From an optimization exercise on the open Yosys and OpenROAD flow, aimed at small area; shortcuts taken in it are not production practice. At most, simulation tests tie the RTL to the original design; equivalence was not proved. Not every run is shown, and edits may drop behaviour that the tests do not exercise. For runs 2 and 4, only the layout was checked, not whether the RTL still works. Power figures rest on the tool's default switching activity, not on a simulated workload.

File: design.v
module instruction_decoder
  (
   FD_reset, inst, aluout_1_0,
   immediate,
   alu_is_signed, aluop1_sel, aluop2_sel, alu_op,
   pc_update, pc_mepc,
   regwrite, jump, link, jr, br,
   dm_be, dm_we, mem_is_signed,
   csr_read, csr_write, csr_set, csr_clear, csr_imm,
   a_rs1, a_rs2, a_rd, funct3, funct7,
   exception_illegal_instruction,
   exception_load_misaligned,
   exception_store_misaligned,
   exception_ecall,
   exception_ebreak
   );
   input wire FD_reset;
   input wire [31:0] inst;
   input wire [1:0] aluout_1_0;
   output [31:0]     immediate;
   output 	     alu_is_signed;
   output [31:0]     aluop1_sel, aluop2_sel, alu_op;
   output 	     pc_update, pc_mepc;
   output 	     regwrite;
   output 	     jump, link, jr;
   output 	     br;
   output [3:0]      dm_be;
   output 	     dm_we;
   output 	     mem_is_signed;
   output 	     csr_read, csr_write, csr_set, csr_clear, csr_imm;
   output [4:0]      a_rs1, a_rs2, a_rd;
   output [2:0]      funct3;
   output [6:0]      funct7;
   output 	     exception_illegal_instruction;
   output 	     exception_load_misaligned;
   output 	     exception_store_misaligned;
   /*verilator lint_off UNUSED*/
   wire [6:0] 	     opcode;
   /*verilator lint_on UNUSED*/
   assign opcode = inst[6:0];
   reg [5:0] 	     instr_IURJBS;
   always @ (*) begin : INSTRUCTION_FORMAT
      /*verilator lint_off CASEOVERLAP*/
      case (opcode[6:2])
	5'b00100: instr_IURJBS = 6'b100000;
	5'b11001: instr_IURJBS = 6'b100000;
	5'b00000: instr_IURJBS = 6'b100000;
	5'b00011: instr_IURJBS = 6'b100000;
	5'b00100: instr_IURJBS = 6'b100000;
	5'b11100: instr_IURJBS = 6'b100000;
	5'b01101: instr_IURJBS = 6'b010000;
	5'b00101: instr_IURJBS = 6'b010000;
	5'b01100: instr_IURJBS = 6'b001000;
	5'b11011: instr_IURJBS = 6'b000100;
	5'b11000: instr_IURJBS = 6'b000010;
	5'b01000: instr_IURJBS = 6'b000001;
	default: instr_IURJBS = 6'b000000;
      endcase  
      /*verilator lint_on CASEOVERLAP*/
   end  
   reg [31:0] immediate;
   always @ (*) begin : IMMEDIATE_DECODE
      case (instr_IURJBS)
	6'b100000: begin : I_TYPE
	   immediate
	     = (opcode[6:2] == 5'b00100
		&& 
		(funct3 == 3'b101 || funct3 == 3'b001))
	       ? {27'b0, inst[24:20]}
	       : {{21{inst[31]}}, inst[30:20]};
	end
	6'b010000: immediate = {inst[31:12], 12'b0};
	6'b001000: immediate = 32'b0;
	6'b000100: immediate = {{12{inst[31]}}, inst[19:12], inst[20], inst[30:21], 1'b0};
	6'b000010: immediate = {{20{inst[31]}}, inst[7], inst[30:25], inst[11:8], 1'b0};
	6'b000001: immediate = {{21{inst[31]}}, inst[30:25], inst[11:8], inst[7]};
	default: begin
	   immediate = 32'b0;
	end
      endcase  
   end  
   wire [2:0] funct3;
   wire [6:0] funct7;
   assign funct3 = inst[14:12];
   assign funct7 = inst[31:25];
   reg 	      alu_is_signed, pc_update, pc_mepc, regwrite, jump, link, jr;
   reg 	      br;
   reg [3:0]  dm_be;
   reg 	      dm_we;
   reg 	      mem_is_signed;
   reg 	      csr_read, csr_write, csr_set, csr_clear, csr_imm;
   wire [4:0]  a_rs1, a_rs2, a_rd;
   reg 	      exception_illegal_instruction;
   reg 	      exception_load_misaligned;
   reg 	      exception_store_misaligned;
   output reg        exception_ecall, exception_ebreak;
   reg [31:0] aluop1_sel, aluop2_sel, alu_op;
   assign a_rs1 = (opcode[6:2] == 5'b01101) ? 5'd0 : inst[19:15];
   assign a_rs2 = inst[24:20];
   assign a_rd  = inst[11:7];
   always @ (*) begin : CONTROL_SIG_GENERATOR
      alu_is_signed = 1'b1;
      aluop1_sel = 0;
      aluop2_sel = 32'bX;
      alu_op = 32'bX;
      regwrite = 1'b0;
      pc_update = 1'b0;
      pc_mepc = 1'b0;
      dm_be = 4'b0;
      dm_we = 1'b0;
      mem_is_signed = 1'b0;
      jump = 1'b0;
      jr = 1'b0;
      link = 1'b0;
      br = 1'b0;
      csr_read = 1'b0;
      csr_write = 1'b0;
      csr_set = 1'b0;
      csr_clear = 1'b0;
      csr_imm = 1'b0;
      exception_illegal_instruction = 1'b0;
      exception_load_misaligned = 1'b0;
      exception_store_misaligned = 1'b0;
      exception_ecall = 1'b0;
      exception_ebreak = 1'b0;
      if (!FD_reset) begin
        case (opcode[6:2])
          5'b00100: begin
            regwrite = 1'b1;
            aluop2_sel = 1;
            case (funct3)
              3'b000: begin : ADDI
                alu_op = 0;
              end
              3'b001: begin : SLLI
                alu_op = 5;
              end
              3'b010: begin : SLTI
                alu_op = 1;
              end
              3'b011: begin : SLTIU
                alu_op = 1;
                alu_is_signed = 1'b0;
              end
              3'b100: begin : XORI
                alu_op = 4;
              end
              3'b101: begin : SRLI_SRAI
                alu_op = inst[30] ? 7 : 6;
              end
              3'b110: begin : ORI
                alu_op = 3;
              end
              3'b111: begin : ANDI
                alu_op = 2;
              end
            endcase  
          end  
          5'b01101: begin
            aluop2_sel = 1;
            alu_op = 0;
            regwrite = 1'b1;
          end
          5'b00101: begin
            regwrite = 1'b1;
            aluop1_sel = 1;
            aluop2_sel = 1;
            alu_op = 0;
          end
          5'b01100: begin
            regwrite = 1'b1;
            aluop2_sel = 0;
            case (funct3)
              3'b000: begin : ADD_SUB
                if (funct7[5]) begin : SUB
                  alu_op = 8; 
                end
                else begin : ADD
                  alu_op = 0;
                end
              end
              3'b001: begin : SLL
                alu_op = 5;
              end
              3'b010: begin : SLT
                alu_op = 1;
              end
              3'b011: begin : SLTU
                alu_op = 1;
                alu_is_signed = 1'b0;
              end
              3'b100: begin : XOR
                alu_op = 4;
              end
              3'b101: begin : SRL_SRA
                alu_op = funct7[5] ? 7 : 6;
              end
              3'b110: begin : OR
                alu_op = 3;
              end
              3'b111: begin : AND
                alu_op = 2;
              end
            endcase  
          end
          5'b11011: begin
            jump = 1'b1;
            link = 1'b1;
            regwrite = 1'b1;
            alu_op = 0;
            aluop2_sel = 0;
          end
          5'b11001: begin
            jr = 1'b1;
            link = 1'b1;
            regwrite = 1'b1;
            alu_op = 0;
            aluop2_sel = 0;
          end
          5'b11000: begin
            br = 1'b1;
            case (funct3)
              3'b000,3'b001,3'b100,3'b101,3'b110,3'b111: begin
              end
              default: begin
                exception_illegal_instruction = 1'b1;
              end
            endcase  
          end
          5'b00000: begin
            regwrite = 1'b1;
            case (funct3)
              3'b000, 3'b100: begin : LB
                mem_is_signed = (funct3 == 3'b000) ? 1'b1 : 1'b0;
                case (aluout_1_0[1:0])
                  2'b00: begin
                    dm_be = 4'b0001;
                  end
                  2'b01: begin
                    dm_be = 4'b0010;
                  end
                  2'b10: begin
                    dm_be = 4'b0100;
                  end
                  2'b11: begin
                    dm_be = 4'b1000;
                  end
                  default:
                    dm_be = 4'bX;
                endcase  
              end
              3'b001, 3'b101: begin : LH
                mem_is_signed = (funct3 == 3'b001) ? 1'b1 : 1'b0;
                exception_load_misaligned = aluout_1_0[0] ? 1'b1 : 1'b0;
                dm_be = aluout_1_0[0] ? 4'b0000
                : aluout_1_0[1] ? 4'b1100 : 4'b0011;
              end
              3'b010: begin : LW
                dm_be = 4'b1111;
                exception_load_misaligned 
                = (aluout_1_0[0] | aluout_1_0[1]) ? 1'b1 : 1'b0;
              end
              default: begin 
              exception_illegal_instruction = 1'b1;
            end
          endcase  
        end
        5'b01000: begin
          dm_we = 1'b1;
          case (funct3)
            3'b000: begin : SB
              case (aluout_1_0[1:0])
                2'b00: begin
                  dm_be = 4'b0001;
                end
                2'b01: begin
                  dm_be = 4'b0010;
                end
                2'b10: begin
                  dm_be = 4'b0100;
                end
                2'b11: begin
                  dm_be = 4'b1000;
                end
              endcase  
            end
            3'b001: begin : SH
              exception_store_misaligned = aluout_1_0[0] ? 1'b1 : 1'b0;
              dm_be = aluout_1_0[0] ? 4'b0
              : aluout_1_0[1] ? 4'b1100 : 4'b0011;
            end
            3'b010: begin : SW
              dm_be = 4'b1111;
              exception_store_misaligned
              = (aluout_1_0[0] | aluout_1_0[1]) ? 1'b1 : 1'b0;
            end
            default: begin 
            exception_illegal_instruction = 1'b1;
          end
        endcase  
      end
      5'b00011: begin
      end
      5'b11100: begin
        case (funct3)
          3'b000: begin : ECALL_EBREAK_RET
            case (funct7)
              7'b0: begin : ECALL_EBREAK_URET
                exception_ecall = ~immediate[0];
                exception_ebreak = immediate[0];
              end
              7'b0001000: begin : SRET_WFI
                exception_illegal_instruction = 1'b1;
              end
              7'b0011000: begin : MRET
                pc_update = 1'b1;
                pc_mepc = 1'b1;
              end
              default: begin 
              exception_illegal_instruction = 1'b1;
            end
          endcase  
        end
        3'b001: begin : CSRRW
          regwrite = 1'b1;
          csr_read = 1'b1;
          csr_write = 1'b1;
        end
        3'b010: begin : CSRRS
          regwrite = 1'b1;
          csr_read = 1'b1;
          csr_set = 1'b1;
        end
        3'b011: begin : CSRRC
          regwrite = 1'b1;
          csr_read = 1'b1;
          csr_clear = 1'b1;
        end
        3'b101: begin : CSRRWI
          regwrite = 1'b1;
          csr_read = 1'b1;
          csr_write = 1'b1;
          csr_imm = 1'b1;
        end
        3'b110: begin : CSRRSI
          regwrite = 1'b1;
          csr_read = 1'b1;
          csr_set = 1'b1;
          csr_imm = 1'b1;
        end
        3'b111: begin : CSRRCI
          regwrite = 1'b1;
          csr_read = 1'b1;
          csr_clear = 1'b1;
          csr_imm = 1'b1;
        end
        default: begin
          exception_illegal_instruction = 1'b1;
        end
      endcase  
    end
    default: begin
      exception_illegal_instruction = 1'b1;
    end
  endcase  
end 
      /*verilator lint_on CASEOVERLAP*/
      if (  exception_illegal_instruction
	  | exception_load_misaligned
	  | exception_store_misaligned) begin
	 regwrite = 1'b0;
      end
   end
endmodule  
module csr_ehu
  (
   clk, resetb, XB_bubble,
   read, write, set, clear, imm, a_rd,
   initiate_exception,
   XB_FD_exception_illegal_instruction,
   XB_FD_exception_ecall,
   XB_FD_exception_ebreak,
   XB_FD_exception_instruction_misaligned,
   XB_FD_exception_load_misaligned,
   XB_FD_exception_store_misaligned,
   irq_mtimecmp,
   src_dst, d_rs1, uimm, FD_aluout, 
   nextPC, XB_pc, 
   data_out, csr_mepc, csr_mtvec
   );
   input wire clk, resetb, XB_bubble;
   input wire read, write, set, clear, imm;
   input wire [4:0] a_rd;
   input wire [11:0] src_dst;
   input wire [31:2] XB_pc;
   input wire [31:0] d_rs1, FD_aluout, nextPC;
   input wire [4:0]  uimm;
   input wire	     XB_FD_exception_illegal_instruction;
   input wire	     XB_FD_exception_ecall;
   input wire	     XB_FD_exception_ebreak;
   input wire	     XB_FD_exception_instruction_misaligned;
   input wire	     XB_FD_exception_load_misaligned;
   input wire	     XB_FD_exception_store_misaligned;
   input wire        irq_mtimecmp;
   output reg [31:0] data_out;
   output reg 	     initiate_exception;
   output wire [31:0] csr_mepc;
   output wire [31:0] csr_mtvec;
   reg 		      XB_exception_illegal_instruction;
   reg [31:2] 	      mepc;
   reg [31:0] 	      mscratch, mcause, mtval;
   reg [31:2] 	      mtvec;
   reg 		      mpie, mie;
   reg 		      mtie;
   reg [63:0] 	      mcycle, minstret;
   reg 		     irq_mtimecmp_p;
   wire 	      FD_exception, XB_exception;
   assign csr_mepc = {mepc[31:2], 2'b0};
   assign csr_mtvec = {mtvec[31:2], 2'b0};
   reg 		      initiate_irq_mtimecmp,
		      initiate_illinst, initiate_misaligned, 
		      initiate_ecall, initiate_ebreak;
   always @ (*) begin : EXCEPTION_HANDLING_UNIT
      initiate_irq_mtimecmp
	= mtie & irq_mtimecmp & ~irq_mtimecmp_p;
      initiate_ecall
        = ~XB_bubble & XB_FD_exception_ecall;
      initiate_ebreak
        = ~XB_bubble & XB_FD_exception_ebreak;
      initiate_illinst
        = ~XB_bubble & (XB_exception_illegal_instruction |
			XB_FD_exception_illegal_instruction);
      initiate_misaligned
        = ~XB_bubble & (XB_FD_exception_instruction_misaligned |
			XB_FD_exception_load_misaligned |
			XB_FD_exception_store_misaligned);
      initiate_exception = initiate_irq_mtimecmp 
			   | initiate_ecall | initiate_ebreak
			   | initiate_illinst | initiate_misaligned;
   end
   assign FD_exception = XB_FD_exception_illegal_instruction |
			 XB_FD_exception_ecall |
			 XB_FD_exception_ebreak |
			 XB_FD_exception_instruction_misaligned |
			 XB_FD_exception_load_misaligned |
			 XB_FD_exception_store_misaligned;
   assign XB_exception = XB_exception_illegal_instruction | initiate_irq_mtimecmp;
   wire [31:0] 	     operand;
   assign operand = imm ? {27'b0, uimm} : d_rs1;
   wire 	     really_read, really_write, really_set, really_clear;
   assign really_read = read && (a_rd != 5'b0);
   assign really_write = write;
   assign really_set = set && (uimm != 5'b0);
   assign really_clear = clear && (uimm != 5'b0);
   reg [31:0] 	     badaddr_p, nextPC_p;
   /*verilator lint_off BLKSEQ*/
   always @ (posedge clk) begin : CSR_PIPELINE
      if (!resetb) begin
         mcycle <= 64'b0;
         minstret <= 64'b0;
         mepc <= 30'bX;
         data_out <= 32'bX;
         mtvec[31:2] <= 30'h1;  
         mpie <= 1'b0;
         mie <= 1'b0;
	 mtie <= 1'b0;
         badaddr_p <= 32'bX;
         nextPC_p <= 32'bX;
	 irq_mtimecmp_p <= 1'b0;
      end
      else begin
         XB_exception_illegal_instruction <= 1'b0;
         mcycle <= mcycle + 64'b1;
         if (initiate_exception) mpie <= mie;
	 irq_mtimecmp_p <= irq_mtimecmp;
         if (!XB_bubble) begin
            minstret <= minstret + 64'b1;
         end
         badaddr_p <= FD_aluout;
         nextPC_p <= nextPC;
         case (src_dst)
           12'hF11: begin
              if (really_read) data_out <= 32'b0;
           end
           12'hF12: begin
              if (really_read) data_out <= 32'b0;
           end
           12'hF13: begin
              if (really_read) data_out <= 32'b0;
           end
           12'hF14: begin
              if (really_read) data_out <= 32'b0;
           end
	   12'h300: begin
              if (really_read) 
		data_out <= {19'b0,2'b11,3'b0,mpie,3'b0,mie,3'b0};
              if (really_write) begin
		 mpie <= operand[7];
		 mie <= operand[3];
              end
              if (really_set) begin
		 mpie <= operand[7] ? 1 : mpie;
		 mie <= operand[3] ? 1 : mie;
              end
              if (really_clear) begin
		 mpie <= operand[7] ? 0 : mpie;
		 mie <= operand[3] ? 0 : mie;
              end
	   end
	   12'h301: begin
              if (really_read) data_out <= 32'b0100_0000_0000_0000_0000_0001_0000_0000;
	   end
	   12'h304: begin
	      if (really_read) data_out <= {24'b0, mtie, 7'b0};
	      if (really_write) mtie <= operand[7];
	      if (really_set) mtie <= mtie | operand[7];
	      if (really_clear) mtie <= mtie & ~operand[7];
	   end
	   12'h305: begin
	      if (really_read) data_out <= {mtvec[31:2], 2'b0};
	      if (really_write) mtvec[31:2] <= operand[31:2];
	      if (really_set) mtvec[31:2] <= mtvec[31:2] | operand[31:2];
	      if (really_clear) mtvec[31:2] <= mtvec[31:2] & ~operand[31:2];
	   end
	   12'h340: begin
	      if (really_read) data_out <= mscratch;
	      if (really_write) mscratch <= operand;
	      if (really_set) mscratch <= mscratch | operand;
	      if (really_clear) mscratch <= mscratch & ~operand;
	   end
	   12'h341: begin
	      if (really_read) data_out <= {mepc, 2'b0};
	      if (really_write) mepc[31:2] <= operand[31:2];
	      if (really_set) mepc[31:2] <= mepc[31:2] | operand[31:2];
	      if (really_clear) mepc[31:2] <= mepc & ~operand[31:2];
	   end
           12'h342: begin
              if (really_read) data_out <= mcause;
              if (really_write) mcause <= operand;
              if (really_set) mcause <= mcause | operand;
              if (really_clear) mcause <= mcause & ~operand;
           end
           12'h343: begin
              if (really_read) data_out <= mtval;
              if (really_write) mtval <= operand;
              if (really_set) mtval <= mtval | operand;
              if (really_clear) mtval <= mtval & ~operand;
           end
	   12'h344: begin
	      if (really_read) data_out <= {24'b0, irq_mtimecmp, 7'b0};
	   end
	   12'hB00: begin
              if (really_read) data_out <= mcycle[0+:32];
              if (really_write) mcycle[0+:32] <= operand;
              if (really_set) mcycle[0+:32] <= mcycle[0+:32] | operand;
              if (really_clear) mcycle[0+:32] <= mcycle[0+:32] & ~operand;
	   end
	   12'hB02: begin
	      if (really_read) data_out <= minstret[0+:32];
	      if (really_write) minstret[0+:32] <= operand;
	      if (really_set) minstret[0+:32] <= minstret[0+:32] | operand;
	      if (really_clear) minstret[0+:32] <= minstret[0+:32] & ~operand;
	   end
	   12'hB80: begin
	      if (really_read) data_out <= mcycle[32+:32];
	      if (really_write) mcycle[32+:32] <= operand;
	      if (really_set) mcycle[32+:32] <= mcycle[32+:32] | operand;
	      if (really_clear) mcycle[32+:32] <= mcycle[32+:32] & ~operand;
	   end
	   12'hB82: begin
	      if (really_read) data_out <= minstret[32+:32];
	      if (really_write) minstret[32+:32] <= operand;
	      if (really_set) minstret[32+:32] <= minstret[32+:32] | operand;
	      if (really_clear) minstret[32+:32] <= minstret[32+:32] & ~operand;
	   end
           default: begin
              if (src_dst[11:4] == 8'hB0 || 
		  src_dst[11:4] == 8'hB1 ||
		  src_dst[11:4] == 8'hB8 ||
		  src_dst[11:4] == 8'hB9 ||
		  src_dst[11:4] == 8'h32 ||
		  src_dst[11:4] == 8'h33
		  ) begin : PERFORMANCE_MONITORS
		 data_out <= 32'b0;
              end
              else begin
		 if (~XB_bubble & (read|write|set|clear))
                   XB_exception_illegal_instruction <= 1'b1;
              end  
           end  
         endcase  
         if (~XB_bubble & XB_exception) begin
	    mepc <= XB_pc[31:2];
            if (initiate_irq_mtimecmp) begin
	       mcause <= {1'b1, 31'd7};
	       mtval <= 32'b0;
            end
            else if (XB_exception_illegal_instruction) begin
               mcause <= 32'd2;  
               mtval <= 32'b0;
            end
         end
         else if (~XB_bubble & FD_exception) begin
            mepc <= XB_pc[31:2];
            if (XB_FD_exception_instruction_misaligned) begin
               mcause <= 32'd0;
               mtval <= nextPC_p;
            end
            else if (XB_FD_exception_illegal_instruction) begin
               mcause <= 32'd2;
               mtval <= 32'b0;
            end
            else if (XB_FD_exception_ebreak) begin
               mcause <= 32'd3;
            end
            else if (XB_FD_exception_load_misaligned) begin
               mcause <= 32'd4;
               mtval <= badaddr_p;
            end
            else if (XB_FD_exception_store_misaligned) begin
               mcause <= 32'd6;
               mtval <= badaddr_p;
            end
            else if (XB_FD_exception_ecall) begin
               mcause <= 32'd11;
            end
         end  
      end  
   end  
   /*verilator lint_on BLKSEQ*/
endmodule  
module regfile(
	       input wire 	  clk, input wire resetb,
	       input wire [4:0]   a_rs1,
	       output reg [31:0] d_rs1,
	       input wire [4:0]   a_rs2,
	       output reg [31:0] d_rs2,
	       input wire [4:0]   a_rd,
	       input wire [31:0] d_rd,
	       input wire we_rd
	       );
   reg [31:0] 		  data [0:31] ;
   integer 		  i;
   always @ (posedge clk) begin : MAIN_CLK_PROCESS
      if (!resetb) begin
      end
      else begin
	 if (we_rd) begin
	    data[a_rd] <= d_rd;
	 end
      end
   end  
   always @ (*) begin : COMBINATIONAL_PROCESS
      if (a_rs1 == 5'b0)
	d_rs1 = 32'b0;
      else if (we_rd && a_rd != 5'b0 && a_rs1 == a_rd)
	d_rs1 = d_rd;
      else
	d_rs1 = data[a_rs1];
      if (a_rs2 == 5'b0)
	d_rs2 = 32'b0;
      else if (we_rd && a_rd != 5'b0 && a_rs2 == a_rd)
	d_rs2 = d_rd;
      else
	d_rs2 = data[a_rs2];
   end
endmodule  
module mmu(
           clk, resetb, dm_we,
           im_addr, im_do, dm_addr, dm_di, dm_do,
           dm_be, is_signed,
	   ram_iaddr, ram_irdata, 
	   ram_addr, ram_wstrb, ram_rdata, ram_wdata,
           io_addr, io_en, io_we, io_data_read, io_data_write
           );
   parameter 
     WORD_DEPTH = 65536,
     WORD_DEPTH_LOG = 16;
   localparam
     DEV_RAM = 1,
     DEV_IO = 2,
     DEV_UNKN = 3;
   input wire clk, resetb, dm_we;
   /*verilator lint_off UNUSED*/
   input wire [31:0] im_addr, dm_addr, dm_di;
   /*verilator lint_on UNUSED*/
   input wire [3:0]  dm_be;
   input wire 	     is_signed;
   input wire [31:0] io_data_read;
   output reg [31:0]  io_data_write, dm_do;
   reg [31:0] 	      dm_do_tmp;
   output wire [31:0]  im_do;
   output reg [7:0]   io_addr;
   output reg 	      io_en, io_we;
   reg [31:0] 	      dm_di_shift;
   output reg [WORD_DEPTH_LOG-1:2] ram_addr;
   output wire [WORD_DEPTH_LOG-1:2] ram_iaddr;
   output reg [3:0]		    ram_wstrb;
   input wire [31:0] 		    ram_irdata, ram_rdata;
   output reg [31:0] 		    ram_wdata;
   /*verilator lint_off UNUSED*/
   integer 		    chosen_device_tmp;
   /*verilator lint_on UNUSED*/
   reg [2:0] 		    chosen_device_p;
   reg [3:0] 		    dm_be_p;
   reg 			    is_signed_p;
   reg [31:0] 		    io_data_write_tmp;
   reg [7:0] 		    io_addr_tmp;
   reg 			    io_en_tmp, io_we_tmp;
   assign ram_iaddr = im_addr[2+:WORD_DEPTH_LOG-2];
   assign im_do = ram_irdata;
   always @ (posedge clk) begin : MMU_PIPELINE
      if (!resetb) begin
	 chosen_device_p <= 3'bX;
	 is_signed_p <= 1'bX;
	 dm_be_p <= 4'b0;
	 io_data_write <= 32'bX;
	 io_en <= 1'b0;
	 io_we <= 1'b0;
	 io_addr <= 8'bX;
      end
      else begin
	 dm_be_p <= dm_be;
	 chosen_device_p <= chosen_device_tmp[2:0];
	 is_signed_p <= is_signed;
	 io_data_write <= io_data_write_tmp;
	 io_en <= io_en_tmp;
	 io_we <= io_we_tmp;
	 io_addr <= io_addr_tmp;
      end
   end
   /*verilator lint_off UNUSED*/
   reg [31:0] 		    ram_addr_temp, io_addr_temp;
   /*verilator lint_on UNUSED*/
   always @ (*) begin : DM_ADDR_MAP
      ram_addr_temp = dm_addr;
      io_addr_temp = dm_addr - 32'h80000000;
      io_addr_tmp = io_addr_temp[7:0];
      io_en_tmp = 1'b0;
      io_we_tmp = 1'b0;
      io_data_write_tmp = 32'bX;
      ram_wstrb = 4'b0;
      ram_addr = ram_addr_temp[2+:WORD_DEPTH_LOG-2];
      ram_wdata = 32'bX;
      chosen_device_tmp = DEV_UNKN;
      if (dm_addr[31] == 1'b0) begin
	 chosen_device_tmp = DEV_RAM;
	 ram_addr = ram_addr_temp[2+:WORD_DEPTH_LOG-2];
	 ram_wdata = dm_di_shift;
	 ram_wstrb = dm_we ? dm_be : 4'b0;
      end
      else if (dm_addr[31:8] == 24'h800000) begin
	 io_en_tmp = 1'b1;
	 io_we_tmp = dm_we;
	 io_data_write_tmp = dm_di_shift;
	 chosen_device_tmp = DEV_IO;
      end
   end  
   always @ (*) begin : DM_IN_SHIFT
      dm_di_shift = 32'bX;
      if (dm_be == 4'b1111) begin
   	 dm_di_shift = dm_di;
      end
      else if (dm_be == 4'b1100) begin
   	 dm_di_shift[16+:16] = dm_di[0+:16];
      end
      else if (dm_be == 4'b0011) begin
   	 dm_di_shift[0+:16] = dm_di[0+:16];
      end
      else if (dm_be == 4'b0001) begin
   	 dm_di_shift[0+:8] = dm_di[0+:8];
      end
      else if (dm_be == 4'b0010) begin
   	 dm_di_shift[8+:8] = dm_di[0+:8];
      end
      else if (dm_be == 4'b0100) begin
   	 dm_di_shift[16+:8] = dm_di[0+:8];
      end
      else if (dm_be == 4'b1000) begin
   	 dm_di_shift[24+:8] = dm_di[0+:8];
      end
   end  
   always @ (*) begin : DM_OUT_SHIFT
      case (chosen_device_p)
        DEV_RAM:
   	  dm_do_tmp = ram_rdata;
   	DEV_IO:
   	  dm_do_tmp = io_data_read;
   	default:
   	  dm_do_tmp = 32'bX;
      endcase  
      dm_do = 32'bX;
      if (dm_be_p == 4'b1111) begin
   	 dm_do = dm_do_tmp;
      end
      else if (dm_be_p == 4'b1100) begin
   	 if (is_signed_p)
   	   dm_do = {{16{dm_do_tmp[31]}}, dm_do_tmp[16+:16]};
   	 else
   	   dm_do = {16'b0, dm_do_tmp[16+:16]};
      end
      else if (dm_be_p == 4'b0011) begin
   	 if (is_signed_p)
   	   dm_do = {{16{dm_do_tmp[15]}}, dm_do_tmp[0+:16]};
   	 else
   	   dm_do = {16'b0, dm_do_tmp[0+:16]};
      end
      else if (dm_be_p == 4'b0001) begin
   	 if (is_signed_p)
   	   dm_do = {{24{dm_do_tmp[7]}}, dm_do_tmp[0+:8]};
   	 else
   	   dm_do = {24'b0, dm_do_tmp[0+:8]};
      end
      else if (dm_be_p == 4'b0010) begin
   	 if (is_signed_p)
   	   dm_do = {{24{dm_do_tmp[15]}}, dm_do_tmp[8+:8]};
   	 else
   	   dm_do = {24'b0, dm_do_tmp[8+:8]};
      end
      else if (dm_be_p == 4'b0100) begin
   	 if (is_signed_p)
   	   dm_do = {{24{dm_do_tmp[23]}}, dm_do_tmp[16+:8]};
   	 else
   	   dm_do = {24'b0, dm_do_tmp[16+:8]};
      end
      else if (dm_be_p == 4'b1000) begin
   	 if (is_signed_p)
   	   dm_do = {{24{dm_do_tmp[31]}}, dm_do_tmp[24+:8]};
   	 else
   	   dm_do = {24'b0, dm_do_tmp[24+:8]};
      end
   end
endmodule  
module core 
  (
   clk, resetb,
   dm_we, im_addr, im_do, dm_addr, dm_di, dm_do, dm_be, dm_is_signed,
   irq_mtimecmp
   );
   input wire clk, resetb;
   input wire [31:0] im_do, dm_do ;
   output 	     dm_we, dm_is_signed;
   output [31:0]     im_addr, dm_addr, dm_di;
   output [3:0]      dm_be;
   wire 	     dm_we, dm_is_signed;
   wire [31:0] 	     dm_addr, dm_di;
   reg [31:0] 	     im_addr;
   wire [3:0] 	     dm_be ;
   input wire irq_mtimecmp;
   wire [31:0] 	     FD_imm;
   wire 	     FD_alu_is_signed;
   wire [31:0] 	     FD_aluop1_sel, FD_aluop2_sel, FD_alu_op;
   wire 	     FD_pc_update, FD_pc_mepc;
   wire 	     FD_regwrite ;
   wire 	     FD_jump, FD_link, FD_jr, FD_br ;
   wire [3:0] 	     FD_dm_be;
   wire 	     FD_dm_we;
   wire 	     FD_dm_is_signed;
   wire 	     FD_csr_read, FD_csr_write, FD_csr_set, FD_csr_clear, FD_csr_imm;
   wire [4:0] 	     FD_a_rs1, FD_a_rs2, FD_a_rd;
   wire [2:0] 	     FD_funct3;
   /*verilator lint_off UNUSED*/
   wire [6:0] 	     FD_funct7;
   /*verilator lint_on UNUSED*/   
   wire 	     FD_exception_illegal_instruction;
   wire 	     FD_exception_ecall;
   wire 	     FD_exception_ebreak;
   reg 		     FD_exception_instruction_misaligned;
   wire 	     FD_exception_load_misaligned;
   wire 	     FD_exception_store_misaligned;
   wire 	     FD_initiate_exception;
   reg [31:0] FD_PC ;
   reg [31:0] 	     nextPC ;
   wire [31:0] FD_aluout;
   reg [4:0]   XB_a_rd;
   reg [31:0]  XB_d_rd;
   wire [31:0]  FD_d_rs1, FD_d_rs2;
   reg [31:0]  XB_d_rs1, XB_d_rs2, XB_imm;
   /*verilator lint_off UNUSED*/   
   reg [4:0]   XB_a_rs1;
   /*verilator lint_on UNUSED*/   
   reg 	       XB_regwrite ;
   reg 	       XB_memtoreg;
   reg 	       XB_alu_is_signed;
   reg [31:0]  XB_aluop1_sel, XB_aluop2_sel, XB_alu_op;
   reg 	       XB_FD_exception_illegal_instruction;
   reg 	       XB_FD_exception_ecall;
   reg 	       XB_FD_exception_ebreak;
   reg 	       XB_FD_exception_instruction_misaligned;
   reg 	       XB_FD_exception_load_misaligned;
   reg 	       XB_FD_exception_store_misaligned;
   reg [31:0]  XB_PC ;
   wire        FD_bubble;
   reg FD_reset;
   reg 	       XB_bubble;
   reg [31:0]  XB_aluop1, XB_aluop2, XB_aluout;
   wire [31:0] XB_csr_out;
   wire        XB_csr_read, XB_csr_write, XB_csr_set, XB_csr_clear, XB_csr_imm;
   wire [31:0] CSR_mepc , CSR_mtvec;
   reg 	       XB_csr_writeback;
   assign dm_be = FD_bubble ? 4'b0 : FD_dm_be;
   assign dm_we = (FD_exception_store_misaligned | FD_bubble) ?
     1'b0 : FD_dm_we;
   assign dm_is_signed = FD_dm_is_signed;
   instruction_decoder inst_dec
   (
     .FD_reset(FD_reset),
     .inst(im_do), .aluout_1_0(FD_aluout[1:0]),
     .immediate(FD_imm),
     .alu_is_signed(FD_alu_is_signed),
     .aluop1_sel(FD_aluop1_sel), .aluop2_sel(FD_aluop2_sel), 
     .alu_op(FD_alu_op),
     .pc_update(FD_pc_update), .pc_mepc(FD_pc_mepc),
     .regwrite(FD_regwrite), .jump(FD_jump), .link(FD_link),
     .jr(FD_jr), .br(FD_br),
     .dm_be(FD_dm_be), .dm_we(FD_dm_we), 
     .mem_is_signed(FD_dm_is_signed),
     .csr_read(FD_csr_read), .csr_write(FD_csr_write),
     .csr_set(FD_csr_set), .csr_clear(FD_csr_clear), .csr_imm(FD_csr_imm),
     .a_rs1(FD_a_rs1), .a_rs2(FD_a_rs2), .a_rd(FD_a_rd), 
     .funct3(FD_funct3), .funct7(FD_funct7),
     .exception_illegal_instruction(FD_exception_illegal_instruction),
     .exception_ecall(FD_exception_ecall),
     .exception_ebreak(FD_exception_ebreak),
     .exception_load_misaligned(FD_exception_load_misaligned),
     .exception_store_misaligned(FD_exception_store_misaligned)
   );
   reg 	       do_branch;
   always @ (*) begin : PC_UPDATE
      do_branch = FD_br == 1'b0 ? 1'b0
		  :
		  (
		   (FD_funct3==3'b000&&FD_d_rs1 == FD_d_rs2)
		   ||
		   (FD_funct3==3'b001&&FD_d_rs1 != FD_d_rs2)
		   ||
		   (FD_funct3==3'b100&&$signed(FD_d_rs1)<$signed(FD_d_rs2))
		   ||
		   (FD_funct3==3'b101&&$signed(FD_d_rs1)>=$signed(FD_d_rs2))
		   ||
		   (FD_funct3==3'b110&&$unsigned(FD_d_rs1)<$unsigned(FD_d_rs2))
		   ||
		   (FD_funct3==3'b111&&$unsigned(FD_d_rs1)>=$unsigned(FD_d_rs2))
		   )
		    ? 1'b1 : 1'b0;
      nextPC = (FD_initiate_exception) ? CSR_mtvec
	       : (FD_pc_update & FD_pc_mepc) ? CSR_mepc
	       : (do_branch) ? FD_imm + FD_PC
	       : (FD_jump) ? FD_PC + FD_imm
	       : (FD_jr) ? {FD_aluout[31:1], 1'b0}
	       : FD_PC + 32'd4;
      FD_exception_instruction_misaligned = nextPC[1:0] != 2'b00;
      im_addr = nextPC;
   end
   always @ (posedge clk) begin : PROGRAM_COUNTER
      if (!resetb) begin
	 FD_PC <= 32'hFFFFFFFC;
      end
      else begin
	 FD_PC <= nextPC;
      end  
   end
   assign FD_aluout = FD_d_rs1 + FD_imm;
   regfile RF(
	      .clk(clk), .resetb(resetb),
	      .a_rs1(FD_a_rs1), .d_rs1(FD_d_rs1),
	      .a_rs2(FD_a_rs2), .d_rs2(FD_d_rs2),
	      .a_rd(XB_a_rd), .d_rd(XB_d_rd), .we_rd(XB_regwrite)
	      );
   always @ (*) begin : XB_ALU
      case (XB_aluop1_sel)
	0: XB_aluop1 = XB_d_rs1;
	1: XB_aluop1 = XB_PC;
	default: XB_aluop1 = 32'bX;
      endcase  
      case (XB_aluop2_sel)
	0: XB_aluop2 = XB_d_rs2;
	1: XB_aluop2 = XB_imm;
	default: XB_aluop2 = 32'bX;
      endcase  
      case (XB_alu_op)
	0: begin
	   XB_aluout = XB_aluop1 + XB_aluop2;
	end
	1: begin
	   XB_aluout = (XB_alu_is_signed)
	     ? ($signed(XB_aluop1) < $signed(XB_aluop2) ? 32'h1 : 32'h0)
	       : ($unsigned(XB_aluop1) < $unsigned(XB_aluop2) ? 32'h1 : 32'h0);
	end
	2: begin
	   XB_aluout = XB_aluop1 & XB_aluop2;
	end
	3: begin
	   XB_aluout = XB_aluop1 | XB_aluop2;
	end
	4: begin
	   XB_aluout = XB_aluop1 ^ XB_aluop2;
	end
	5: begin
	   XB_aluout = XB_aluop1 << XB_aluop2[4:0];
	end
	6: begin
	   XB_aluout = XB_aluop1 >> XB_aluop2[4:0];
	end
	7: begin
	   XB_aluout = $signed(XB_aluop1) >>> XB_aluop2[4:0];
	end
	8: begin
	   XB_aluout = XB_aluop1 - XB_aluop2;
	end
	default:
	  XB_aluout = 32'bX;
      endcase  
   end  
   assign XB_csr_read = FD_bubble ? 1'b0 : FD_csr_read;
   assign XB_csr_write = FD_bubble ? 1'b0 : FD_csr_write;
   assign XB_csr_set = FD_bubble ? 1'b0 : FD_csr_set;
   assign XB_csr_clear = FD_bubble ? 1'b0 : FD_csr_clear;
   assign XB_csr_imm = FD_csr_imm;
   csr_ehu CSR_EHU0
     (
      .clk(clk), .resetb(resetb), .XB_bubble(XB_bubble),
      .read(XB_csr_read), .write(XB_csr_write),
      .set(XB_csr_set), .clear(XB_csr_clear),
      .imm(XB_csr_imm), .a_rd(FD_a_rd),
      .initiate_exception(FD_initiate_exception),
      .XB_FD_exception_illegal_instruction(XB_FD_exception_illegal_instruction),
      .XB_FD_exception_instruction_misaligned(XB_FD_exception_instruction_misaligned),
      .XB_FD_exception_ecall(XB_FD_exception_ecall),
      .XB_FD_exception_ebreak(XB_FD_exception_ebreak),
      .XB_FD_exception_load_misaligned(XB_FD_exception_load_misaligned),
      .XB_FD_exception_store_misaligned(XB_FD_exception_store_misaligned),
      .irq_mtimecmp(irq_mtimecmp),
      .src_dst(FD_imm[11:0]),
      .d_rs1(FD_d_rs1), .uimm(FD_a_rs1), .FD_aluout(FD_aluout),
      .nextPC(nextPC), .XB_pc(XB_PC[31:2]), .data_out(XB_csr_out), 
      .csr_mepc(CSR_mepc), .csr_mtvec(CSR_mtvec)
      );
   always @ (*) begin : XB_Writeback_Path
      XB_d_rd = XB_memtoreg ? dm_do
		: XB_csr_writeback ? XB_csr_out
		: XB_aluout;
   end
   assign dm_addr = FD_aluout;
   assign dm_di = FD_d_rs2;
   assign FD_bubble = FD_initiate_exception;
   always @ (posedge clk) begin : CORE_PIPELINE
      if (!resetb) begin
	 XB_regwrite <= 1'b0;
	 XB_csr_writeback <= 1'b0;
	 XB_FD_exception_illegal_instruction <= 1'b0;
	 XB_FD_exception_ecall <= 1'b0;
	 XB_FD_exception_ebreak <= 1'b0;
	 XB_FD_exception_instruction_misaligned <= 1'b0;
	 XB_FD_exception_load_misaligned <= 1'b0;
	 XB_FD_exception_store_misaligned <= 1'b0;
	 XB_bubble <= 1'b1;
	 XB_PC <= 32'bX;
	 XB_d_rs1 <= 32'bX;
	 XB_d_rs2 <= 32'bX;
	 XB_a_rs1 <= 5'bX;
	 XB_a_rd <= 5'bX;
	 XB_memtoreg <= 1'bX;
	 XB_alu_is_signed <= 1'bX;
	 XB_aluop1_sel <= 32'bX;
	 XB_aluop2_sel <= 32'bX;
         FD_reset <= 1'b1;
      end
      else begin
        FD_reset <= 1'b0;
	 if (!FD_link) begin
	    XB_d_rs1 <= FD_d_rs1;
	    XB_d_rs2 <= FD_d_rs2;
	 end
	 else begin
	    XB_d_rs1 <= FD_PC;
	    XB_d_rs2 <= 32'h4;
	 end
	 XB_imm <= FD_imm;
	 XB_a_rs1 <= FD_a_rs1;
	 XB_a_rd <= FD_a_rd;
	 XB_memtoreg <= FD_dm_be[3] | FD_dm_be[2] | FD_dm_be[1] | FD_dm_be[0];
	 XB_aluop1_sel <= FD_aluop1_sel;
	 XB_aluop2_sel <= FD_aluop2_sel;
	 XB_alu_op <= FD_alu_op;
	 XB_alu_is_signed <= FD_alu_is_signed;
	 XB_PC <= FD_PC;
	 XB_bubble <= FD_bubble;
	 if (!FD_bubble) begin
	    XB_csr_writeback <= XB_csr_read;
	    XB_regwrite <= FD_regwrite;
	    XB_FD_exception_illegal_instruction
	      <= FD_exception_illegal_instruction;
	    XB_FD_exception_ecall <= FD_exception_ecall;
	    XB_FD_exception_ebreak <= FD_exception_ebreak;
	    XB_FD_exception_instruction_misaligned
	      <= FD_exception_instruction_misaligned;
	    XB_FD_exception_load_misaligned
	      <= FD_exception_load_misaligned;
	    XB_FD_exception_store_misaligned
	      <= FD_exception_store_misaligned;
	 end
	 else begin
	    XB_regwrite <= 1'b0;
	    XB_FD_exception_illegal_instruction <= 1'b0;
	    XB_FD_exception_instruction_misaligned <= 1'b0;
	    XB_FD_exception_load_misaligned <= 1'b0;
	    XB_FD_exception_store_misaligned <= 1'b0;
	 end  
      end
   end
endmodule  
module core_top
(
  input wire 	      clk, 
  input wire 	      resetb,
  /*verilator lint_off UNDRIVEN*/
  output wire [31:2] ram_iaddr,
  input wire [31:0] ram_irdata,
  output wire [31:2] ram_addr,
  output wire [3:0] ram_wstrb,
  input wire [31:0] ram_rdata,
  output wire [31:0] ram_wdata,
  /*verilator lint_on UNDRIVEN*/
  output wire [7:0]  io_addr,
  output wire 	      io_en, 
  output wire 	      io_we, 
  input wire [31:0]  io_data_read, 
  output wire [31:0] io_data_write,
  input wire irq_mtimecmp
);
wire 	      dm_we;
wire [31:0] 	      im_addr;
wire [31:0] 	      im_do;
wire [31:0] 	      dm_addr;
wire [31:0] 	      dm_di;
wire [31:0] 	      dm_do;
wire [3:0] 	      dm_be;
wire 	      dm_is_signed;
core CPU0
(
  .clk(clk), .resetb(resetb),
  .dm_we(dm_we), .im_addr(im_addr), .im_do(im_do),
  .dm_addr(dm_addr), .dm_di(dm_di), .dm_do(dm_do),
  .dm_be(dm_be), .dm_is_signed(dm_is_signed),
  .irq_mtimecmp(irq_mtimecmp)
);
mmu MMU0
(
  .clk(clk), .resetb(resetb),
  .dm_we(dm_we),
  .im_addr(im_addr), .im_do(im_do),
  .dm_addr(dm_addr), .dm_di(dm_di), .dm_do(dm_do),
  .dm_be(dm_be), .is_signed(dm_is_signed),
  .ram_iaddr(ram_iaddr[15:2]), .ram_irdata(ram_irdata), 
  .ram_addr(ram_addr[15:2]), .ram_wstrb(ram_wstrb), 
  .ram_rdata(ram_rdata), .ram_wdata(ram_wdata),
  .io_addr(io_addr), .io_en(io_en), .io_we(io_we),
  .io_data_read(io_data_read), .io_data_write(io_data_write)
);
endmodule
module timer(
  input wire clk,
  input wire resetb,
  input wire [3:2] io_addr_3_2,
    input wire io_we,
    input wire [31:0] io_din,
    output wire [31:0] io_dout,
    output reg irq_mtimecmp
    );
    reg [63:0] mtime ;
    reg [63:0] mtimecmp;
    always @ (posedge clk) begin : TIMER_PIPELINE
      if (!resetb) begin
        mtime <= 64'b0;
        mtimecmp <= 64'b0;
        irq_mtimecmp <= 1'b0;
      end
      else begin
        mtime <= mtime + 1;
        if (io_we) begin
          case (io_addr_3_2[3:2])
            2'b00: mtime[0+:32] <= io_din;
            2'b01: mtime[32+:32] <= io_din;
            2'b10: begin 
            mtimecmp[0+:32] <= io_din;
            irq_mtimecmp <= 1'b0;
          end
          2'b11: begin 
          mtimecmp[32+:32] <= io_din;
          irq_mtimecmp <= 1'b0;
        end
      endcase
    end
    if (mtime == mtimecmp) begin
      irq_mtimecmp <= 1'b1;
    end
  end
end
assign io_dout = 
  io_addr_3_2[3]
  ? ( io_addr_3_2[2] ? mtimecmp[32+:32] : mtimecmp[0+:32] )
  : ( io_addr_3_2[2] ? mtime[32+:32] : mtime[0+:32] );
  endmodule
module io_port
(
	input wire 	      clk,
	input wire 	      resetb,
	/*verilator lint_off UNUSED*/
	input wire [7:0]   io_addr,
	input wire 	      io_en,
	/*verilator lint_on UNUSED*/
	input wire 	      io_we,
	input wire [31:0]  io_data_write,
	output reg [31:0] io_data_read,
		output wire 	      irq_mtimecmp,
		output reg [7:0] output0,
		input wire [7:0] input0,
		output reg [7:0] dir0
	);
	wire 	      mtime_we;
	wire [31:0] 	      mtime_dout;
	assign mtime_we = io_addr[7:4] == 4'b0001 ? io_we : 1'b0;
	integer i;
	always @ (*) begin
		io_data_read = 32'bX;
		case (io_addr)
			8'h00: begin
				for (i=0; i<8; i=i+1) begin
					io_data_read[i] = dir0[i] ? output0[i] : input0_p[i];
				end
			end
			8'h01: begin
				io_data_read[15:8] = dir0;
			end
			8'h10: io_data_read = mtime_dout;
			default: begin
			end
		endcase
	end
	reg [7:0]   input0_p;
	always @ (posedge clk) begin : GPIO0
		if (!resetb) begin
			input0_p <= 8'b0;
			output0 <= 8'b0;
			dir0 <= 8'b0;
		end
		else begin
			input0_p <= input0;
			if (io_we) begin
				case (io_addr[7:0])
					8'b0: output0 <= io_data_write[7:0];
					8'b1: dir0 <= io_data_write[15:8];
					default: begin
					end
				endcase
			end
		end
	end
	timer TIMER0
	(
		.clk(clk), .resetb(resetb),
		.io_addr_3_2(io_addr[3:2]), .io_we(mtime_we), .io_din(io_data_write),
		.io_dout(mtime_dout), .irq_mtimecmp(irq_mtimecmp)
	);
	endmodule
module mscc_top
(
  input  wire        clk,
  input  wire        resetb,
  output wire [15:2] ram_iaddr,
  input  wire [31:0] ram_irdata,
  output wire [15:2] ram_addr,
  output wire [3:0]  ram_wstrb,
  input  wire [31:0] ram_rdata,
  output wire [31:0] ram_wdata,
  input  wire [7:0]  gpio_in,
  output wire [7:0]  gpio_out,
  output wire [7:0]  gpio_dir
);
wire [7:0]  io_addr;
wire        io_en, io_we;
wire [31:0] io_data_read;
wire [31:0] io_data_write;
wire        irq_mtimecmp;
/*verilator lint_off UNUSED*/
wire [31:2] ram_iaddr_full;
wire [31:2] ram_addr_full;
/*verilator lint_on UNUSED*/
assign ram_iaddr = ram_iaddr_full[15:2];
assign ram_addr  = ram_addr_full[15:2];
core_top CT0
(
  .clk(clk), .resetb(resetb),
  .ram_iaddr(ram_iaddr_full), .ram_irdata(ram_irdata),
  .ram_addr(ram_addr_full), .ram_wstrb(ram_wstrb),
  .ram_rdata(ram_rdata), .ram_wdata(ram_wdata),
  .io_addr(io_addr), .io_en(io_en), .io_we(io_we),
  .io_data_read(io_data_read), .io_data_write(io_data_write),
  .irq_mtimecmp(irq_mtimecmp)
);
io_port IO0
(
  .clk(clk), .resetb(resetb),
  .io_addr(io_addr), .io_en(io_en), .io_we(io_we),
  .io_data_read(io_data_read), .io_data_write(io_data_write),
  .irq_mtimecmp(irq_mtimecmp),
  .output0(gpio_out), .input0(gpio_in), .dir0(gpio_dir)
);
endmodule
File: run.sh
#!/bin/bash
# synth_recipe.tcl (not shown) runs the flow's synth.tcl, then flattens the netlist and writes it again
# the make line also repeats each setting of config.mk as NAME=value (left out here)
make -C /OpenROAD-flow-scripts/flow DESIGN_CONFIG=/design/flow/config.mk WORK_HOME=/design/flow/orfs CLKGATE_MAP_FILE= SYNTH_SCRIPT=/design/flow/synth_recipe.tcl finish
File: config.mk
export PLATFORM = sky130hd
export DESIGN_NAME = mscc_top
export DESIGN_NICKNAME = mscc_top
export VERILOG_FILES = /design/flow/design.v
export SDC_FILE = /design/flow/constraint.sdc
export NUM_CORES = 4
export LEC_CHECK = 0
export CAP_MARGIN = 20
export CELL_PAD_IN_SITES_DETAIL_PLACEMENT = 2
export CELL_PAD_IN_SITES_GLOBAL_PLACEMENT = 3
export CORE_MARGIN = 2
export CORE_UTILIZATION = 30
export SETUP_SLACK_MARGIN = 0.5
export SLEW_MARGIN = 20
File: constraint.sdc
create_clock -name core_clock -period 15.0 [get_ports {clk}]
set_input_delay 3.0000 -clock core_clock [delete_from_list [all_inputs] [get_ports {clk}]]
set_output_delay 3.0000 -clock core_clock [all_outputs]
set_load 0.01 [all_outputs]
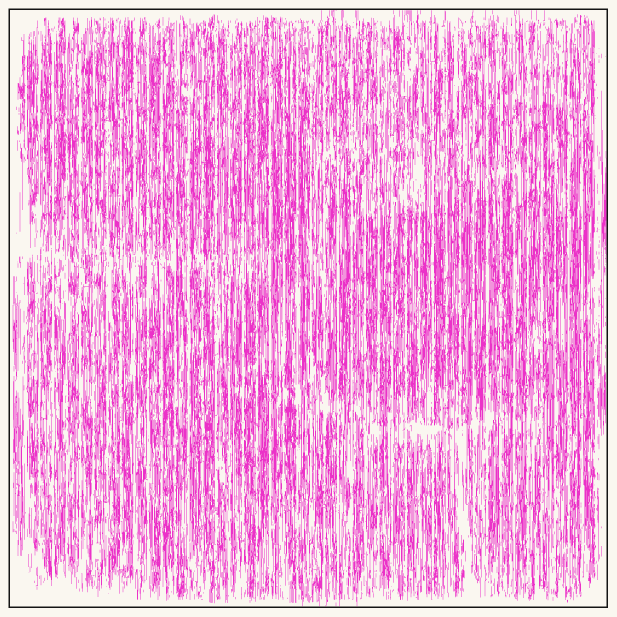
run_1/m2.png
(1 px per µm)
main direction	vertical
share of all routed wire	43%
longest straight run	230 µm
nets with wire on the layer	9873
Vias: 99100
met2 Usage GRT: 0.554

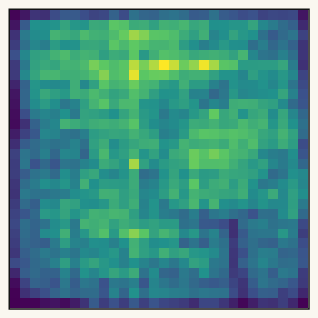
run_1/route_heat.png
(0.5 px per µm) 30 x 30 tiles, from dark purple (low) to yellow (high), scaled to the fullest tile. Values are wire area over tile area, all layers added.
densest ninth of the die	north
fullest tile	0.68
mean over tiles	0.32
emptiest ninth of the die	south-east
nearly empty tiles	0.80%
Routed WL per cell: 44.4 µm
WL final: 680000 µm
total track usage: 0.372

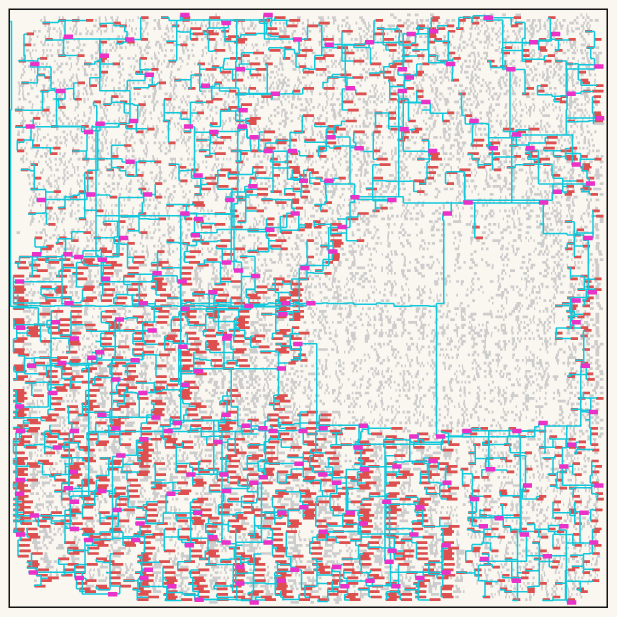
run_1/clock_wires.png
(1 px per µm)
[red] flip-flops | count: 1784
[magenta] clock-net drivers | count: 221
[cyan] clock wires | length: 30.7 mm
flops lie	all over the die
routed clock nets	222
clock power share: 0.357
latest clock arrival within the worst-skew pair: 1.01 ns

==> metrics.csv, run 1 <==
metric,value,unit
cts-root-buf,clkbuf_16,
cpLargestDelayFamily,buffers and inverters,
muxShareOfSynthArea,0.133,
cp-start-kind,input pin,
seqCellArea,47900,µm²
yosys-top-cells-area,"edfxtp_1 (35%), dfxtp_1 (11%), mux4_2 (8.4%)",
max_stage_delay,0.56,ns
tns,0,ns
cts_max_level,4,
area_growth,17.0,%
power_per_cell_area,124,nW/µm²
synth_cell_types,120,
place_ws,0.160,ns
yosys_warnings,7,
cts_tree,yes,
syn-num-nets,10500,
grt_overflow_total,0,
synth_enable_flop_cells,1219,
path_common_cell,buf_4,
crit_path_max_fanout,21,
grt_use_met3,0.0724,
synth_top_area_share,0.348,
die_h,597,µm
ys_async_sr_fraction,0,
drt_iter0_markers,12700,
postRouteAntennaNets,0,
grt_max_degree,75,
fin_crit,14.46,ns
outcome,no timing/DRC/antenna violations,
maxCapViolCount,0,
p_total,0.0153,W
grt-busiest-layer,met2,
nets,10800,
path_buf_inv,13,
setup_viol,0,
clk_path_buf_depth,4,
die_area,356000,µm²
syn_avg_cell_area,10.3,µm²
placeableCoreArea,349000,µm²
routabilityCongestion,0.959,
firstDrtPassIters,6,
hold_violations,0,
grt_use_met1,0.529,
hp-class,register to register,
fp.dieW,597,µm
timing.fmax,69.2,MHz
antenna_found_initial,78,
yosys.area_share.simple,0.142,
ys_ff_latch,1784,
crit_path_end_kind,primary output,
fp-row-count,217,
final_common_cell,nand2_1,
postPlaceCellArea,116000,µm²
final_cell_mix,"nand2_1 (1225), edfxtp_1 (1219), nor2_1 (676)",
grt_pass1_wl,909000,µm
ios,154,
fillCellCount,37200,
synth_top_area_cell,edfxtp_1,
yosys_most_used_dff,edfxtp_1,
slowest_stage,clkdlybuf4s50_1,
leakagePower,43.4,nW
fin_worst_skew,0.130,ns
syn_inst,10300,
synth-compound-area-share,0.179,
hpwlAfterDp,501000,µm
criticalPathCategory,input pin to primary output,
clkSinkCount,1784,
maxSlewViolCount,0,
whs,0.419,ns
crit_required,12.00,ns
grt_pass1_vias,98900,
synth_top_family_by_area,compound AO/OA/AOI/OAI gates,
drc,0,
stdcell_area,123000,µm²
tightest_slew,1.30,ns
cts_buffers,221,
io_buffers,151,
rsz0062_at_grt,false,
setup_slack,0.543,ns
clk_pin_slew_worst_paths,0.06,ns
drive_above_1_share,0.166,
start_util,0.301,
synthXorXnorAreaFrac,0.0258,
syn_area,105000,µm²
ir_worst_vdd,0.111,mV
vias_per_cell,6.47,
multi_input_area,54200,µm²
## run 1: metrics by stage
step,utilization,std cells
after CTS,0.352,15300
after global routing,0.353,15300
after global placement,0.331,14900
final,0.353,15300
after floorplan,-,10300
after detailed placement,0.331,14900
## run 1: worst paths after layout
kind	startpoint	to	slack, ns	depth (start not counted)
setup / recovery	ram_irdata[3]	ram_iaddr[12]	0.54	34
hold / removal	CT0.CPU0.FD_PC[31]	CT0.CPU0.XB_PC[31]	0.42	0
setup reg to reg	CT0.CPU0.XB_aluop1_sel[0]	CT0.CPU0.FD_PC[16]	3.93	30
hold reg to reg	CT0.CPU0.FD_PC[31]	CT0.CPU0.XB_PC[31]	0.42	0
## run 1: sequential cells by signal, summed over array words and instances, names as in the netlist, 64 cells and up
name / count
CT0.CPU0.CSR_EHU0.minstret: 64
IO0.TIMER0.mtimecmp: 64
CT0.CPU0.RF.data: 1024
IO0.TIMER0.mtime: 64
CT0.CPU0.CSR_EHU0.mcycle: 64
## run 1: cell usage after synthesis (110+ instances only)
library cell and number:
nand2_1 1235, edfxtp_1 1219, nor2_1 739, a21oi_1 679, dfxtp_1 565, clkbuf_1 533
o21ai_0 500, mux2i_1 444, mux4_2 392, nand3_1 317, a211oi_1 213, inv_1 208
ha_1 198, and3_1 180, xnor2_1 171, nor3_1 162, xor2_1 136, a31oi_1 133
nand4_1 125, o22ai_1 125, o211ai_1 118, a22oi_1 110
## run 1: cells by family (layout without fill, tap and decap cells)
kind of cell    count (synthesis)  in the layout
mux                           901            901
compound gates               2804           2804
simple gates                 3230           3230
flops                        1784           1784
xor+xnor                      308            308
fa+ha+maj                     202            202
other cells                     0             21
buf+inv                      1028           1472
## run 1: layout make-up
class	instances	area share
Multi-Input combinational cell	7445	0.440
Sequential cell	1784	0.389
Timing Repair Buffer	846	0.0603
Clock buffer	305	0.0498
Tap cell	4599	0.0467
Clock inverter	103	0.00721
Inverter	218	0.00675
Antenna cell	21	0.000426
## run 1: repair_timing
| item | in CTS | in global routing |
|---|---|---|
| endpoints found under the setup margin | 17 | 18 |
| gates resized for setup | 6 | 31 |
| hold buffers | 0 | 0 |
| buffers inserted | 14 | 4 |
| cloned | 0 | 0 |
| pin swaps | 4 | 2 |
## run 1: power by group
part	internal, W	switching (W)	total [W]
Clock	0.00304	0.00240	0.00544
Combinational	0.00113	0.00275	0.00388
Sequential	0.00569	0.000238	0.00593
## run 1: per-layer routing
layer  wire length, µm  share of wire
met3             58400          0.086
met2            291000           0.43
met5               413        0.00061
met4             29900          0.044
met1            301000           0.44
## Run 2: files that changed since run 1, shown whole
==> design.v <==
module mscc_top
(
  input  wire        clk,
  input  wire        resetb,
  output wire [15:2] ram_iaddr,
  input  wire [31:0] ram_irdata,
  output wire [15:2] ram_addr,
  output wire [3:0]  ram_wstrb,
  input  wire [31:0] ram_rdata,
  output wire [31:0] ram_wdata,
  input  wire [7:0]  gpio_in,
  output wire [7:0]  gpio_out,
  output wire [7:0]  gpio_dir
);
  integer i;
  reg [31:1] pc;             
  reg        fd_reset;       
  reg        xb_bubble;
  reg        xb_regwrite;
  reg [4:0]  xb_rd;
  reg        xb_load;
  reg [2:0]  xb_f3;          
  reg        xb_exc;         
  reg [3:0]  xb_code;        
  reg [31:0] xb_res;         
  reg [31:2] xb_pc;
  reg        w_out, w_dir, w_mtl, w_mth, w_cmpl, w_cmph;
  reg [31:0] csr_dout;       
  reg [63:0] mcycle, minstret;
  reg [31:2] mepc, mtvec;
  reg [31:0] mscratch, mcause, mtval;
  reg        mpie, mie, mtie, irq_p;
  reg [63:0] mtime, mtimecmp;
  reg        irq;
  reg [7:0]  gin_p, gout, gdir;
  reg [32*32-1:32] rf;       
  assign gpio_out = gout;
  assign gpio_dir = gdir;
  wire [31:0] inst = ram_irdata;
  wire [4:0]  opc  = inst[6:2];
  wire [2:0]  f3   = inst[14:12];
  wire [6:0]  f7   = inst[31:25];
  wire        run  = ~fd_reset;
  wire o_load   = opc == 5'b00000;
  wire o_fence  = opc == 5'b00011;
  wire o_imm    = opc == 5'b00100;
  wire o_auipc  = opc == 5'b00101;
  wire o_store  = opc == 5'b01000;
  wire o_op     = opc == 5'b01100;
  wire o_lui    = opc == 5'b01101;
  wire o_branch = opc == 5'b11000;
  wire o_jalr   = opc == 5'b11001;
  wire o_jal    = opc == 5'b11011;
  wire o_sys    = opc == 5'b11100;
  wire known = o_load | o_fence | o_imm | o_auipc | o_store | o_op | o_lui
             | o_branch | o_jalr | o_jal | o_sys;
  reg [31:0] imm;
  always @(*) begin
    if (o_imm | o_jalr | o_load | o_fence | o_sys)
      imm = (o_imm & f3[1:0] == 2'b01) ? {27'b0, inst[24:20]}
                                        : {{21{inst[31]}}, inst[30:20]};
    else if (o_lui | o_auipc)
      imm = {inst[31:12], 12'b0};
    else if (o_jal)
      imm = {{12{inst[31]}}, inst[19:12], inst[20], inst[30:21], 1'b0};
    else if (o_branch)
      imm = {{20{inst[31]}}, inst[7], inst[30:25], inst[11:8], 1'b0};
    else if (o_store)
      imm = {{21{inst[31]}}, inst[30:25], inst[11:8], inst[7]};
    else
      imm = 32'b0;
  end
  wire [4:0] a1 = o_lui ? 5'd0 : inst[19:15];
  wire [4:0] a2 = inst[24:20];
  reg  [31:0] ld_data;
  wire [31:0] xb_wd = xb_load ? ld_data : xb_res;
  wire fwd1 = xb_regwrite & (xb_rd != 5'd0) & (a1 == xb_rd);
  wire fwd2 = xb_regwrite & (xb_rd != 5'd0) & (a2 == xb_rd);
  reg [30:0] sel1, sel2;
  always @(*) begin
    for (i = 1; i < 32; i = i + 1) begin
      sel1[i-1] = ~fwd1 & (a1 == i[4:0]);
      sel2[i-1] = ~fwd2 & (a2 == i[4:0]);
    end
  end
  wire [31:0] rd1, rd2;
  genvar gb, gk;
  generate for (gb = 0; gb < 32; gb = gb + 1) begin : RDBIT
    wire [30:0] col;
    for (gk = 1; gk < 32; gk = gk + 1) begin : COL
      assign col[gk-1] = rf[32*gk + gb];
    end
    mscc_ao31 m1 (.s(sel1), .d(col), .y(rd1[gb]));
    mscc_ao31 m2 (.s(sel2), .d(col), .y(rd2[gb]));
  end endgenerate
  wire [31:0] rs1 = fwd1 ? xb_wd : rd1;
  wire [31:0] rs2 = fwd2 ? xb_wd : rd2;
  wire        sub  = o_branch | ((o_op | o_imm) & f3[2:1] == 2'b01)
                   | (o_op & f3 == 3'b000 & f7[5]);
  wire [31:0] op2  = (o_op | o_branch) ? rs2 : imm;
  wire [32:0] sum  = {1'b0, rs1} + {1'b0, op2 ^ {32{sub}}} + {32'b0, sub};
  wire        ltu  = ~sum[32];
  wire        lts  = ltu ^ rs1[31] ^ op2[31];
  wire        eq   = sum[31:0] == 32'b0;
  wire        ltx  = f3[1] ? ltu : lts;
  wire        take = run & o_branch
                   & (f3[2] ? (ltx ^ f3[0]) : (f3[1] ? 1'b0 : (eq ^ f3[0])));
  wire        mret = run & o_sys & f3 == 3'b000 & f7 == 7'b0011000;
  wire [31:1] pc_imm = pc + imm[31:1];
  wire [31:1] pc_4   = {pc[31:2] + 30'd1, pc[1]};
  wire irq_init = mtie & irq & ~irq_p;
  wire init_exc = irq_init | (~xb_bubble & xb_exc);
  reg [31:1] npc;
  always @(*) begin
    if (init_exc)                     npc = {mtvec, 1'b0};
    else if (mret)                    npc = {mepc, 1'b0};
    else if (take | (run & o_jal))    npc = pc_imm;
    else if (run & o_jalr)            npc = sum[31:1];
    else                              npc = pc_4;
  end
  assign ram_iaddr = npc[15:2];
  wire ill = run & (~known
           | (o_branch & f3[2:1] == 2'b01)
           | (o_load & (f3 == 3'b011 | f3[2:1] == 2'b11))
           | (o_store & (f3[2] | f3[1:0] == 2'b11))
           | (o_sys & ((f3 == 3'b000 & f7 != 7'b0 & f7 != 7'b0011000)
                       | f3 == 3'b100)));
  wire ld_mis = run & o_load
              & ((f3[1:0] == 2'b01 & sum[0]) | (f3 == 3'b010 & (sum[0] | sum[1])));
  wire st_mis = run & o_store
              & ((f3 == 3'b001 & sum[0]) | (f3 == 3'b010 & (sum[0] | sum[1])));
  wire sys0   = run & o_sys & f3 == 3'b000 & f7 == 7'b0;
  wire ecall  = sys0 & ~inst[20];
  wire ebreak = sys0 & inst[20];
  wire imis   = npc[1];
  wire [11:0] ca = inst[31:20];
  wire csr_op = run & o_sys & f3[1:0] != 2'b00;
  wire c_mstatus  = ca == 12'h300;
  wire c_misa     = ca == 12'h301;
  wire c_mie      = ca == 12'h304;
  wire c_mtvec    = ca == 12'h305;
  wire c_mscratch = ca == 12'h340;
  wire c_mepc     = ca == 12'h341;
  wire c_mcause   = ca == 12'h342;
  wire c_mtval    = ca == 12'h343;
  wire c_mip      = ca == 12'h344;
  wire c_mcycle   = ca == 12'hB00;
  wire c_minstret = ca == 12'hB02;
  wire c_mcycleh  = ca == 12'hB80;
  wire c_minstreth= ca == 12'hB82;
  wire c_id       = ca == 12'hF11 | ca == 12'hF12 | ca == 12'hF13 | ca == 12'hF14;
  wire c_impl = c_mstatus | c_misa | c_mie | c_mtvec | c_mscratch | c_mepc
              | c_mcause | c_mtval | c_mip | c_mcycle | c_minstret | c_mcycleh
              | c_minstreth | c_id;
  wire perf = (imm[11:8] == 4'hB & imm[6:5] == 2'b00
               & ~(imm[4] == 1'b0 & (imm[3:0] == 4'h0 | imm[3:0] == 4'h2)))
            | (imm[11:8] == 4'h3 & imm[7:5] == 3'b001);
  reg [31:0] csr_rdata;
  always @(*) begin
    csr_rdata = 32'b0;
    if (c_mstatus)   csr_rdata = csr_rdata | {19'b0, 2'b11, 3'b0, mpie, 3'b0, mie, 3'b0};
    if (c_misa)      csr_rdata = csr_rdata | 32'h40000100;
    if (c_mie)       csr_rdata = csr_rdata | {24'b0, mtie, 7'b0};
    if (c_mtvec)     csr_rdata = csr_rdata | {mtvec, 2'b0};
    if (c_mscratch)  csr_rdata = csr_rdata | mscratch;
    if (c_mepc)      csr_rdata = csr_rdata | {mepc, 2'b0};
    if (c_mcause)    csr_rdata = csr_rdata | mcause;
    if (c_mtval)     csr_rdata = csr_rdata | mtval;
    if (c_mip)       csr_rdata = csr_rdata | {24'b0, irq, 7'b0};
    if (c_mcycle)    csr_rdata = csr_rdata | mcycle[31:0];
    if (c_minstret)  csr_rdata = csr_rdata | minstret[31:0];
    if (c_mcycleh)   csr_rdata = csr_rdata | mcycle[63:32];
    if (c_minstreth) csr_rdata = csr_rdata | minstret[63:32];
  end
  wire [31:0] csr_opnd = f3[2] ? {27'b0, inst[19:15]} : rs1;
  wire [31:0] csr_wval = (f3[1:0] == 2'b01) ? csr_opnd
                       : (f3[1:0] == 2'b10) ? (csr_rdata | csr_opnd)
                       : (csr_rdata & ~csr_opnd);
  wire csr_go = csr_op & ~init_exc;
  wire csr_we = csr_go & (f3[1:0] == 2'b01 | inst[19:15] != 5'd0);
  wire csr_rd = csr_go & inst[11:7] != 5'd0 & c_impl;
  wire [31:0] csr_dnext = perf ? 32'b0 : csr_rd ? csr_rdata : csr_dout;
  wire ill_csr = csr_op & ~c_impl & ~perf & ~xb_bubble;
  wire [31:0] sh_l  = rs1 << op2[4:0];
  wire [31:0] sh_r  = $signed({inst[30] & rs1[31], rs1}) >>> op2[4:0];
  reg  [31:0] alu;
  always @(*) begin
    case (f3)
      3'b000: alu = sum[31:0];
      3'b001: alu = sh_l;
      3'b010: alu = {31'b0, lts};
      3'b011: alu = {31'b0, ltu};
      3'b100: alu = rs1 ^ op2;
      3'b101: alu = sh_r;
      3'b110: alu = rs1 | op2;
      default: alu = rs1 & op2;
    endcase
  end
  reg [31:0] res;
  always @(*) begin
    if (o_imm | o_op)          res = alu;
    else if (o_auipc)          res = {pc_imm, 1'b0};
    else if (o_jal | o_jalr)   res = {pc_4, 1'b0};
    else if (o_sys)            res = csr_dnext;
    else if (o_store & ~st_mis) res = rs2;
    else                       res = sum[31:0];
  end
  wire rw = run & (o_imm | o_lui | o_auipc | o_op | o_jal | o_jalr | o_load | csr_op)
          & ~ill & ~ld_mis;
  wire [3:0] be_b = 4'b0001 << sum[1:0];
  wire [3:0] be_h = sum[0] ? 4'b0000 : (sum[1] ? 4'b1100 : 4'b0011);
  wire [3:0] st_be = (f3 == 3'b000) ? be_b : (f3 == 3'b001) ? be_h
                   : (f3 == 3'b010) ? 4'b1111 : 4'b0000;
  wire st_go = run & o_store & ~st_mis & ~init_exc;
  assign ram_wstrb = (st_go & ~sum[31]) ? st_be : 4'b0;
  assign ram_addr  = sum[15:2];
  assign ram_wdata = {f3[1] ? rs2[31:24] : f3[0] ? rs2[15:8] : rs2[7:0],
                      f3[1] ? rs2[23:16] : rs2[7:0],
                      (f3[1:0] == 2'b00) ? rs2[7:0] : rs2[15:8],
                      rs2[7:0]};
  wire io_we = st_go & sum[31:8] == 24'h800000;
  always @(posedge clk) begin
    if (!resetb) begin
      pc <= 31'h7FFFFFFE;
      fd_reset <= 1'b1;
      xb_bubble <= 1'b1;
      xb_regwrite <= 1'b0;
      w_out <= 1'b0; w_dir <= 1'b0;
      w_mtl <= 1'b0; w_mth <= 1'b0; w_cmpl <= 1'b0; w_cmph <= 1'b0;
    end else begin
      pc <= npc;
      fd_reset <= 1'b0;
      xb_bubble <= init_exc;
      xb_regwrite <= rw & ~init_exc;
      w_out  <= io_we & sum[7:0] == 8'h00;
      w_dir  <= io_we & sum[7:0] == 8'h01;
      w_mtl  <= io_we & sum[7:2] == 6'b000100;
      w_mth  <= io_we & sum[7:2] == 6'b000101;
      w_cmpl <= io_we & sum[7:2] == 6'b000110;
      w_cmph <= io_we & sum[7:2] == 6'b000111;
    end
    xb_rd   <= inst[11:7];
    xb_load <= o_load;
    xb_f3   <= f3;
    xb_res  <= res;
    xb_pc   <= pc[31:2];
    xb_exc  <= imis | ill | ebreak | ld_mis | st_mis | ecall | ill_csr;
    xb_code <= imis ? 4'd0 : (ill | ill_csr) ? 4'd2 : ebreak ? 4'd3
             : ld_mis ? 4'd4 : st_mis ? 4'd6 : 4'd11;
  end
  wire [7:0]  gval = (gdir & gout) | (~gdir & gin_p);
  wire [31:0] io_rd = {mtime[31:16],
                       xb_res[4] ? mtime[15:8] : gdir,
                       xb_res[4] ? mtime[7:0]  : gval};
  wire [31:0] src = xb_res[31] ? io_rd : ram_rdata;
  wire [15:0] hw  = xb_res[1] ? src[31:16] : src[15:0];
  wire [7:0]  bt  = xb_res[0] ? hw[15:8] : hw[7:0];
  always @(*) begin
    if (xb_f3[1])      ld_data = src;
    else if (xb_f3[0]) ld_data = {{16{~xb_f3[2] & hw[15]}}, hw};
    else               ld_data = {{24{~xb_f3[2] & bt[7]}}, bt};
  end
  always @(posedge clk) begin
    for (i = 1; i < 32; i = i + 1)
      if (resetb & xb_regwrite & (xb_rd == i[4:0])) rf[32*i +: 32] <= xb_wd;
  end
  wire trap = ~xb_bubble & (irq_init | xb_exc);
  wire [63:0] mcycle_inc = mcycle + 64'd1;
  wire [63:0] minstret_inc = minstret + {63'b0, ~xb_bubble};
  always @(posedge clk) begin
    if (!resetb) begin
      mcycle <= 64'b0;
      minstret <= 64'b0;
      mtvec <= 30'h1;
      mpie <= 1'b0;
      mie <= 1'b0;
      mtie <= 1'b0;
      irq_p <= 1'b0;
    end else begin
      irq_p <= irq;
      mcycle <= {(csr_we & c_mcycleh) ? csr_wval : mcycle_inc[63:32],
                 (csr_we & c_mcycle)  ? csr_wval : mcycle_inc[31:0]};
      minstret <= {(csr_we & c_minstreth) ? csr_wval : minstret_inc[63:32],
                   (csr_we & c_minstret)  ? csr_wval : minstret_inc[31:0]};
      if (init_exc) mpie <= mie;
      if (csr_we & c_mstatus) begin
        mpie <= csr_wval[7];
        mie <= csr_wval[3];
      end
      if (csr_we & c_mie) mtie <= csr_wval[7];
      if (csr_we & c_mtvec) mtvec <= csr_wval[31:2];
    end
    csr_dout <= csr_dnext;
    if (csr_we & c_mscratch) mscratch <= csr_wval;
    if (trap) mepc <= xb_pc;
    else if (csr_we & c_mepc) mepc <= csr_wval[31:2];
    if (trap) begin
      if (irq_init) mcause <= 32'h80000007;
      else mcause <= {28'b0, xb_code};
    end else if (csr_we & c_mcause) mcause <= csr_wval;
    if (trap) begin
      if (irq_init | xb_code == 4'd2) mtval <= 32'b0;
      else if (xb_code == 4'd0) mtval <= {pc, 1'b0};
      else if (xb_code[2]) mtval <= xb_res;
    end else if (csr_we & c_mtval) mtval <= csr_wval;
  end
  wire [63:0] mtime_inc = mtime + 64'd1;
  always @(posedge clk) begin
    if (!resetb) begin
      gin_p <= 8'b0;
      gout <= 8'b0;
      gdir <= 8'b0;
      mtime <= 64'b0;
      mtimecmp <= 64'b0;
      irq <= 1'b0;
    end else begin
      gin_p <= gpio_in;
      if (w_out) gout <= xb_res[7:0];
      if (w_dir) gdir <= xb_res[7:0];
      mtime <= {w_mth ? xb_res : mtime_inc[63:32],
                w_mtl ? xb_res : mtime_inc[31:0]};
      if (w_cmpl) mtimecmp[31:0] <= xb_res;
      if (w_cmph) mtimecmp[63:32] <= xb_res;
      if (mtime == mtimecmp) irq <= 1'b1;
      else if (w_cmpl | w_cmph) irq <= 1'b0;
    end
  end
endmodule
module mscc_ao31 (input wire [30:0] s, input wire [30:0] d, output wire y);
  assign y = |(s & d);
endmodule
==> config.mk <==
export PLATFORM = sky130hd
export DESIGN_NAME = mscc_top
export DESIGN_NICKNAME = mscc_top
export VERILOG_FILES = /design/flow/design.v
export SDC_FILE = /design/flow/constraint.sdc
export NUM_CORES = 4
export LEC_CHECK = 0
export CAP_MARGIN = 20
export CELL_PAD_IN_SITES_DETAIL_PLACEMENT = 2
export CELL_PAD_IN_SITES_GLOBAL_PLACEMENT = 3
export CORE_MARGIN = 2
export CORE_UTILIZATION = 30
export SETUP_SLACK_MARGIN = 0.5
export SLEW_MARGIN = 20
export SYNTH_HIERARCHICAL = 1
export SYNTH_MINIMUM_KEEP_SIZE = 0
==> run 2 against run 1 <==
Net effect: the layout now fails its checks (negative setup slack); clock power decreased by 11%; routed wire length decreased by 30%; sequential cell count decreased by 203; final area decreased by 14%; sequential share of layout area increased by 1.7 points; clock skew decreased by 0.0017 ns; global-route usage decreased by 3.8 points; register-to-register slack improved by 0.37 ns; die area decreased by 22%.
==> metrics.csv, run 2 <==
metric,value,unit
fp-row-count,192,
postRouteAntennaNets,0,
yosys_most_used_dff,edfxtp_1,
hold_violations,0,
maxSlewViolCount,0,
largest_register_ffs,992,
grt_overflow_total,0,
hold_buffers,0,
grt_max_degree,79,
synth_cell_types,98,
clk_path_buf_depth,4,
max_flop_register,rf,
crit_required,12.00,ns
leakagePower,37.7,nW
outcome,"complete, but fails checks",
timing.fmax,66.0,MHz
grt_pass1_wl,653000,µm
slowest_stage,or4_4,
fillCellCount,28700,
maxCapViolCount,0,
fp.dieW,528,µm
rsz0062_at_grt,true,
setup_slack,-0.161,ns
yosys_warnings,7,
die_h,528,µm
failed_checks,negative setup slack,
finalCoreUtilization,0.387,
synth_enable_flop_cells,1118,
ys_async_sr_fraction,0,
syn_area,82400,µm²
synth_top_area_cell,edfxtp_1,
instances_no_fill,12800,
synth_top_area_share,0.408,
nets,9075,
crit_path_end_kind,primary output,
drive_above_1_share,0.216,
synth-seq-area-share,0.520,
tns,-0.863,ns
placeableCoreArea,273000,µm²
clk_pin_slew_worst_paths,0.06,ns
dp_cells,12200,
routabilityCongestion,0.973,
final_cell_mix,"edfxtp_1 (1118), buf_4 (1002), a22oi_1 (812)",
cp-start-kind,input pin,
vias_per_cell,5.91,
start_util,0.301,
synth_most_common_cell,edfxtp_1,
cts_buffers,197,
die_area,279000,µm²
yosys-top-cells-area,"edfxtp_1 (41%), dfxtp_1 (11%), a22oi_1 (7.6%)",
arrival,12.16,ns
io_buffers,151,
tightest_slew,1.27,ns
slew_headroom,0.148,
hp-class,register to register,
place_ws,-1.28,ns
area_growth,28.3,%
firstDrtPassIters,9,
cts_max_level,4,
ios,154,
ys_ff_latch,1581,
power_per_cell_area,134,nW/µm²
syn_avg_cell_area,10.6,µm²
clkSinkCount,1581,
drt_iter0_markers,6427,
final_common_cell,edfxtp_1,
drc,0,
synthTopCellsByCount,"edfxtp_1 (1118), a22oi_1 (835), nor2_1 (811)",
fin_crit_sh,1.01,
max_stage_delay,0.62,ns
whs,0.445,ns
cts_tree,yes,
criticalPathCategory,input pin to primary output,
r2r_slack,4.30,ns
fin_crit,15.16,ns
syn-num-nets,7987,
syn_inst,7780,
grt_pass1_vias,78900,
cts-root-buf,clkbuf_16,
ir_worst_vdd,0.103,mV
crit_path_max_fanout,13,
hpwlAfterDp,360000,µm
setup_viol,11,
antenna_found_initial,43,
[run 2: cells by family after synthesis]
kind of cell	synth area share
AO/OA/AOI/OAI	0.211
XOR/XNOR	0.0427
adder cells (fa/ha/maj)	0.0204
buffers and inverters	0.0269
flip-flops	0.520
multiplexers	0.0489
AND/OR/NAND/NOR	0.130
[run 2: path summary, 6_finish.rpt]
path | end | start | cells past startpoint
max | ram_iaddr[9] | ram_irdata[21] | 45
min | xb_pc[11] | pc[11] | 0
max reg2reg | pc[25] | xb_rd[0] | 43
min reg2reg | xb_pc[11] | pc[11] | 0
[run 2: layout make-up]
| class | instances | area (µm²) | area share |
|---|---|---|---|
| sequential | 1581 | 42900 | 0.405 |
| clock inverter | 105 | 1020 | 0.00967 |
| clock buffer | 254 | 5340 | 0.0505 |
| multi-input combinational | 5631 | 39800 | 0.377 |
| antenna | 143 | 358 | 0.00339 |
| inverter | 177 | 678 | 0.00642 |
| timing repair buffer | 1280 | 11100 | 0.105 |
| tap | 3589 | 4490 | 0.0425 |
[run 2: routing by layer]
| layer | global-route usage | share of wire | wire length, µm |
|---|---|---|---|
| met1 | 0.410 | 0.41 | 194000 |
| met5 | 0 | 0.000019 | 9 |
| met2 | 0.540 | 0.46 | 221000 |
| met3 | 0.0358 | 0.043 | 20600 |
| met4 | 0.253 | 0.087 | 41800 |
[run 2: critical path: cells and delay by family]
family,cells,cell delay [ns]
buffers and inverters,17,2.35
adder cells (fa/ha/maj),1,0.29
AND/OR/NAND/NOR,15,3.91
XOR/XNOR,3,0.49
multiplexers,2,0.53
AO/OA/AOI/OAI,7,1.51
[run 2: through the flow]
stage          total power, W  cell area, µm²
2_1_floorplan         0.00678           82700
3_3_place_gp          0.00915           96800
3_5_place_dp          0.00922           96800
4_1_cts                0.0142          105000
5_1_grt                0.0145          106000
6_report               0.0142          106000
[run 2: repair_timing]
item                                    in CTS  in global routing
setup buffers                               54                 22
endpoints found under the setup margin      18                 14
cloned                                       4                  0
pin swaps                                   90                 38
resized for setup                          336                 76
[run 2: per-module statistics from Yosys (local to each module, per instance)]
module	cells inside	copies in the design	flip-flops and latches	area (µm²)
mscc_top	6500	1	1581	72500
mscc_ao31	20	64	0	154
[run 2: report_power, final]
part	switching, W	internal (W)	leakage, nW	total [W]
clock network	0.00204	0.00278	3.10	0.00482
registers	0.000177	0.00510	13.9	0.00528
logic	0.00281	0.00125	20.7	0.00406
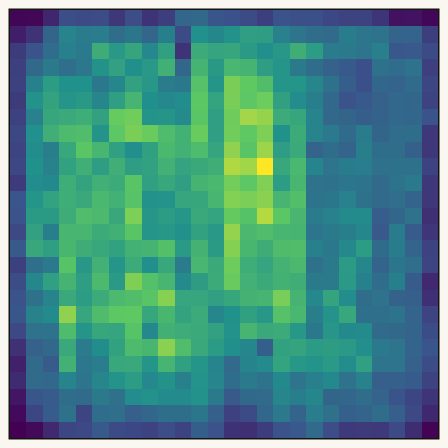
run_2/route_heat.png
26 x 26 tiles, from dark purple (low) to yellow (high), scaled to the fullest tile. Values are wire area over tile area, all layers added.
mean over tiles	0.28
nearly empty tiles	0.70%
fullest tile	0.61
densest ninth of the die	centre
tiles over half the peak	44%
WL final: 478000 µm
total track usage: 0.334
Routed WL per cell: 37.5 µm
Vias: 75400

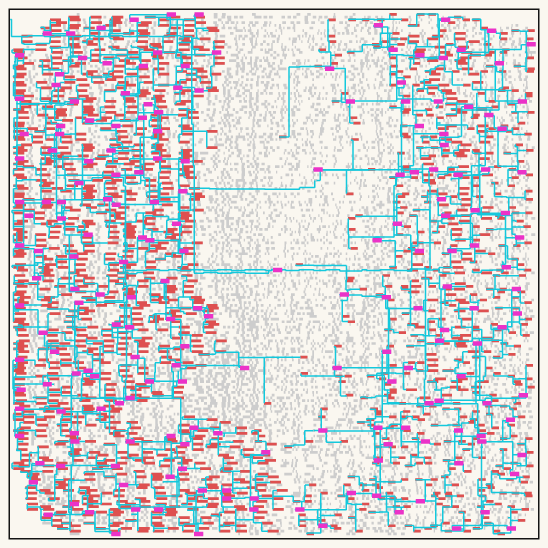
run_2/clock_wires.png
(1 px per µm)
Clk. pwr: 0.00482 W
Clock Skews: 0.128 ns
clock power share: 0.341
latest clock arrival within the worst-skew pair: 0.95 ns

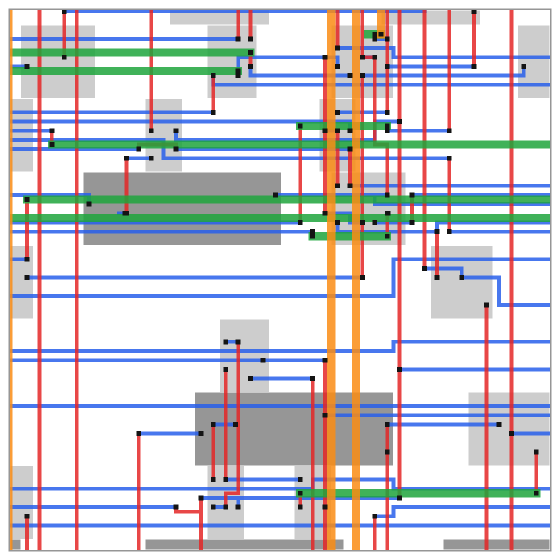
run_2/closeup.png
Region (386, 122) to (406, 142) µm. Cells in grey, sequential cells in the stronger grey; small squares are vias.
colour	layer
blue	M1
orange	M4
green	M3
red	M2
cells with their middle in the window	13
netlist names of flops here include	mtie (1), mtime (1)
sequential cells in the window	2
most frequent	nor2_1 (4), dfxtp_1 (2)

==> run 2 -> run 3 <==
--- a/design.v
+++ b/design.v
@@ -77,23 +77,13 @@
   wire fwd1 = xb_regwrite & (xb_rd != 5'd0) & (a1 == xb_rd);
   wire fwd2 = xb_regwrite & (xb_rd != 5'd0) & (a2 == xb_rd);
-  reg [30:0] sel1, sel2;
+  reg [31:0] rs1, rs2;
   always @(*) begin
+    rs1 = fwd1 ? xb_wd : 32'b0;
+    rs2 = fwd2 ? xb_wd : 32'b0;
     for (i = 1; i < 32; i = i + 1) begin
-      sel1[i-1] = ~fwd1 & (a1 == i[4:0]);
-      sel2[i-1] = ~fwd2 & (a2 == i[4:0]);
+      rs1 = rs1 | (rf[32*i +: 32] & {32{~fwd1 & (a1 == i[4:0])}});
+      rs2 = rs2 | (rf[32*i +: 32] & {32{~fwd2 & (a2 == i[4:0])}});
     end
   end
-  wire [31:0] rd1, rd2;
-  genvar gb, gk;
-  generate for (gb = 0; gb < 32; gb = gb + 1) begin : RDBIT
-    wire [30:0] col;
-    for (gk = 1; gk < 32; gk = gk + 1) begin : COL
-      assign col[gk-1] = rf[32*gk + gb];
-    end
-    mscc_ao31 m1 (.s(sel1), .d(col), .y(rd1[gb]));
-    mscc_ao31 m2 (.s(sel2), .d(col), .y(rd2[gb]));
-  end endgenerate
-  wire [31:0] rs1 = fwd1 ? xb_wd : rd1;
-  wire [31:0] rs2 = fwd2 ? xb_wd : rd2;
   wire        sub  = o_branch | ((o_op | o_imm) & f3[2:1] == 2'b01)
                    | (o_op & f3 == 3'b000 & f7[5]);
@@ -327,5 +317,2 @@
   end
 endmodule
-module mscc_ao31 (input wire [30:0] s, input wire [30:0] d, output wire y);
-  assign y = |(s & d);
-endmodule
--- a/config.mk
+++ b/config.mk
@@ -13,4 +13,2 @@
 export SETUP_SLACK_MARGIN = 0.5
 export SLEW_MARGIN = 20
-export SYNTH_HIERARCHICAL = 1
-export SYNTH_MINIMUM_KEEP_SIZE = 0
==> run 3 against run 2 <==
Net effect: the run now finishes clean; count of clock-buffer cells in the layout decreased by 15; area after synthesis is 0.19% higher; global-route usage rose by 5.9 points; core utilization is 0.51 points higher.
==> metrics.csv, run 3 <==
metric,value,unit
outcome,no timing/DRC/antenna violations,
crit_path_end_kind,primary output,
fp.dieW,528,µm
hp-class,register to register,
placeableCoreArea,274000,µm²
cts-root-buf,clkbuf_16,
fin_crit,14.45,ns
yosys.area_share.simple,0.127,
syn-num-nets,8083,
clk_pin_slew_worst_paths,0.06,ns
syn_area,82500,µm²
grt_pass1_vias,81200,
ys_ff_latch,1581,
rsz0062_at_grt,true,
dp_cells,12200,
timing.fmax,69.2,MHz
drc,0,
die_area,279000,µm²
final_cell_mix,"buf_4 (1119), edfxtp_1 (1118), nor2_1 (797)",
fillCellCount,28500,
synthTopCellsByCount,"edfxtp_1 (1118), nor2_1 (859), clkbuf_1 (497)",
syn_inst,7876,
largest_register_ffs,992,
p_seq_frac,0.366,
hpwlAfterDp,411000,µm
drive_above_1_share,0.230,
synth-compound-area-share,0.216,
postRouteAntennaNets,0,
synth_most_common_cell,edfxtp_1,
clk_path_buf_depth,4,
synth_top_area_share,0.407,
cts_buffers,195,
slowest_stage,or4_4,
synth_enable_flop_cells,1118,
max_stage_delay,0.49,ns
ir_worst_vdd,0.100,mV
yosys_most_used_dff,edfxtp_1,
ios,154,
muxShareOfSynthArea,0.0418,
p_comb_frac,0.276,
vias_per_cell,6.51,
arrival,11.45,ns
start_util,0.302,
cts_tree,yes,
power.internal,0.00918,W
yosys_warnings,1,
routabilityCongestion,0.954,
tightest_slew,1.34,ns
fp-row-count,192,
grt_overflow_total,0,
leakagePower,38.8,nW
grt_pass1_wl,750000,µm
slew_headroom,0.0940,
nets,9154,
synth-seq-area-share,0.519,
maxCapViolCount,0,
place_ws,-1.50,ns
==> run 3: cell count changes after synthesis, moves of 48 or more <==
cell      before  now
a22oi_1      835  449
a221oi_1      64  270
clkbuf_1     316  497
a22o_1        97  245
nand2_1      551  470
nand3_1      278  203
a221oi_2      64    0
or4_1         72   11
a211oi_1     213  271
or2_2         12   64
nor2_1       811  859
==> run 3: layout make-up <==
cell class / count / area (µm²) / area share
diodes: 20 / 50.0 / 0.000467
clock buffers: 239 / 5210 / 0.0486
clock inverters: 114 / 1390 / 0.0130
inverters: 173 / 664 / 0.00620
multi-input cells: 5518 / 38900 / 0.363
flip-flops and latches: 1581 / 42800 / 0.400
well taps: 3589 / 4490 / 0.0419
repair buffers: 1478 / 13700 / 0.127
==> run 3: logic make-up after synthesis <==
family / Yosys count
AO/OA/AOI/OAI: 2435
AND/OR/NAND/NOR: 2239
flip-flops: 1581
buffers and inverters: 777
XOR/XNOR: 372
multiplexers: 339
adder cells (fa/ha/maj): 133
==> run 3: what timing repair did <==
action,CTS,global route
cloned,2,0
hold buffers,0,0
buffers inserted,82,25
pin swaps,70,52
resized for setup,266,79
setup endpoints to repair,16,14
==> run 3: power groups by stage <==
stage / logic (W) / clock network, W / registers [W]
finish: 0.00390 / 0.00506 / 0.00518
global route: 0.00398 / 0.00526 / 0.00518
CTS: 0.00372 / 0.00511 / 0.00518
detailed placement: 0.00364 / 0 / 0.00527
global placement: 0.00358 / 0 / 0.00526
floorplan: 0.00142 / 0 / 0.00525
==> run 3: worst paths after layout <==
kind                  endpoint  depth (start not counted)  slack [ns]      startpoint
setup / recovery  ram_iaddr[3]                         40        0.55  ram_irdata[21]
hold / removal       xb_pc[28]                          0        0.48          pc[28]
setup reg to reg        pc[30]                         35        5.40         gdir[7]
hold reg to reg      xb_pc[28]                          0        0.48          pc[28]
==> run 3: worst max-delay path: cells and delay by family <==
kind	cells	cell delay [ns]
xor+xnor	3	0.50
fa+ha+maj	1	0.37
mux	3	0.85
simple gates	10	2.29
buf+inv	12	2.02
compound gates	11	2.36
==> run 3: stage by stage <==
stage	setup TNS [ns]	area (µm²)	hold WS, ns
6_report	0	107000	0.475
5_1_grt	0	107000	0.483
4_1_cts	0	106000	0.468
3_5_place_dp	-17.56	98100	0.466
3_3_place_gp	-16.84	98100	0.460
2_1_floorplan	0	82500	0.385
==> run 3: metal layers <==
metal  up-vias  global-route usage  wire, µm
li1      32700                   -         -
met1     43600               0.555    243000
met2      5247               0.553    230000
met3      1207              0.0931     59700
met4        30               0.204     34300
met5         -                   0       203
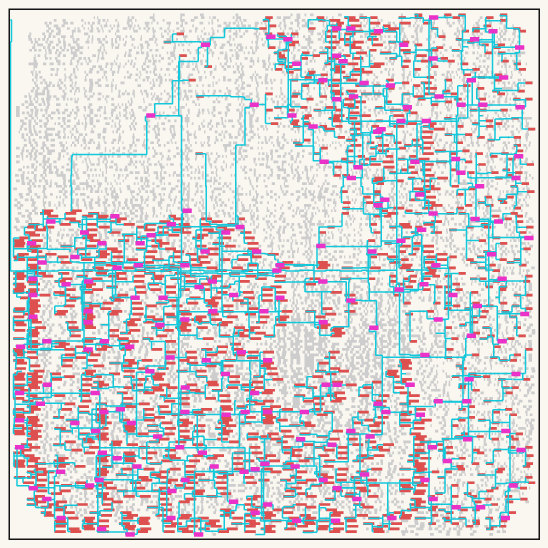
run_3/clock_wires.png
(1 px per µm)
[cyan] clock wires | length: 25.8 mm
[red] flip-flops | count: 1581
[magenta] clock-net drivers | count: 195
flops lie	all over the die
latest clock arrival within the worst-skew pair: 0.93 ns
Clk. pwr: 0.00506 W
clock power share: 0.358
Clock Skews: 0.0864 ns

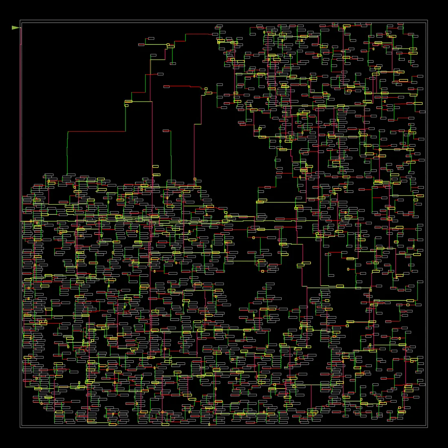
run_3/clock_nets.png
clock buffer count: 239
FFs & Latches: 1581

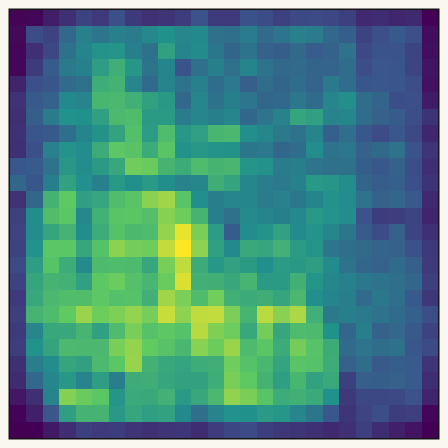
run_3/route_heat.png
26 x 26 tiles, from dark purple (low) to yellow (high), scaled to the fullest tile. Values are wire area over tile area, all layers added.
nearly empty tiles	1.5%
emptiest ninth of the die	north-east
fullest tile	0.77
tiles over half the peak	41%
mean over tiles	0.35
WL final: 567000 µm
total track usage: 0.393
Routed WL per cell: 44.6 µm
Vias: 82800

==> run 3 -> run 4 <==
--- a/design.v
+++ b/design.v
@@ -77,21 +77,33 @@
   wire fwd1 = xb_regwrite & (xb_rd != 5'd0) & (a1 == xb_rd);
   wire fwd2 = xb_regwrite & (xb_rd != 5'd0) & (a2 == xb_rd);
-  reg [31:0] rs1, rs2;
+  reg [30:0] sel1, sel2;
   always @(*) begin
-    rs1 = fwd1 ? xb_wd : 32'b0;
-    rs2 = fwd2 ? xb_wd : 32'b0;
     for (i = 1; i < 32; i = i + 1) begin
-      rs1 = rs1 | (rf[32*i +: 32] & {32{~fwd1 & (a1 == i[4:0])}});
-      rs2 = rs2 | (rf[32*i +: 32] & {32{~fwd2 & (a2 == i[4:0])}});
+      sel1[i-1] = a1 == i[4:0];
+      sel2[i-1] = a2 == i[4:0];
     end
   end
-  wire        sub  = o_branch | ((o_op | o_imm) & f3[2:1] == 2'b01)
+  wire [31:0] rd1, rd2;
+  genvar gb, gk;
+  generate for (gb = 0; gb < 32; gb = gb + 1) begin : RDBIT
+    wire [30:0] col;
+    for (gk = 1; gk < 32; gk = gk + 1) begin : COL
+      assign col[gk-1] = rf[32*gk + gb];
+    end
+    mscc_ao31 m1 (.s(sel1), .d(col), .y(rd1[gb]));
+    mscc_ao31 m2 (.s(sel2), .d(col), .y(rd2[gb]));
+  end endgenerate
+  wire [31:0] rs1 = fwd1 ? xb_wd : rd1;
+  wire [31:0] rs2 = fwd2 ? xb_wd : rd2;
+  wire        sub  = ((o_op | o_imm) & f3[2:1] == 2'b01)
                    | (o_op & f3 == 3'b000 & f7[5]);
-  wire [31:0] op2  = (o_op | o_branch) ? rs2 : imm;
+  wire [31:0] op2  = o_op ? rs2 : imm;
   wire [32:0] sum  = {1'b0, rs1} + {1'b0, op2 ^ {32{sub}}} + {32'b0, sub};
   wire        ltu  = ~sum[32];
   wire        lts  = ltu ^ rs1[31] ^ op2[31];
-  wire        eq   = sum[31:0] == 32'b0;
-  wire        ltx  = f3[1] ? ltu : lts;
+  wire        eq   = rs1 == rs2;
+  wire        b_ltu = rs1 < rs2;
+  wire        b_lts = b_ltu ^ rs1[31] ^ rs2[31];
+  wire        ltx  = f3[1] ? b_ltu : b_lts;
   wire        take = run & o_branch
                    & (f3[2] ? (ltx ^ f3[0]) : (f3[1] ? 1'b0 : (eq ^ f3[0])));
@@ -101,12 +113,13 @@
   wire irq_init = mtie & irq & ~irq_p;
   wire init_exc = irq_init | (~xb_bubble & xb_exc);
-  reg [31:1] npc;
+  reg [31:1] npc_early;
   always @(*) begin
-    if (init_exc)                     npc = {mtvec, 1'b0};
-    else if (mret)                    npc = {mepc, 1'b0};
-    else if (take | (run & o_jal))    npc = pc_imm;
-    else if (run & o_jalr)            npc = sum[31:1];
-    else                              npc = pc_4;
+    if (init_exc)                     npc_early = {mtvec, 1'b0};
+    else if (mret)                    npc_early = {mepc, 1'b0};
+    else if (run & o_jal)             npc_early = pc_imm;
+    else                              npc_early = pc_4;
   end
+  wire        sel_jalr = run & o_jalr & ~init_exc;
+  wire [31:1] npc = (take & ~init_exc) ? pc_imm : sel_jalr ? sum[31:1] : npc_early;
   assign ram_iaddr = npc[15:2];
   wire ill = run & (~known
@@ -317,2 +330,5 @@
   end
 endmodule
+module mscc_ao31 (input wire [30:0] s, input wire [30:0] d, output wire y);
+  assign y = |(s & d);
+endmodule
--- a/config.mk
+++ b/config.mk
@@ -6,9 +6,14 @@
 export NUM_CORES = 4
 export LEC_CHECK = 0
-export CAP_MARGIN = 20
+export CAP_MARGIN = 15
 export CELL_PAD_IN_SITES_DETAIL_PLACEMENT = 2
 export CELL_PAD_IN_SITES_GLOBAL_PLACEMENT = 3
 export CORE_MARGIN = 2
 export CORE_UTILIZATION = 30
-export SETUP_SLACK_MARGIN = 0.5
-export SLEW_MARGIN = 20
+export CTS_CLUSTER_DIAMETER = 60
+export CTS_CLUSTER_SIZE = 18
+export GPL_TIMING_DRIVEN = 1
+export SETUP_SLACK_MARGIN = 0.4
+export SLEW_MARGIN = 15
+export SYNTH_HIERARCHICAL = 1
+export SYNTH_MINIMUM_KEEP_SIZE = 0
==> run 4 against run 3 <==
Net effect: die area up 2.4%; global-route usage down 4.4 points; sequential cell count unchanged; still clean on timing, DRC and antenna; count of clock-buffer cells in the layout down 50; synthesized cell count up 1.9%; largest power group unchanged; worst hold slack worse by 0.022 ns; setup slack worse by 0.42 ns; critical path depth down 16; sequential power about the same; fmax down 2.8%.
==> metrics.csv, run 4 <==
metric,value,unit
outcome,no timing/DRC/antenna violations,
firstDrtPassIters,8,
criticalPathCategory,input pin to primary output,
start_util,0.302,
yosys-top-cells-area,"edfxtp_1 (40%), dfxtp_1 (11%), a22oi_1 (7.1%)",
crit_required,12.00,ns
finalCoreUtilization,0.360,
drive_above_1_share,0.142,
path_cells,clkdlybuf4s50_1 > buf_4 > nand3b_1 > nor2_4 > buf_12 > a22oi_1 > nand3_1 > or4_1 > mux2i_1 > inv_1 > a21oi_1 > xnor2_1 > ha_1 > nand4_1 > nor4_1 > a21oi_1 > a21boi_1 > buf_4 > buf_4 > a31o_2 > nor2_1 > or3b_2 > nor3_1 > clkdlybuf4s50_1,
synth_cell_types,105,
setup_viol,0,
final_common_cell,edfxtp_1,
ys_ff_latch,1581,
maxSlewViolCount,0,
yosys_warnings,7,
rsz0062_at_grt,false,
seqCellArea,42800,µm²
syn_avg_cell_area,10.5,µm²
postPlaceCellArea,94200,µm²
arrival,11.87,ns
syn_inst,8026,
fillCellCount,29700,
slowest_stage,a21oi_1,
postRouteAntennaNets,0,
tightest_slew,1.32,ns
cts_max_level,4,
maxCapViolCount,0,
ios,154,
multi_input_area,40600,µm²
clk_pin_slew_worst_paths,0.06,ns
die_area,286000,µm²
hpwlAfterDp,382000,µm
placeableCoreArea,280000,µm²
yosys_most_used_dff,edfxtp_1,
synth_enable_flop_cells,1118,
grt_pass1_wl,693000,µm
nets,8709,
crit_path_max_fanout,19,
io_buffers,151,
fp-row-count,194,
cts_tree,yes,
ys_async_sr_fraction,0,
vias_per_cell,6.19,
dp_cells,12000,
cp-start-kind,input pin,
synth_most_common_cell,edfxtp_1,
cts_buffers,175,
wl_per_cell,41.2,µm
die_h,535,µm
timing.fmax,67.3,MHz
stdcell_area,101000,µm²
syn-num-nets,8265,
routabilityCongestion,0.995,
antenna_found_initial,58,
path_buf_inv,7,
grt_overflow_total,0,
area_growth,19.1,%
slew_headroom,0.113,
ir_worst_vdd,0.103,mV
cpLargestDelayFamily,simple AND/OR/NAND/NOR gates,
grt_pass1_vias,79000,
fin_crit,14.87,ns
crit_path_end_kind,primary output,
clk_path_buf_depth,4,
path_common_cell,buf_4,
drc,0,
max_flop_register,rf,
power_per_cell_area,133,nW/µm²
whs,0.453,ns
clkSinkCount,1581,
synth-seq-area-share,0.507,
fp.dieW,535,µm
cts-root-buf,clkbuf_16,
syn_area,84600,µm²
synth_top_area_share,0.397,
grt_use_total,0.349,
hp-class,register to register,
synth_top_area_cell,edfxtp_1,
largest_register_ffs,992,
drt_iter0_markers,7825,
grt_max_degree,81,
max_stage_delay,0.90,ns
leakagePower,34.0,nW
fin_crit_sh,0.991,
synthTopCellsByCount,"edfxtp_1 (1118), a22oi_1 (803), nor2_1 (790)",
tns,0,ns
instances_no_fill,12500,
final_cell_mix,"edfxtp_1 (1118), a22oi_1 (803), nor2_1 (692)",
==> run 4: power by group <==
part | internal (W) | leakage (nW) | switching, W
Combinational | 0.000944 | 17.3 | 0.00269
Clock | 0.00241 | 2.85 | 0.00218
Sequential | 0.00505 | 13.9 | 0.000130
==> run 4: timing repair <==
action	CTS	global route
resized for setup	0	7
setup endpoints to repair	3	5
pin swaps	0	1
hold buffers	0	0
buffers inserted	1	3
==> run 4: path summary, 6_finish.rpt <==
kind	start	endpoint	slack (ns)	depth (start not counted)
worst max-delay path	ram_irdata[24]	ram_wstrb[2]	0.13	24
worst min-delay path	pc[28]	xb_pc[28]	0.45	0
worst max register to register	xb_res[31]	w_mth	5.05	25
worst min register to register	pc[28]	xb_pc[28]	0.45	0
==> run 4: through the flow <==
stage	total power, W	setup slack, ns
after global routing	0.0137	0.282
after CTS	0.0134	0.459
after global placement	0.00873	0.538
after floorplan	0.00672	2.00
after detailed placement	0.00881	0.364
final	0.0134	0.133
==> run 4: metal layers <==
metal | GRT usage | vias up | share of wire
li1 | - | 32600 | -
met1 | 0.439 | 41100 | 0.41
met2 | 0.552 | 2805 | 0.45
met3 | 0.0421 | 916 | 0.052
met4 | 0.259 | 18 | 0.087
met5 | 0 | - | 0.00022
==> run 4: logic make-up after synthesis <==
| group | synth area share |
|---|---|
| AOI/OAI and AO/OA | 0.226 |
| xor gates and xnor gates | 0.0410 |
| adders and majority gates | 0.0246 |
| buffers and inverters | 0.0284 |
| DFF | 0.507 |
| muxes | 0.0416 |
| and+or+nand+nor | 0.132 |
==> run 4: layout make-up <==
type | count | area share
flip-flops and latches | 1581 | 0.425
multi-input cells | 5854 | 0.403
repair buffers | 688 | 0.0560
well taps | 3724 | 0.0463
clock buffers | 189 | 0.0450
clock inverters | 130 | 0.0140
inverters | 170 | 0.00644
diodes | 159 | 0.00395
==> run 4: modules after synthesis, one instance, submodules excluded <==
module     flops+latches  area (µm²)  times used  cells inside
mscc_ao31              0         154          64            20
mscc_top            1581       74700           1          6746
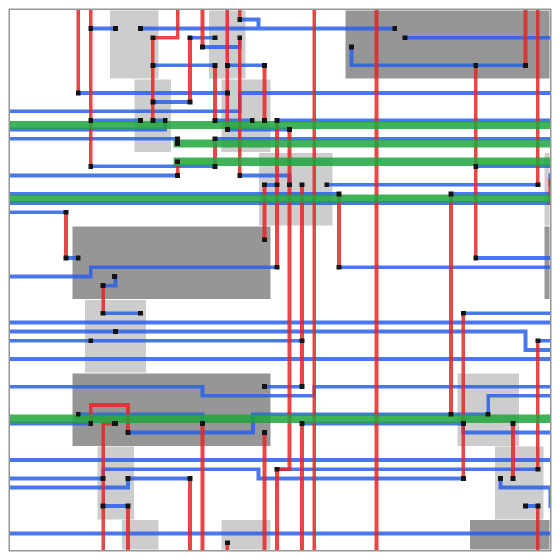
run_4/closeup.png
Region (391, 124) to (411, 144) µm. Cells in grey, sequential cells in the stronger grey; small squares are vias.
colour	layer
green	M3
blue	M1
red	M2
sequential cells in the window	3
most frequent	nand2_1 (2), dfxtp_1 (2)
cells with their middle in the window	12

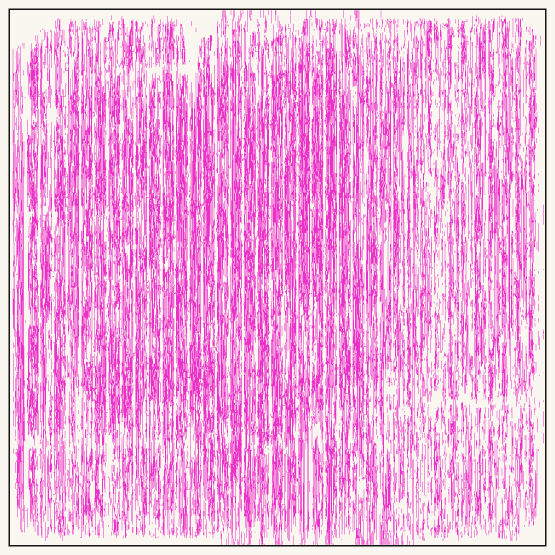
run_4/m2.png
(1 px per µm)
nets with wire on the layer	7940
wire length on this layer	233 mm
share of all routed wire	45%
main direction	vertical
WL final: 515000 µm
Vias: 77400
met2 Usage GRT: 0.552

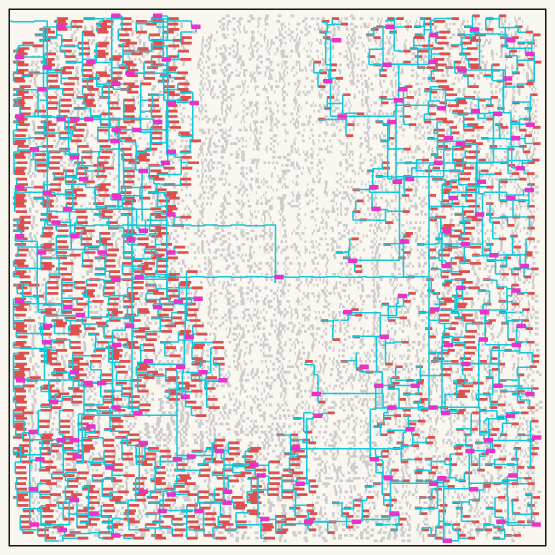
run_4/clock_wires.png
(1 px per µm)
[magenta] clock-net drivers | count: 175
[red] flip-flops | count: 1581
[cyan] clock wires | length: 25.0 mm
routed clock nets	176
clock power share: 0.343
Clk. pwr: 0.00459 W
latest clock arrival within the worst-skew pair: 0.91 ns
Clock Skews: 0.0740 ns

==> run 4 -> run 5 <==
--- a/design.v
+++ b/design.v
@@ -185,6 +185,11 @@
   wire [31:0] csr_dnext = perf ? 32'b0 : csr_rd ? csr_rdata : csr_dout;
   wire ill_csr = csr_op & ~c_impl & ~perf & ~xb_bubble;
-  wire [31:0] sh_l  = rs1 << op2[4:0];
-  wire [31:0] sh_r  = $signed({inst[30] & rs1[31], rs1}) >>> op2[4:0];
+  wire        sh_left = ~f3[2];
+  reg  [31:0] rs1_rev, sh_l;
+  always @(*) for (i = 0; i < 32; i = i + 1) rs1_rev[i] = rs1[31-i];
+  wire [31:0] sh_in = sh_left ? rs1_rev : rs1;
+  wire [32:0] sh_o  = $signed({~sh_left & inst[30] & rs1[31], sh_in}) >>> op2[4:0];
+  always @(*) for (i = 0; i < 32; i = i + 1) sh_l[i] = sh_o[31-i];
+  wire [31:0] sh_r  = sh_o[31:0];
   reg  [31:0] alu;
   always @(*) begin
@@ -331,4 +336,14 @@
 endmodule
 module mscc_ao31 (input wire [30:0] s, input wire [30:0] d, output wire y);
-  assign y = |(s & d);
+  wire [10:0] g;
+  genvar k;
+  generate for (k = 0; k < 10; k = k + 1) begin : G
+    mscc_aoi222 u (.a1(s[3*k]), .a2(d[3*k]), .b1(s[3*k+1]), .b2(d[3*k+1]),
+                   .c1(s[3*k+2]), .c2(d[3*k+2]), .y(g[k]));
+  end endgenerate
+  assign g[10] = ~(s[30] & d[30]);
+  assign y = ~&g;
+endmodule
+module mscc_aoi222 (input wire a1, a2, b1, b2, c1, c2, output wire y);
+  assign y = ~((a1 & a2) | (b1 & b2) | (c1 & c2));
 endmodule
==> run 5 against run 4 <==
Net effect: first-iteration DRC count increased by 28%; global-route usage decreased by 1.2 points; sequential cell count unchanged; highest routed layer unchanged; clock power increased by 2%; combinational power decreased by 4%; clock skew increased by 0.0039 ns; sequential share of layout area increased by 1.7 points; fmax increased by 2.3%; critical path type unchanged.
==> metrics.csv, run 5 <==
metric,value,unit
outcome,no timing/DRC/antenna violations,
synth_top_area_share,0.412,
grt_pass1_wl,650000,µm
postPlaceCellArea,90700,µm²
instances_no_fill,11600,
ir_worst_vdd,0.0923,mV
firstDrtPassIters,12,
switching_power,0.00497,W
synth_enable_flop_cells,1118,
tightest_slew,1.42,ns
clk_pin_slew_worst_paths,0.06,ns
grt_pass1_vias,75200,
hold_violations,0,
drc,0,
area_growth,18.8,%
antenna_found_initial,39,
largest_register_ffs,992,
grt_max_degree,145,
synth-seq-area-share,0.525,
synth_cell_types,101,
cts-root-buf,clkbuf_16,
swShare,0.369,
ys_async_sr_fraction,0,
maxCapViolCount,0,
slew_headroom,0.0526,
placeableCoreArea,271000,µm²
ys_ff_latch,1581,
syn_avg_cell_area,10.9,µm²
stdcell_area,96900,µm²
clkSinkCount,1581,
power_per_cell_area,139,nW/µm²
die_area,276000,µm²
arrival,11.54,ns
rsz0062_at_grt,false,
p_seq_frac,0.394,
synth_most_common_cell,edfxtp_1,
routabilityCongestion,0.990,
clk_path_buf_depth,4,
final_cell_mix,"edfxtp_1 (1118), nor2_1 (741), a222oi_1 (661)",
clkLatencyLatePin,0.91,ns
setup_viol,0,
leakagePower,33.1,nW
m1WireLength,195000,µm
seqCellArea,42800,µm²
max_flop_register,rf,
maxSlewViolCount,0,
multi_input_area,37800,µm²
fillCellCount,28600,
tns,0,ns
crit_path_end_kind,primary output,
final_common_cell,edfxtp_1,
fp.dieW,525,µm
power.internal,0.00852,W
crit_required,12.00,ns
criticalPathCategory,input pin to primary output,
timing.fmax,68.8,MHz
cts_max_level,4,
syn_inst,7452,
cts_buffers,177,
fp-row-count,191,
io_buffers,151,
ios,154,
syn-num-nets,7690,
highest_layer,met5,
hold_buffers,0,
synthTopCellsByCount,"edfxtp_1 (1118), nor2_1 (847), a222oi_1 (661)",
dp_cells,11200,
cts_tree,yes,
route.met3.wl,29000,µm
crit_path_max_fanout,21,
cp-start-kind,input pin,
die_h,525,µm
vias_per_cell,6.33,
p_comb_frac,0.258,
drive_above_1_share,0.133,
fin_crit,14.54,ns
fin_crit_sh,0.969,
syn_area,81500,µm²
synth_top_area_cell,edfxtp_1,
postRouteAntennaNets,0,
yosys_most_used_dff,edfxtp_1,
grt_overflow_total,0,
wl_per_cell,41.6,µm
drt_iter0_markers,9996,
dr_wl_met2,225000,µm
hp-class,register to register,
nets,8081,
yosys-top-cells-area,"edfxtp_1 (41%), dfxtp_1 (11%), a222oi_1 (8.1%)",
grt_use_total,0.338,
yosys_warnings,7,
start_util,0.301,
hpwlAfterDp,349000,µm
-- run 5: cell types whose count changed after synthesis, moves of 36 or more --
cell,before,now
a22oi_1,803,85
a22o_1,109,29
nor2_1,790,847
nand2_1,515,605
mux2i_1,289,229
a21oi_1,436,400
a2111o_1,4,64
a222oi_1,98,661
or4_1,72,7
nand3_1,302,188
a221oi_2,69,1
-- run 5: layout make-up --
class	count	share of cell area
clock inverters	128	0.0150
inverters	144	0.00572
repair buffers	609	0.0529
well taps	3570	0.0461
diodes	17	0.000439
multi-input cells	5330	0.390
clock buffers	198	0.0478
flip-flops and latches	1581	0.442
-- run 5: through the flow --
step	hold WS [ns]	setup WS [ns]	power, W	utilization
finish	0.454	0.462	0.0135	0.358
global route	0.462	0.404	0.0138	0.358
CTS	0.462	0.504	0.0135	0.358
detailed placement	0.455	0.380	0.00879	0.335
global placement	0.449	0.372	0.00873	0.335
floorplan	0.368	2.75	0.00672	-
-- run 5: what timing repair did --
item                       CTS  global route
setup endpoints to repair    1            12
buffers inserted             0             2
resized for setup            1             4
-- run 5: modules after synthesis, one instance, submodules excluded --
module,flops+latches,cells
mscc_ao31,0,4
mscc_top,1581,6556
mscc_aoi222,0,1
-- run 5: worst max-delay path: stages --
cell             delay [ns]
clkdlybuf4s50_1        0.74
and4bb_1               0.44
nand2_1                0.20
nand3_1                0.43
buf_4                  0.31
nor2_4                 0.16
buf_4                  0.33
a222oi_1               0.46
nand4_1                0.46
a2111o_1               0.65
mux2i_1                0.41
inv_1                  0.37
ha_1                   0.42
buf_4                  0.16
inv_1                  0.11
o21bai_1               0.09
a21o_1                 0.19
a21oi_1                0.16
o21bai_1               0.09
a31oi_1                0.22
o31ai_2                0.12
a31oi_1                0.24
buf_4                  0.21
xor2_1                 0.19
nor4b_1                0.30
buf_4                  0.22
and2_1                 0.23
clkdlybuf4s50_1        0.58
-- run 5: final timing paths --
| kind | from | end | slack, ns | cells past startpoint |
|---|---|---|---|---|
| max | ram_irdata[3] | ram_wstrb[1] | 0.46 | 28 |
| min | pc[25] | xb_pc[25] | 0.45 | 0 |
| max reg2reg | xb_res[31] | w_mth | 5.65 | 22 |
| min reg2reg | pc[25] | xb_pc[25] | 0.45 | 0 |
-- run 5: cell families (layout without fill, tap and decap cells) --
group,count (synthesis),count (layout),synth area share
xor gates and xnor gates,392,392,0.0421
adders and majority gates,164,164,0.0253
buffers and inverters,541,1079,0.0265
and+or+nand+nor,2261,2261,0.126
muxes,318,318,0.0451
DFF,1581,1581,0.525
other,0,17,0
AOI/OAI and AO/OA,2195,2195,0.209
-- run 5: routing by layer --
metal	global-route usage	up-vias
li1	-	30800
met1	0.424	38800
met2	0.555	2859
met3	0.0472	791
met4	0.191	12
met5	0	-
-- run 5: power groups by stage --
stage / clock [W] / sequential (W) / combinational (W)
6_report: 0.00470 / 0.00531 / 0.00348
3_5_place_dp: 0 / 0.00541 / 0.00338
5_1_grt: 0.00491 / 0.00531 / 0.00355
2_1_floorplan: 0 / 0.00524 / 0.00149
3_3_place_gp: 0 / 0.00540 / 0.00332
4_1_cts: 0.00478 / 0.00531 / 0.00340
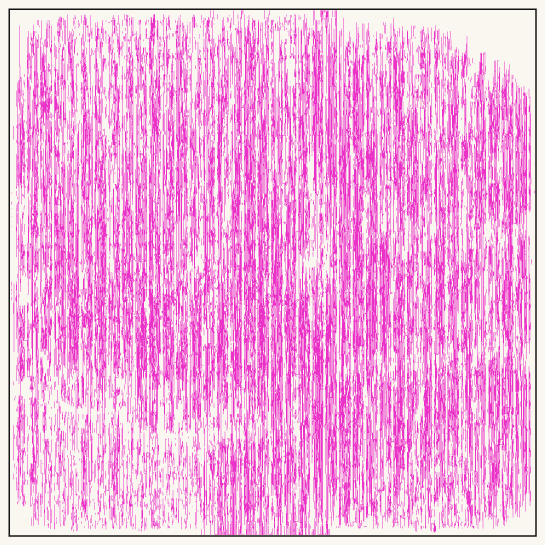
run_5/m2.png
(1 px per µm)
wire length on this layer	225 mm
main direction	vertical
nets with wire on the layer	7456
longest straight run	214 µm
Vias: 73200
WL final: 481000 µm
met2 Usage GRT: 0.555

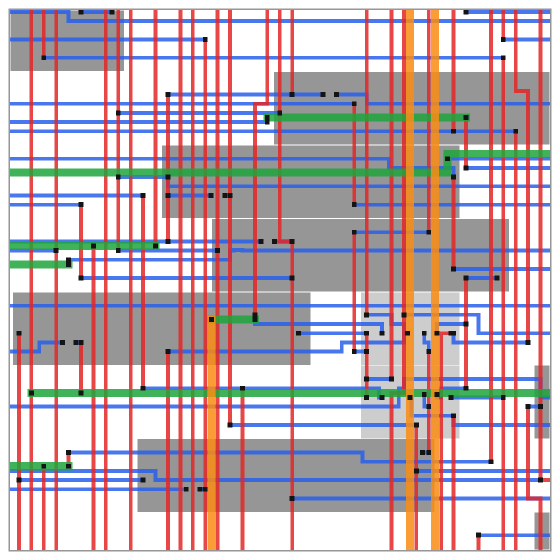
run_5/closeup.png
Region (384, 121) to (404, 141) µm. Cells in grey, sequential cells in the stronger grey; small squares are vias.
colour	layer
red	M2
green	M3
blue	M1
orange	M4
sequential cells in the window	5
netlist names of flops here include	rf (5)
cells with their middle in the window	7
most frequent	edfxtp_1 (5), a222oi_1 (2)

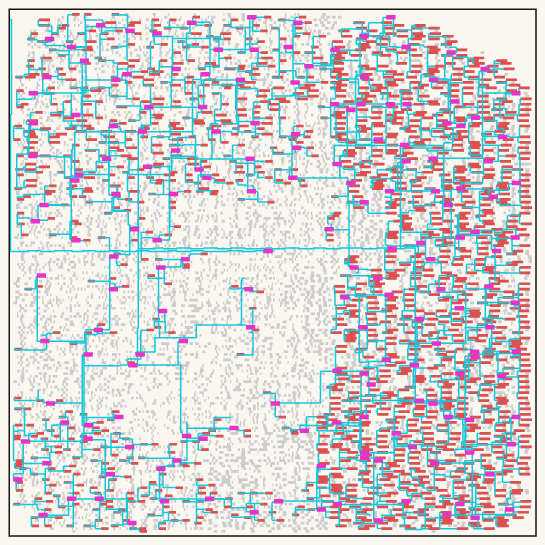
run_5/clock_wires.png
(1 px per µm)
Clock Skews: 0.0779 ns
Clk. pwr: 0.00470 W
clock power share: 0.348

==> run 5 -> run 6 <==
==> config.mk (replaced) <==
export PLATFORM = sky130hd
export DESIGN_NAME = mscc_top
export DESIGN_NICKNAME = mscc_top
export VERILOG_FILES = /design/flow/design.v
export SDC_FILE = /design/flow/constraint.sdc
export NUM_CORES = 4
export LEC_CHECK = 0
export CAP_MARGIN = 20
export CELL_PAD_IN_SITES_DETAIL_PLACEMENT = 2
export CELL_PAD_IN_SITES_GLOBAL_PLACEMENT = 3
export CORE_MARGIN = 2
export CORE_UTILIZATION = 30
export CTS_CLUSTER_DIAMETER = 80
export CTS_CLUSTER_SIZE = 24
export GPL_TIMING_DRIVEN = 1
export SETUP_SLACK_MARGIN = 0.3
export SLEW_MARGIN = 20
export SYNTH_HIERARCHICAL = 1
export SYNTH_MINIMUM_KEEP_SIZE = 0
==> run 6 against run 5 <==
Net effect: still clean; sequential share of layout area grew 0.86 points; routed wire length shrank 0.47%; non-clock buffer count increased by 3; register-to-register slack improved by 0.08 ns; worst hold slack improved by 0.017 ns; synthesized cell count stayed put; sequential cell count did not move; count of clock-buffer cells in the layout shrank 71; final area down 1.9%; fmax decreased by 0.21%; core utilization fell by 0.68 points; clock skew rose by 0.00067 ns; largest cell class unchanged.
==> metrics.csv, run 6 <==
metric,value,unit
outcome,no timing/DRC/antenna violations,
rsz0062_at_grt,false,
syn_avg_cell_area,10.9,µm²
power.internal,0.00769,W
fp-row-count,191,
drt_iter0_markers,9755,
drive_above_1_share,0.124,
criticalPathCategory,input pin to primary output,
crit_required,12.00,ns
fin_crit_sh,0.971,
synth_top_area_share,0.412,
fin_crit,14.57,ns
synthTopCellsByCount,"edfxtp_1 (1118), nor2_1 (847), a222oi_1 (661)",
syn_area,81500,µm²
setup_viol,0,
nets,8026,
synth_most_common_cell,edfxtp_1,
syn-num-nets,7690,
p_seq_frac,0.426,
wl_per_cell,41.7,µm
max_stage_delay,0.75,ns
fillCellCount,28800,
max_flop_register,rf,
synth_fa_ha_area_frac,0.0253,
tightest_slew,1.30,ns
grt_pass1_wl,647000,µm
vias_per_cell,6.35,
synth_cell_types,101,
power_per_cell_area,131,nW/µm²
ys_async_sr_fraction,0,
p_comb_frac,0.279,
clk_path_buf_depth,3,
crit_path_end_kind,primary output,
hp-class,register to register,
area_growth,16.6,%
final_cell_mix,"edfxtp_1 (1118), nor2_1 (742), a222oi_1 (661)",
synth-compound-area-share,0.209,
routabilityCongestion,0.990,
seqCellArea,42800,µm²
hold_violations,0,
synthXorXnorAreaFrac,0.0421,
slew_headroom,0.124,
largest_register_ffs,992,
synth_top_area_cell,edfxtp_1,
ir_worst_vdd,0.127,mV
yosys_warnings,7,
yosys_most_used_dff,edfxtp_1,
cts-root-buf,clkbuf_16,
ys_ff_latch,1581,
antenna_found_initial,32,
cts_setup_buffers,0,
postRouteAntennaNets,0,
run 6: through the flow:
| step | power [W] | instance area [µm²] | worst slack, ns | hold slack [ns] | instances |
|---|---|---|---|---|---|
| 2_1_floorplan | 0.00672 | 81500 | 2.75 | 0.368 | 7452 |
| 3_3_place_gp | 0.00873 | 90700 | 0.372 | 0.449 | 11200 |
| 3_5_place_dp | 0.00879 | 90700 | 0.351 | 0.452 | 11200 |
| 4_1_cts | 0.0124 | 95000 | 0.479 | 0.464 | 11500 |
| 5_1_grt | 0.0127 | 95000 | 0.353 | 0.466 | 11500 |
| 6_report | 0.0124 | 95100 | 0.431 | 0.471 | 11500 |
run 6: metal layers:
layer  vias up  part of all wire  GRT usage
met4        10             0.064      0.185
met3       706             0.060     0.0492
met1     38800              0.41      0.422
met5         -           0.00013          0
li1      30600                 -          -
met2      2762              0.47      0.554
run 6: power by group through the flow:
stage / sequential (W) / combinational, W / clock [W]
4_1_cts: 0.00531 / 0.00340 / 0.00372
3_5_place_dp: 0.00541 / 0.00338 / 0
3_3_place_gp: 0.00540 / 0.00332 / 0
5_1_grt: 0.00530 / 0.00355 / 0.00385
6_report: 0.00531 / 0.00348 / 0.00366
2_1_floorplan: 0.00524 / 0.00149 / 0
run 6: final timing paths:
check | startpoint | endpoint | slack, ns | cells past startpoint
setup / recovery | ram_irdata[3] | ram_iaddr[13] | 0.43 | 25
hold / removal | pc[31] | xb_pc[31] | 0.47 | 0
setup reg to reg | xb_res[31] | w_mth | 5.73 | 22
hold reg to reg | pc[31] | xb_pc[31] | 0.47 | 0
run 6: cells by family (layout without fill, tap and decap cells):
kind of cell             after synthesis  after routing
AO/OA/AOI/OAI                       2195           2195
XOR/XNOR                             392            392
adder cells (fa/ha/maj)              164            164
buffers and inverters                541            974
flip-flops                          1581           1581
multiplexers                         318            318
other                                  0             20
AND/OR/NAND/NOR                     2261           2261
run 6: area by class of cell:
| type | instances | area share |
|---|---|---|
| Clock inverter | 91 | 0.0125 |
| Tap cell | 3570 | 0.0470 |
| Clock buffer | 127 | 0.0320 |
| Antenna cell | 20 | 0.000526 |
| Sequential cell | 1581 | 0.451 |
| Inverter | 144 | 0.00579 |
| Timing Repair Buffer | 612 | 0.0541 |
| Multi-Input combinational cell | 5330 | 0.397 |
run 6: timing repair:
item	4_1_cts	5_1_grt
gates resized for setup	1	1
setup endpoints to repair	1	5
endpoints found under the hold margin	0	0
run 6: worst max-delay path, delay by kind of cell:
family	cells	cell delay, ns
compound gates	6	2.21
fa+ha+maj	1	0.44
buf+inv	7	2.79
mux	1	0.20
simple gates	10	2.85
run 6: per-module statistics from Yosys (local to each module, per instance):
module	flip-flops and latches	area, µm²
mscc_ao31	0	27.5
mscc_aoi222	0	10.0
mscc_top	1581	73400
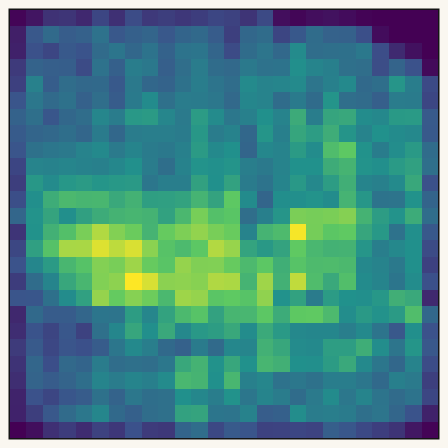
run_6/route_heat.png
26 x 26 tiles, from dark purple (low) to yellow (high), scaled to the fullest tile. Values are wire area over tile area, all layers added.
fullest tile	0.64
mean over tiles	0.28
tiles over half the peak	33%
Vias: 72800
total track usage: 0.336
WL final: 479000 µm

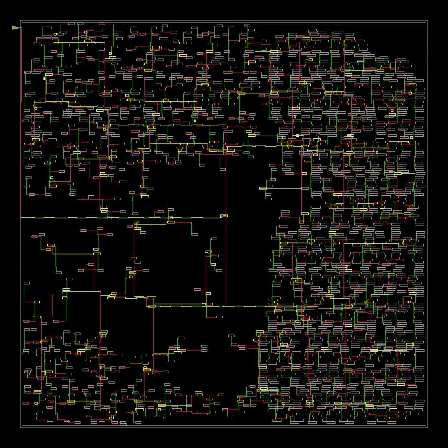
run_6/clock_nets.png
Clock Skews: 0.0786 ns
clock buffer count: 127
total CTS buffers: 119
clock sink count: 1581
Clk. pwr: 0.00366 W

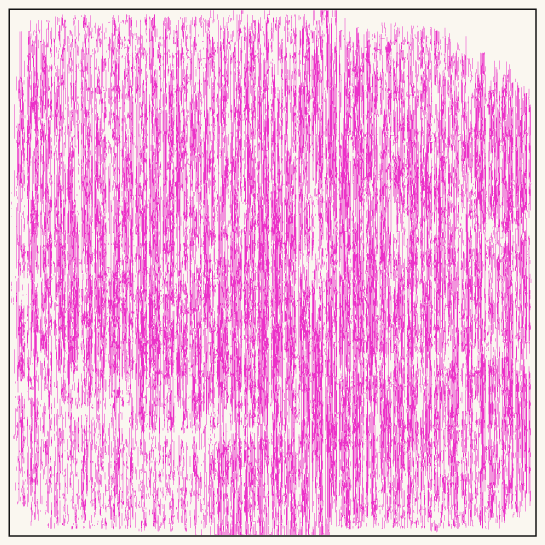
run_6/m2.png
(1 px per µm)
share of all routed wire	47%
main direction	vertical
longest straight run	214 µm
met2 Usage GRT: 0.554

static timing again, ports no longer ideal:
Ports are ideal in the flow. The routed layouts listed here were re-timed in OpenROAD. Step 1 assumes that a clkbuf_16 drives the clock port and a buf_2 every other input. Step 2 moves the port delays by t, midway between the first and last clock arrival at a register: inputs arrive t later, outputs are due t later. That takes back most of the time a late clock gives input paths. Slacks: no drivers / after step 1 / after step 2; pairs: no drivers / after step 1.
| run | t (ns) | setup slack, ns | worst hold slack (ns) | worst slew at a driven data input, ns |
|---|---|---|---|---|
| run 1 | 1.048 | 0.543 / 0.452 / 0.452 | 0.419 / 0.419 / 0.419 | 0.14 |
| run 2 | 0.989 | -0.161 / -0.186 / -0.186 | 0.445 / 0.445 / 0.445 | 0.17 |
| run 3 | 0.994 | 0.555 / 0.517 / 0.517 | 0.475 / 0.475 / 0.475 | 0.09 |
| run 4 | 0.990 | 0.133 / 0.099 / 0.099 | 0.453 / 0.453 / 0.453 | 0.18 |
| run 5 | 0.972 | 0.462 / 0.436 / 0.436 | 0.454 / 0.454 / 0.454 | 0.24 |
| run 6 | 0.937 | 0.431 / 0.405 / 0.405 | 0.471 / 0.471 / 0.471 | 0.24 |
For run 1, which loses most, drivers alone change the setup slack by -0.091 ns; drivers and shift together by -0.091 ns.
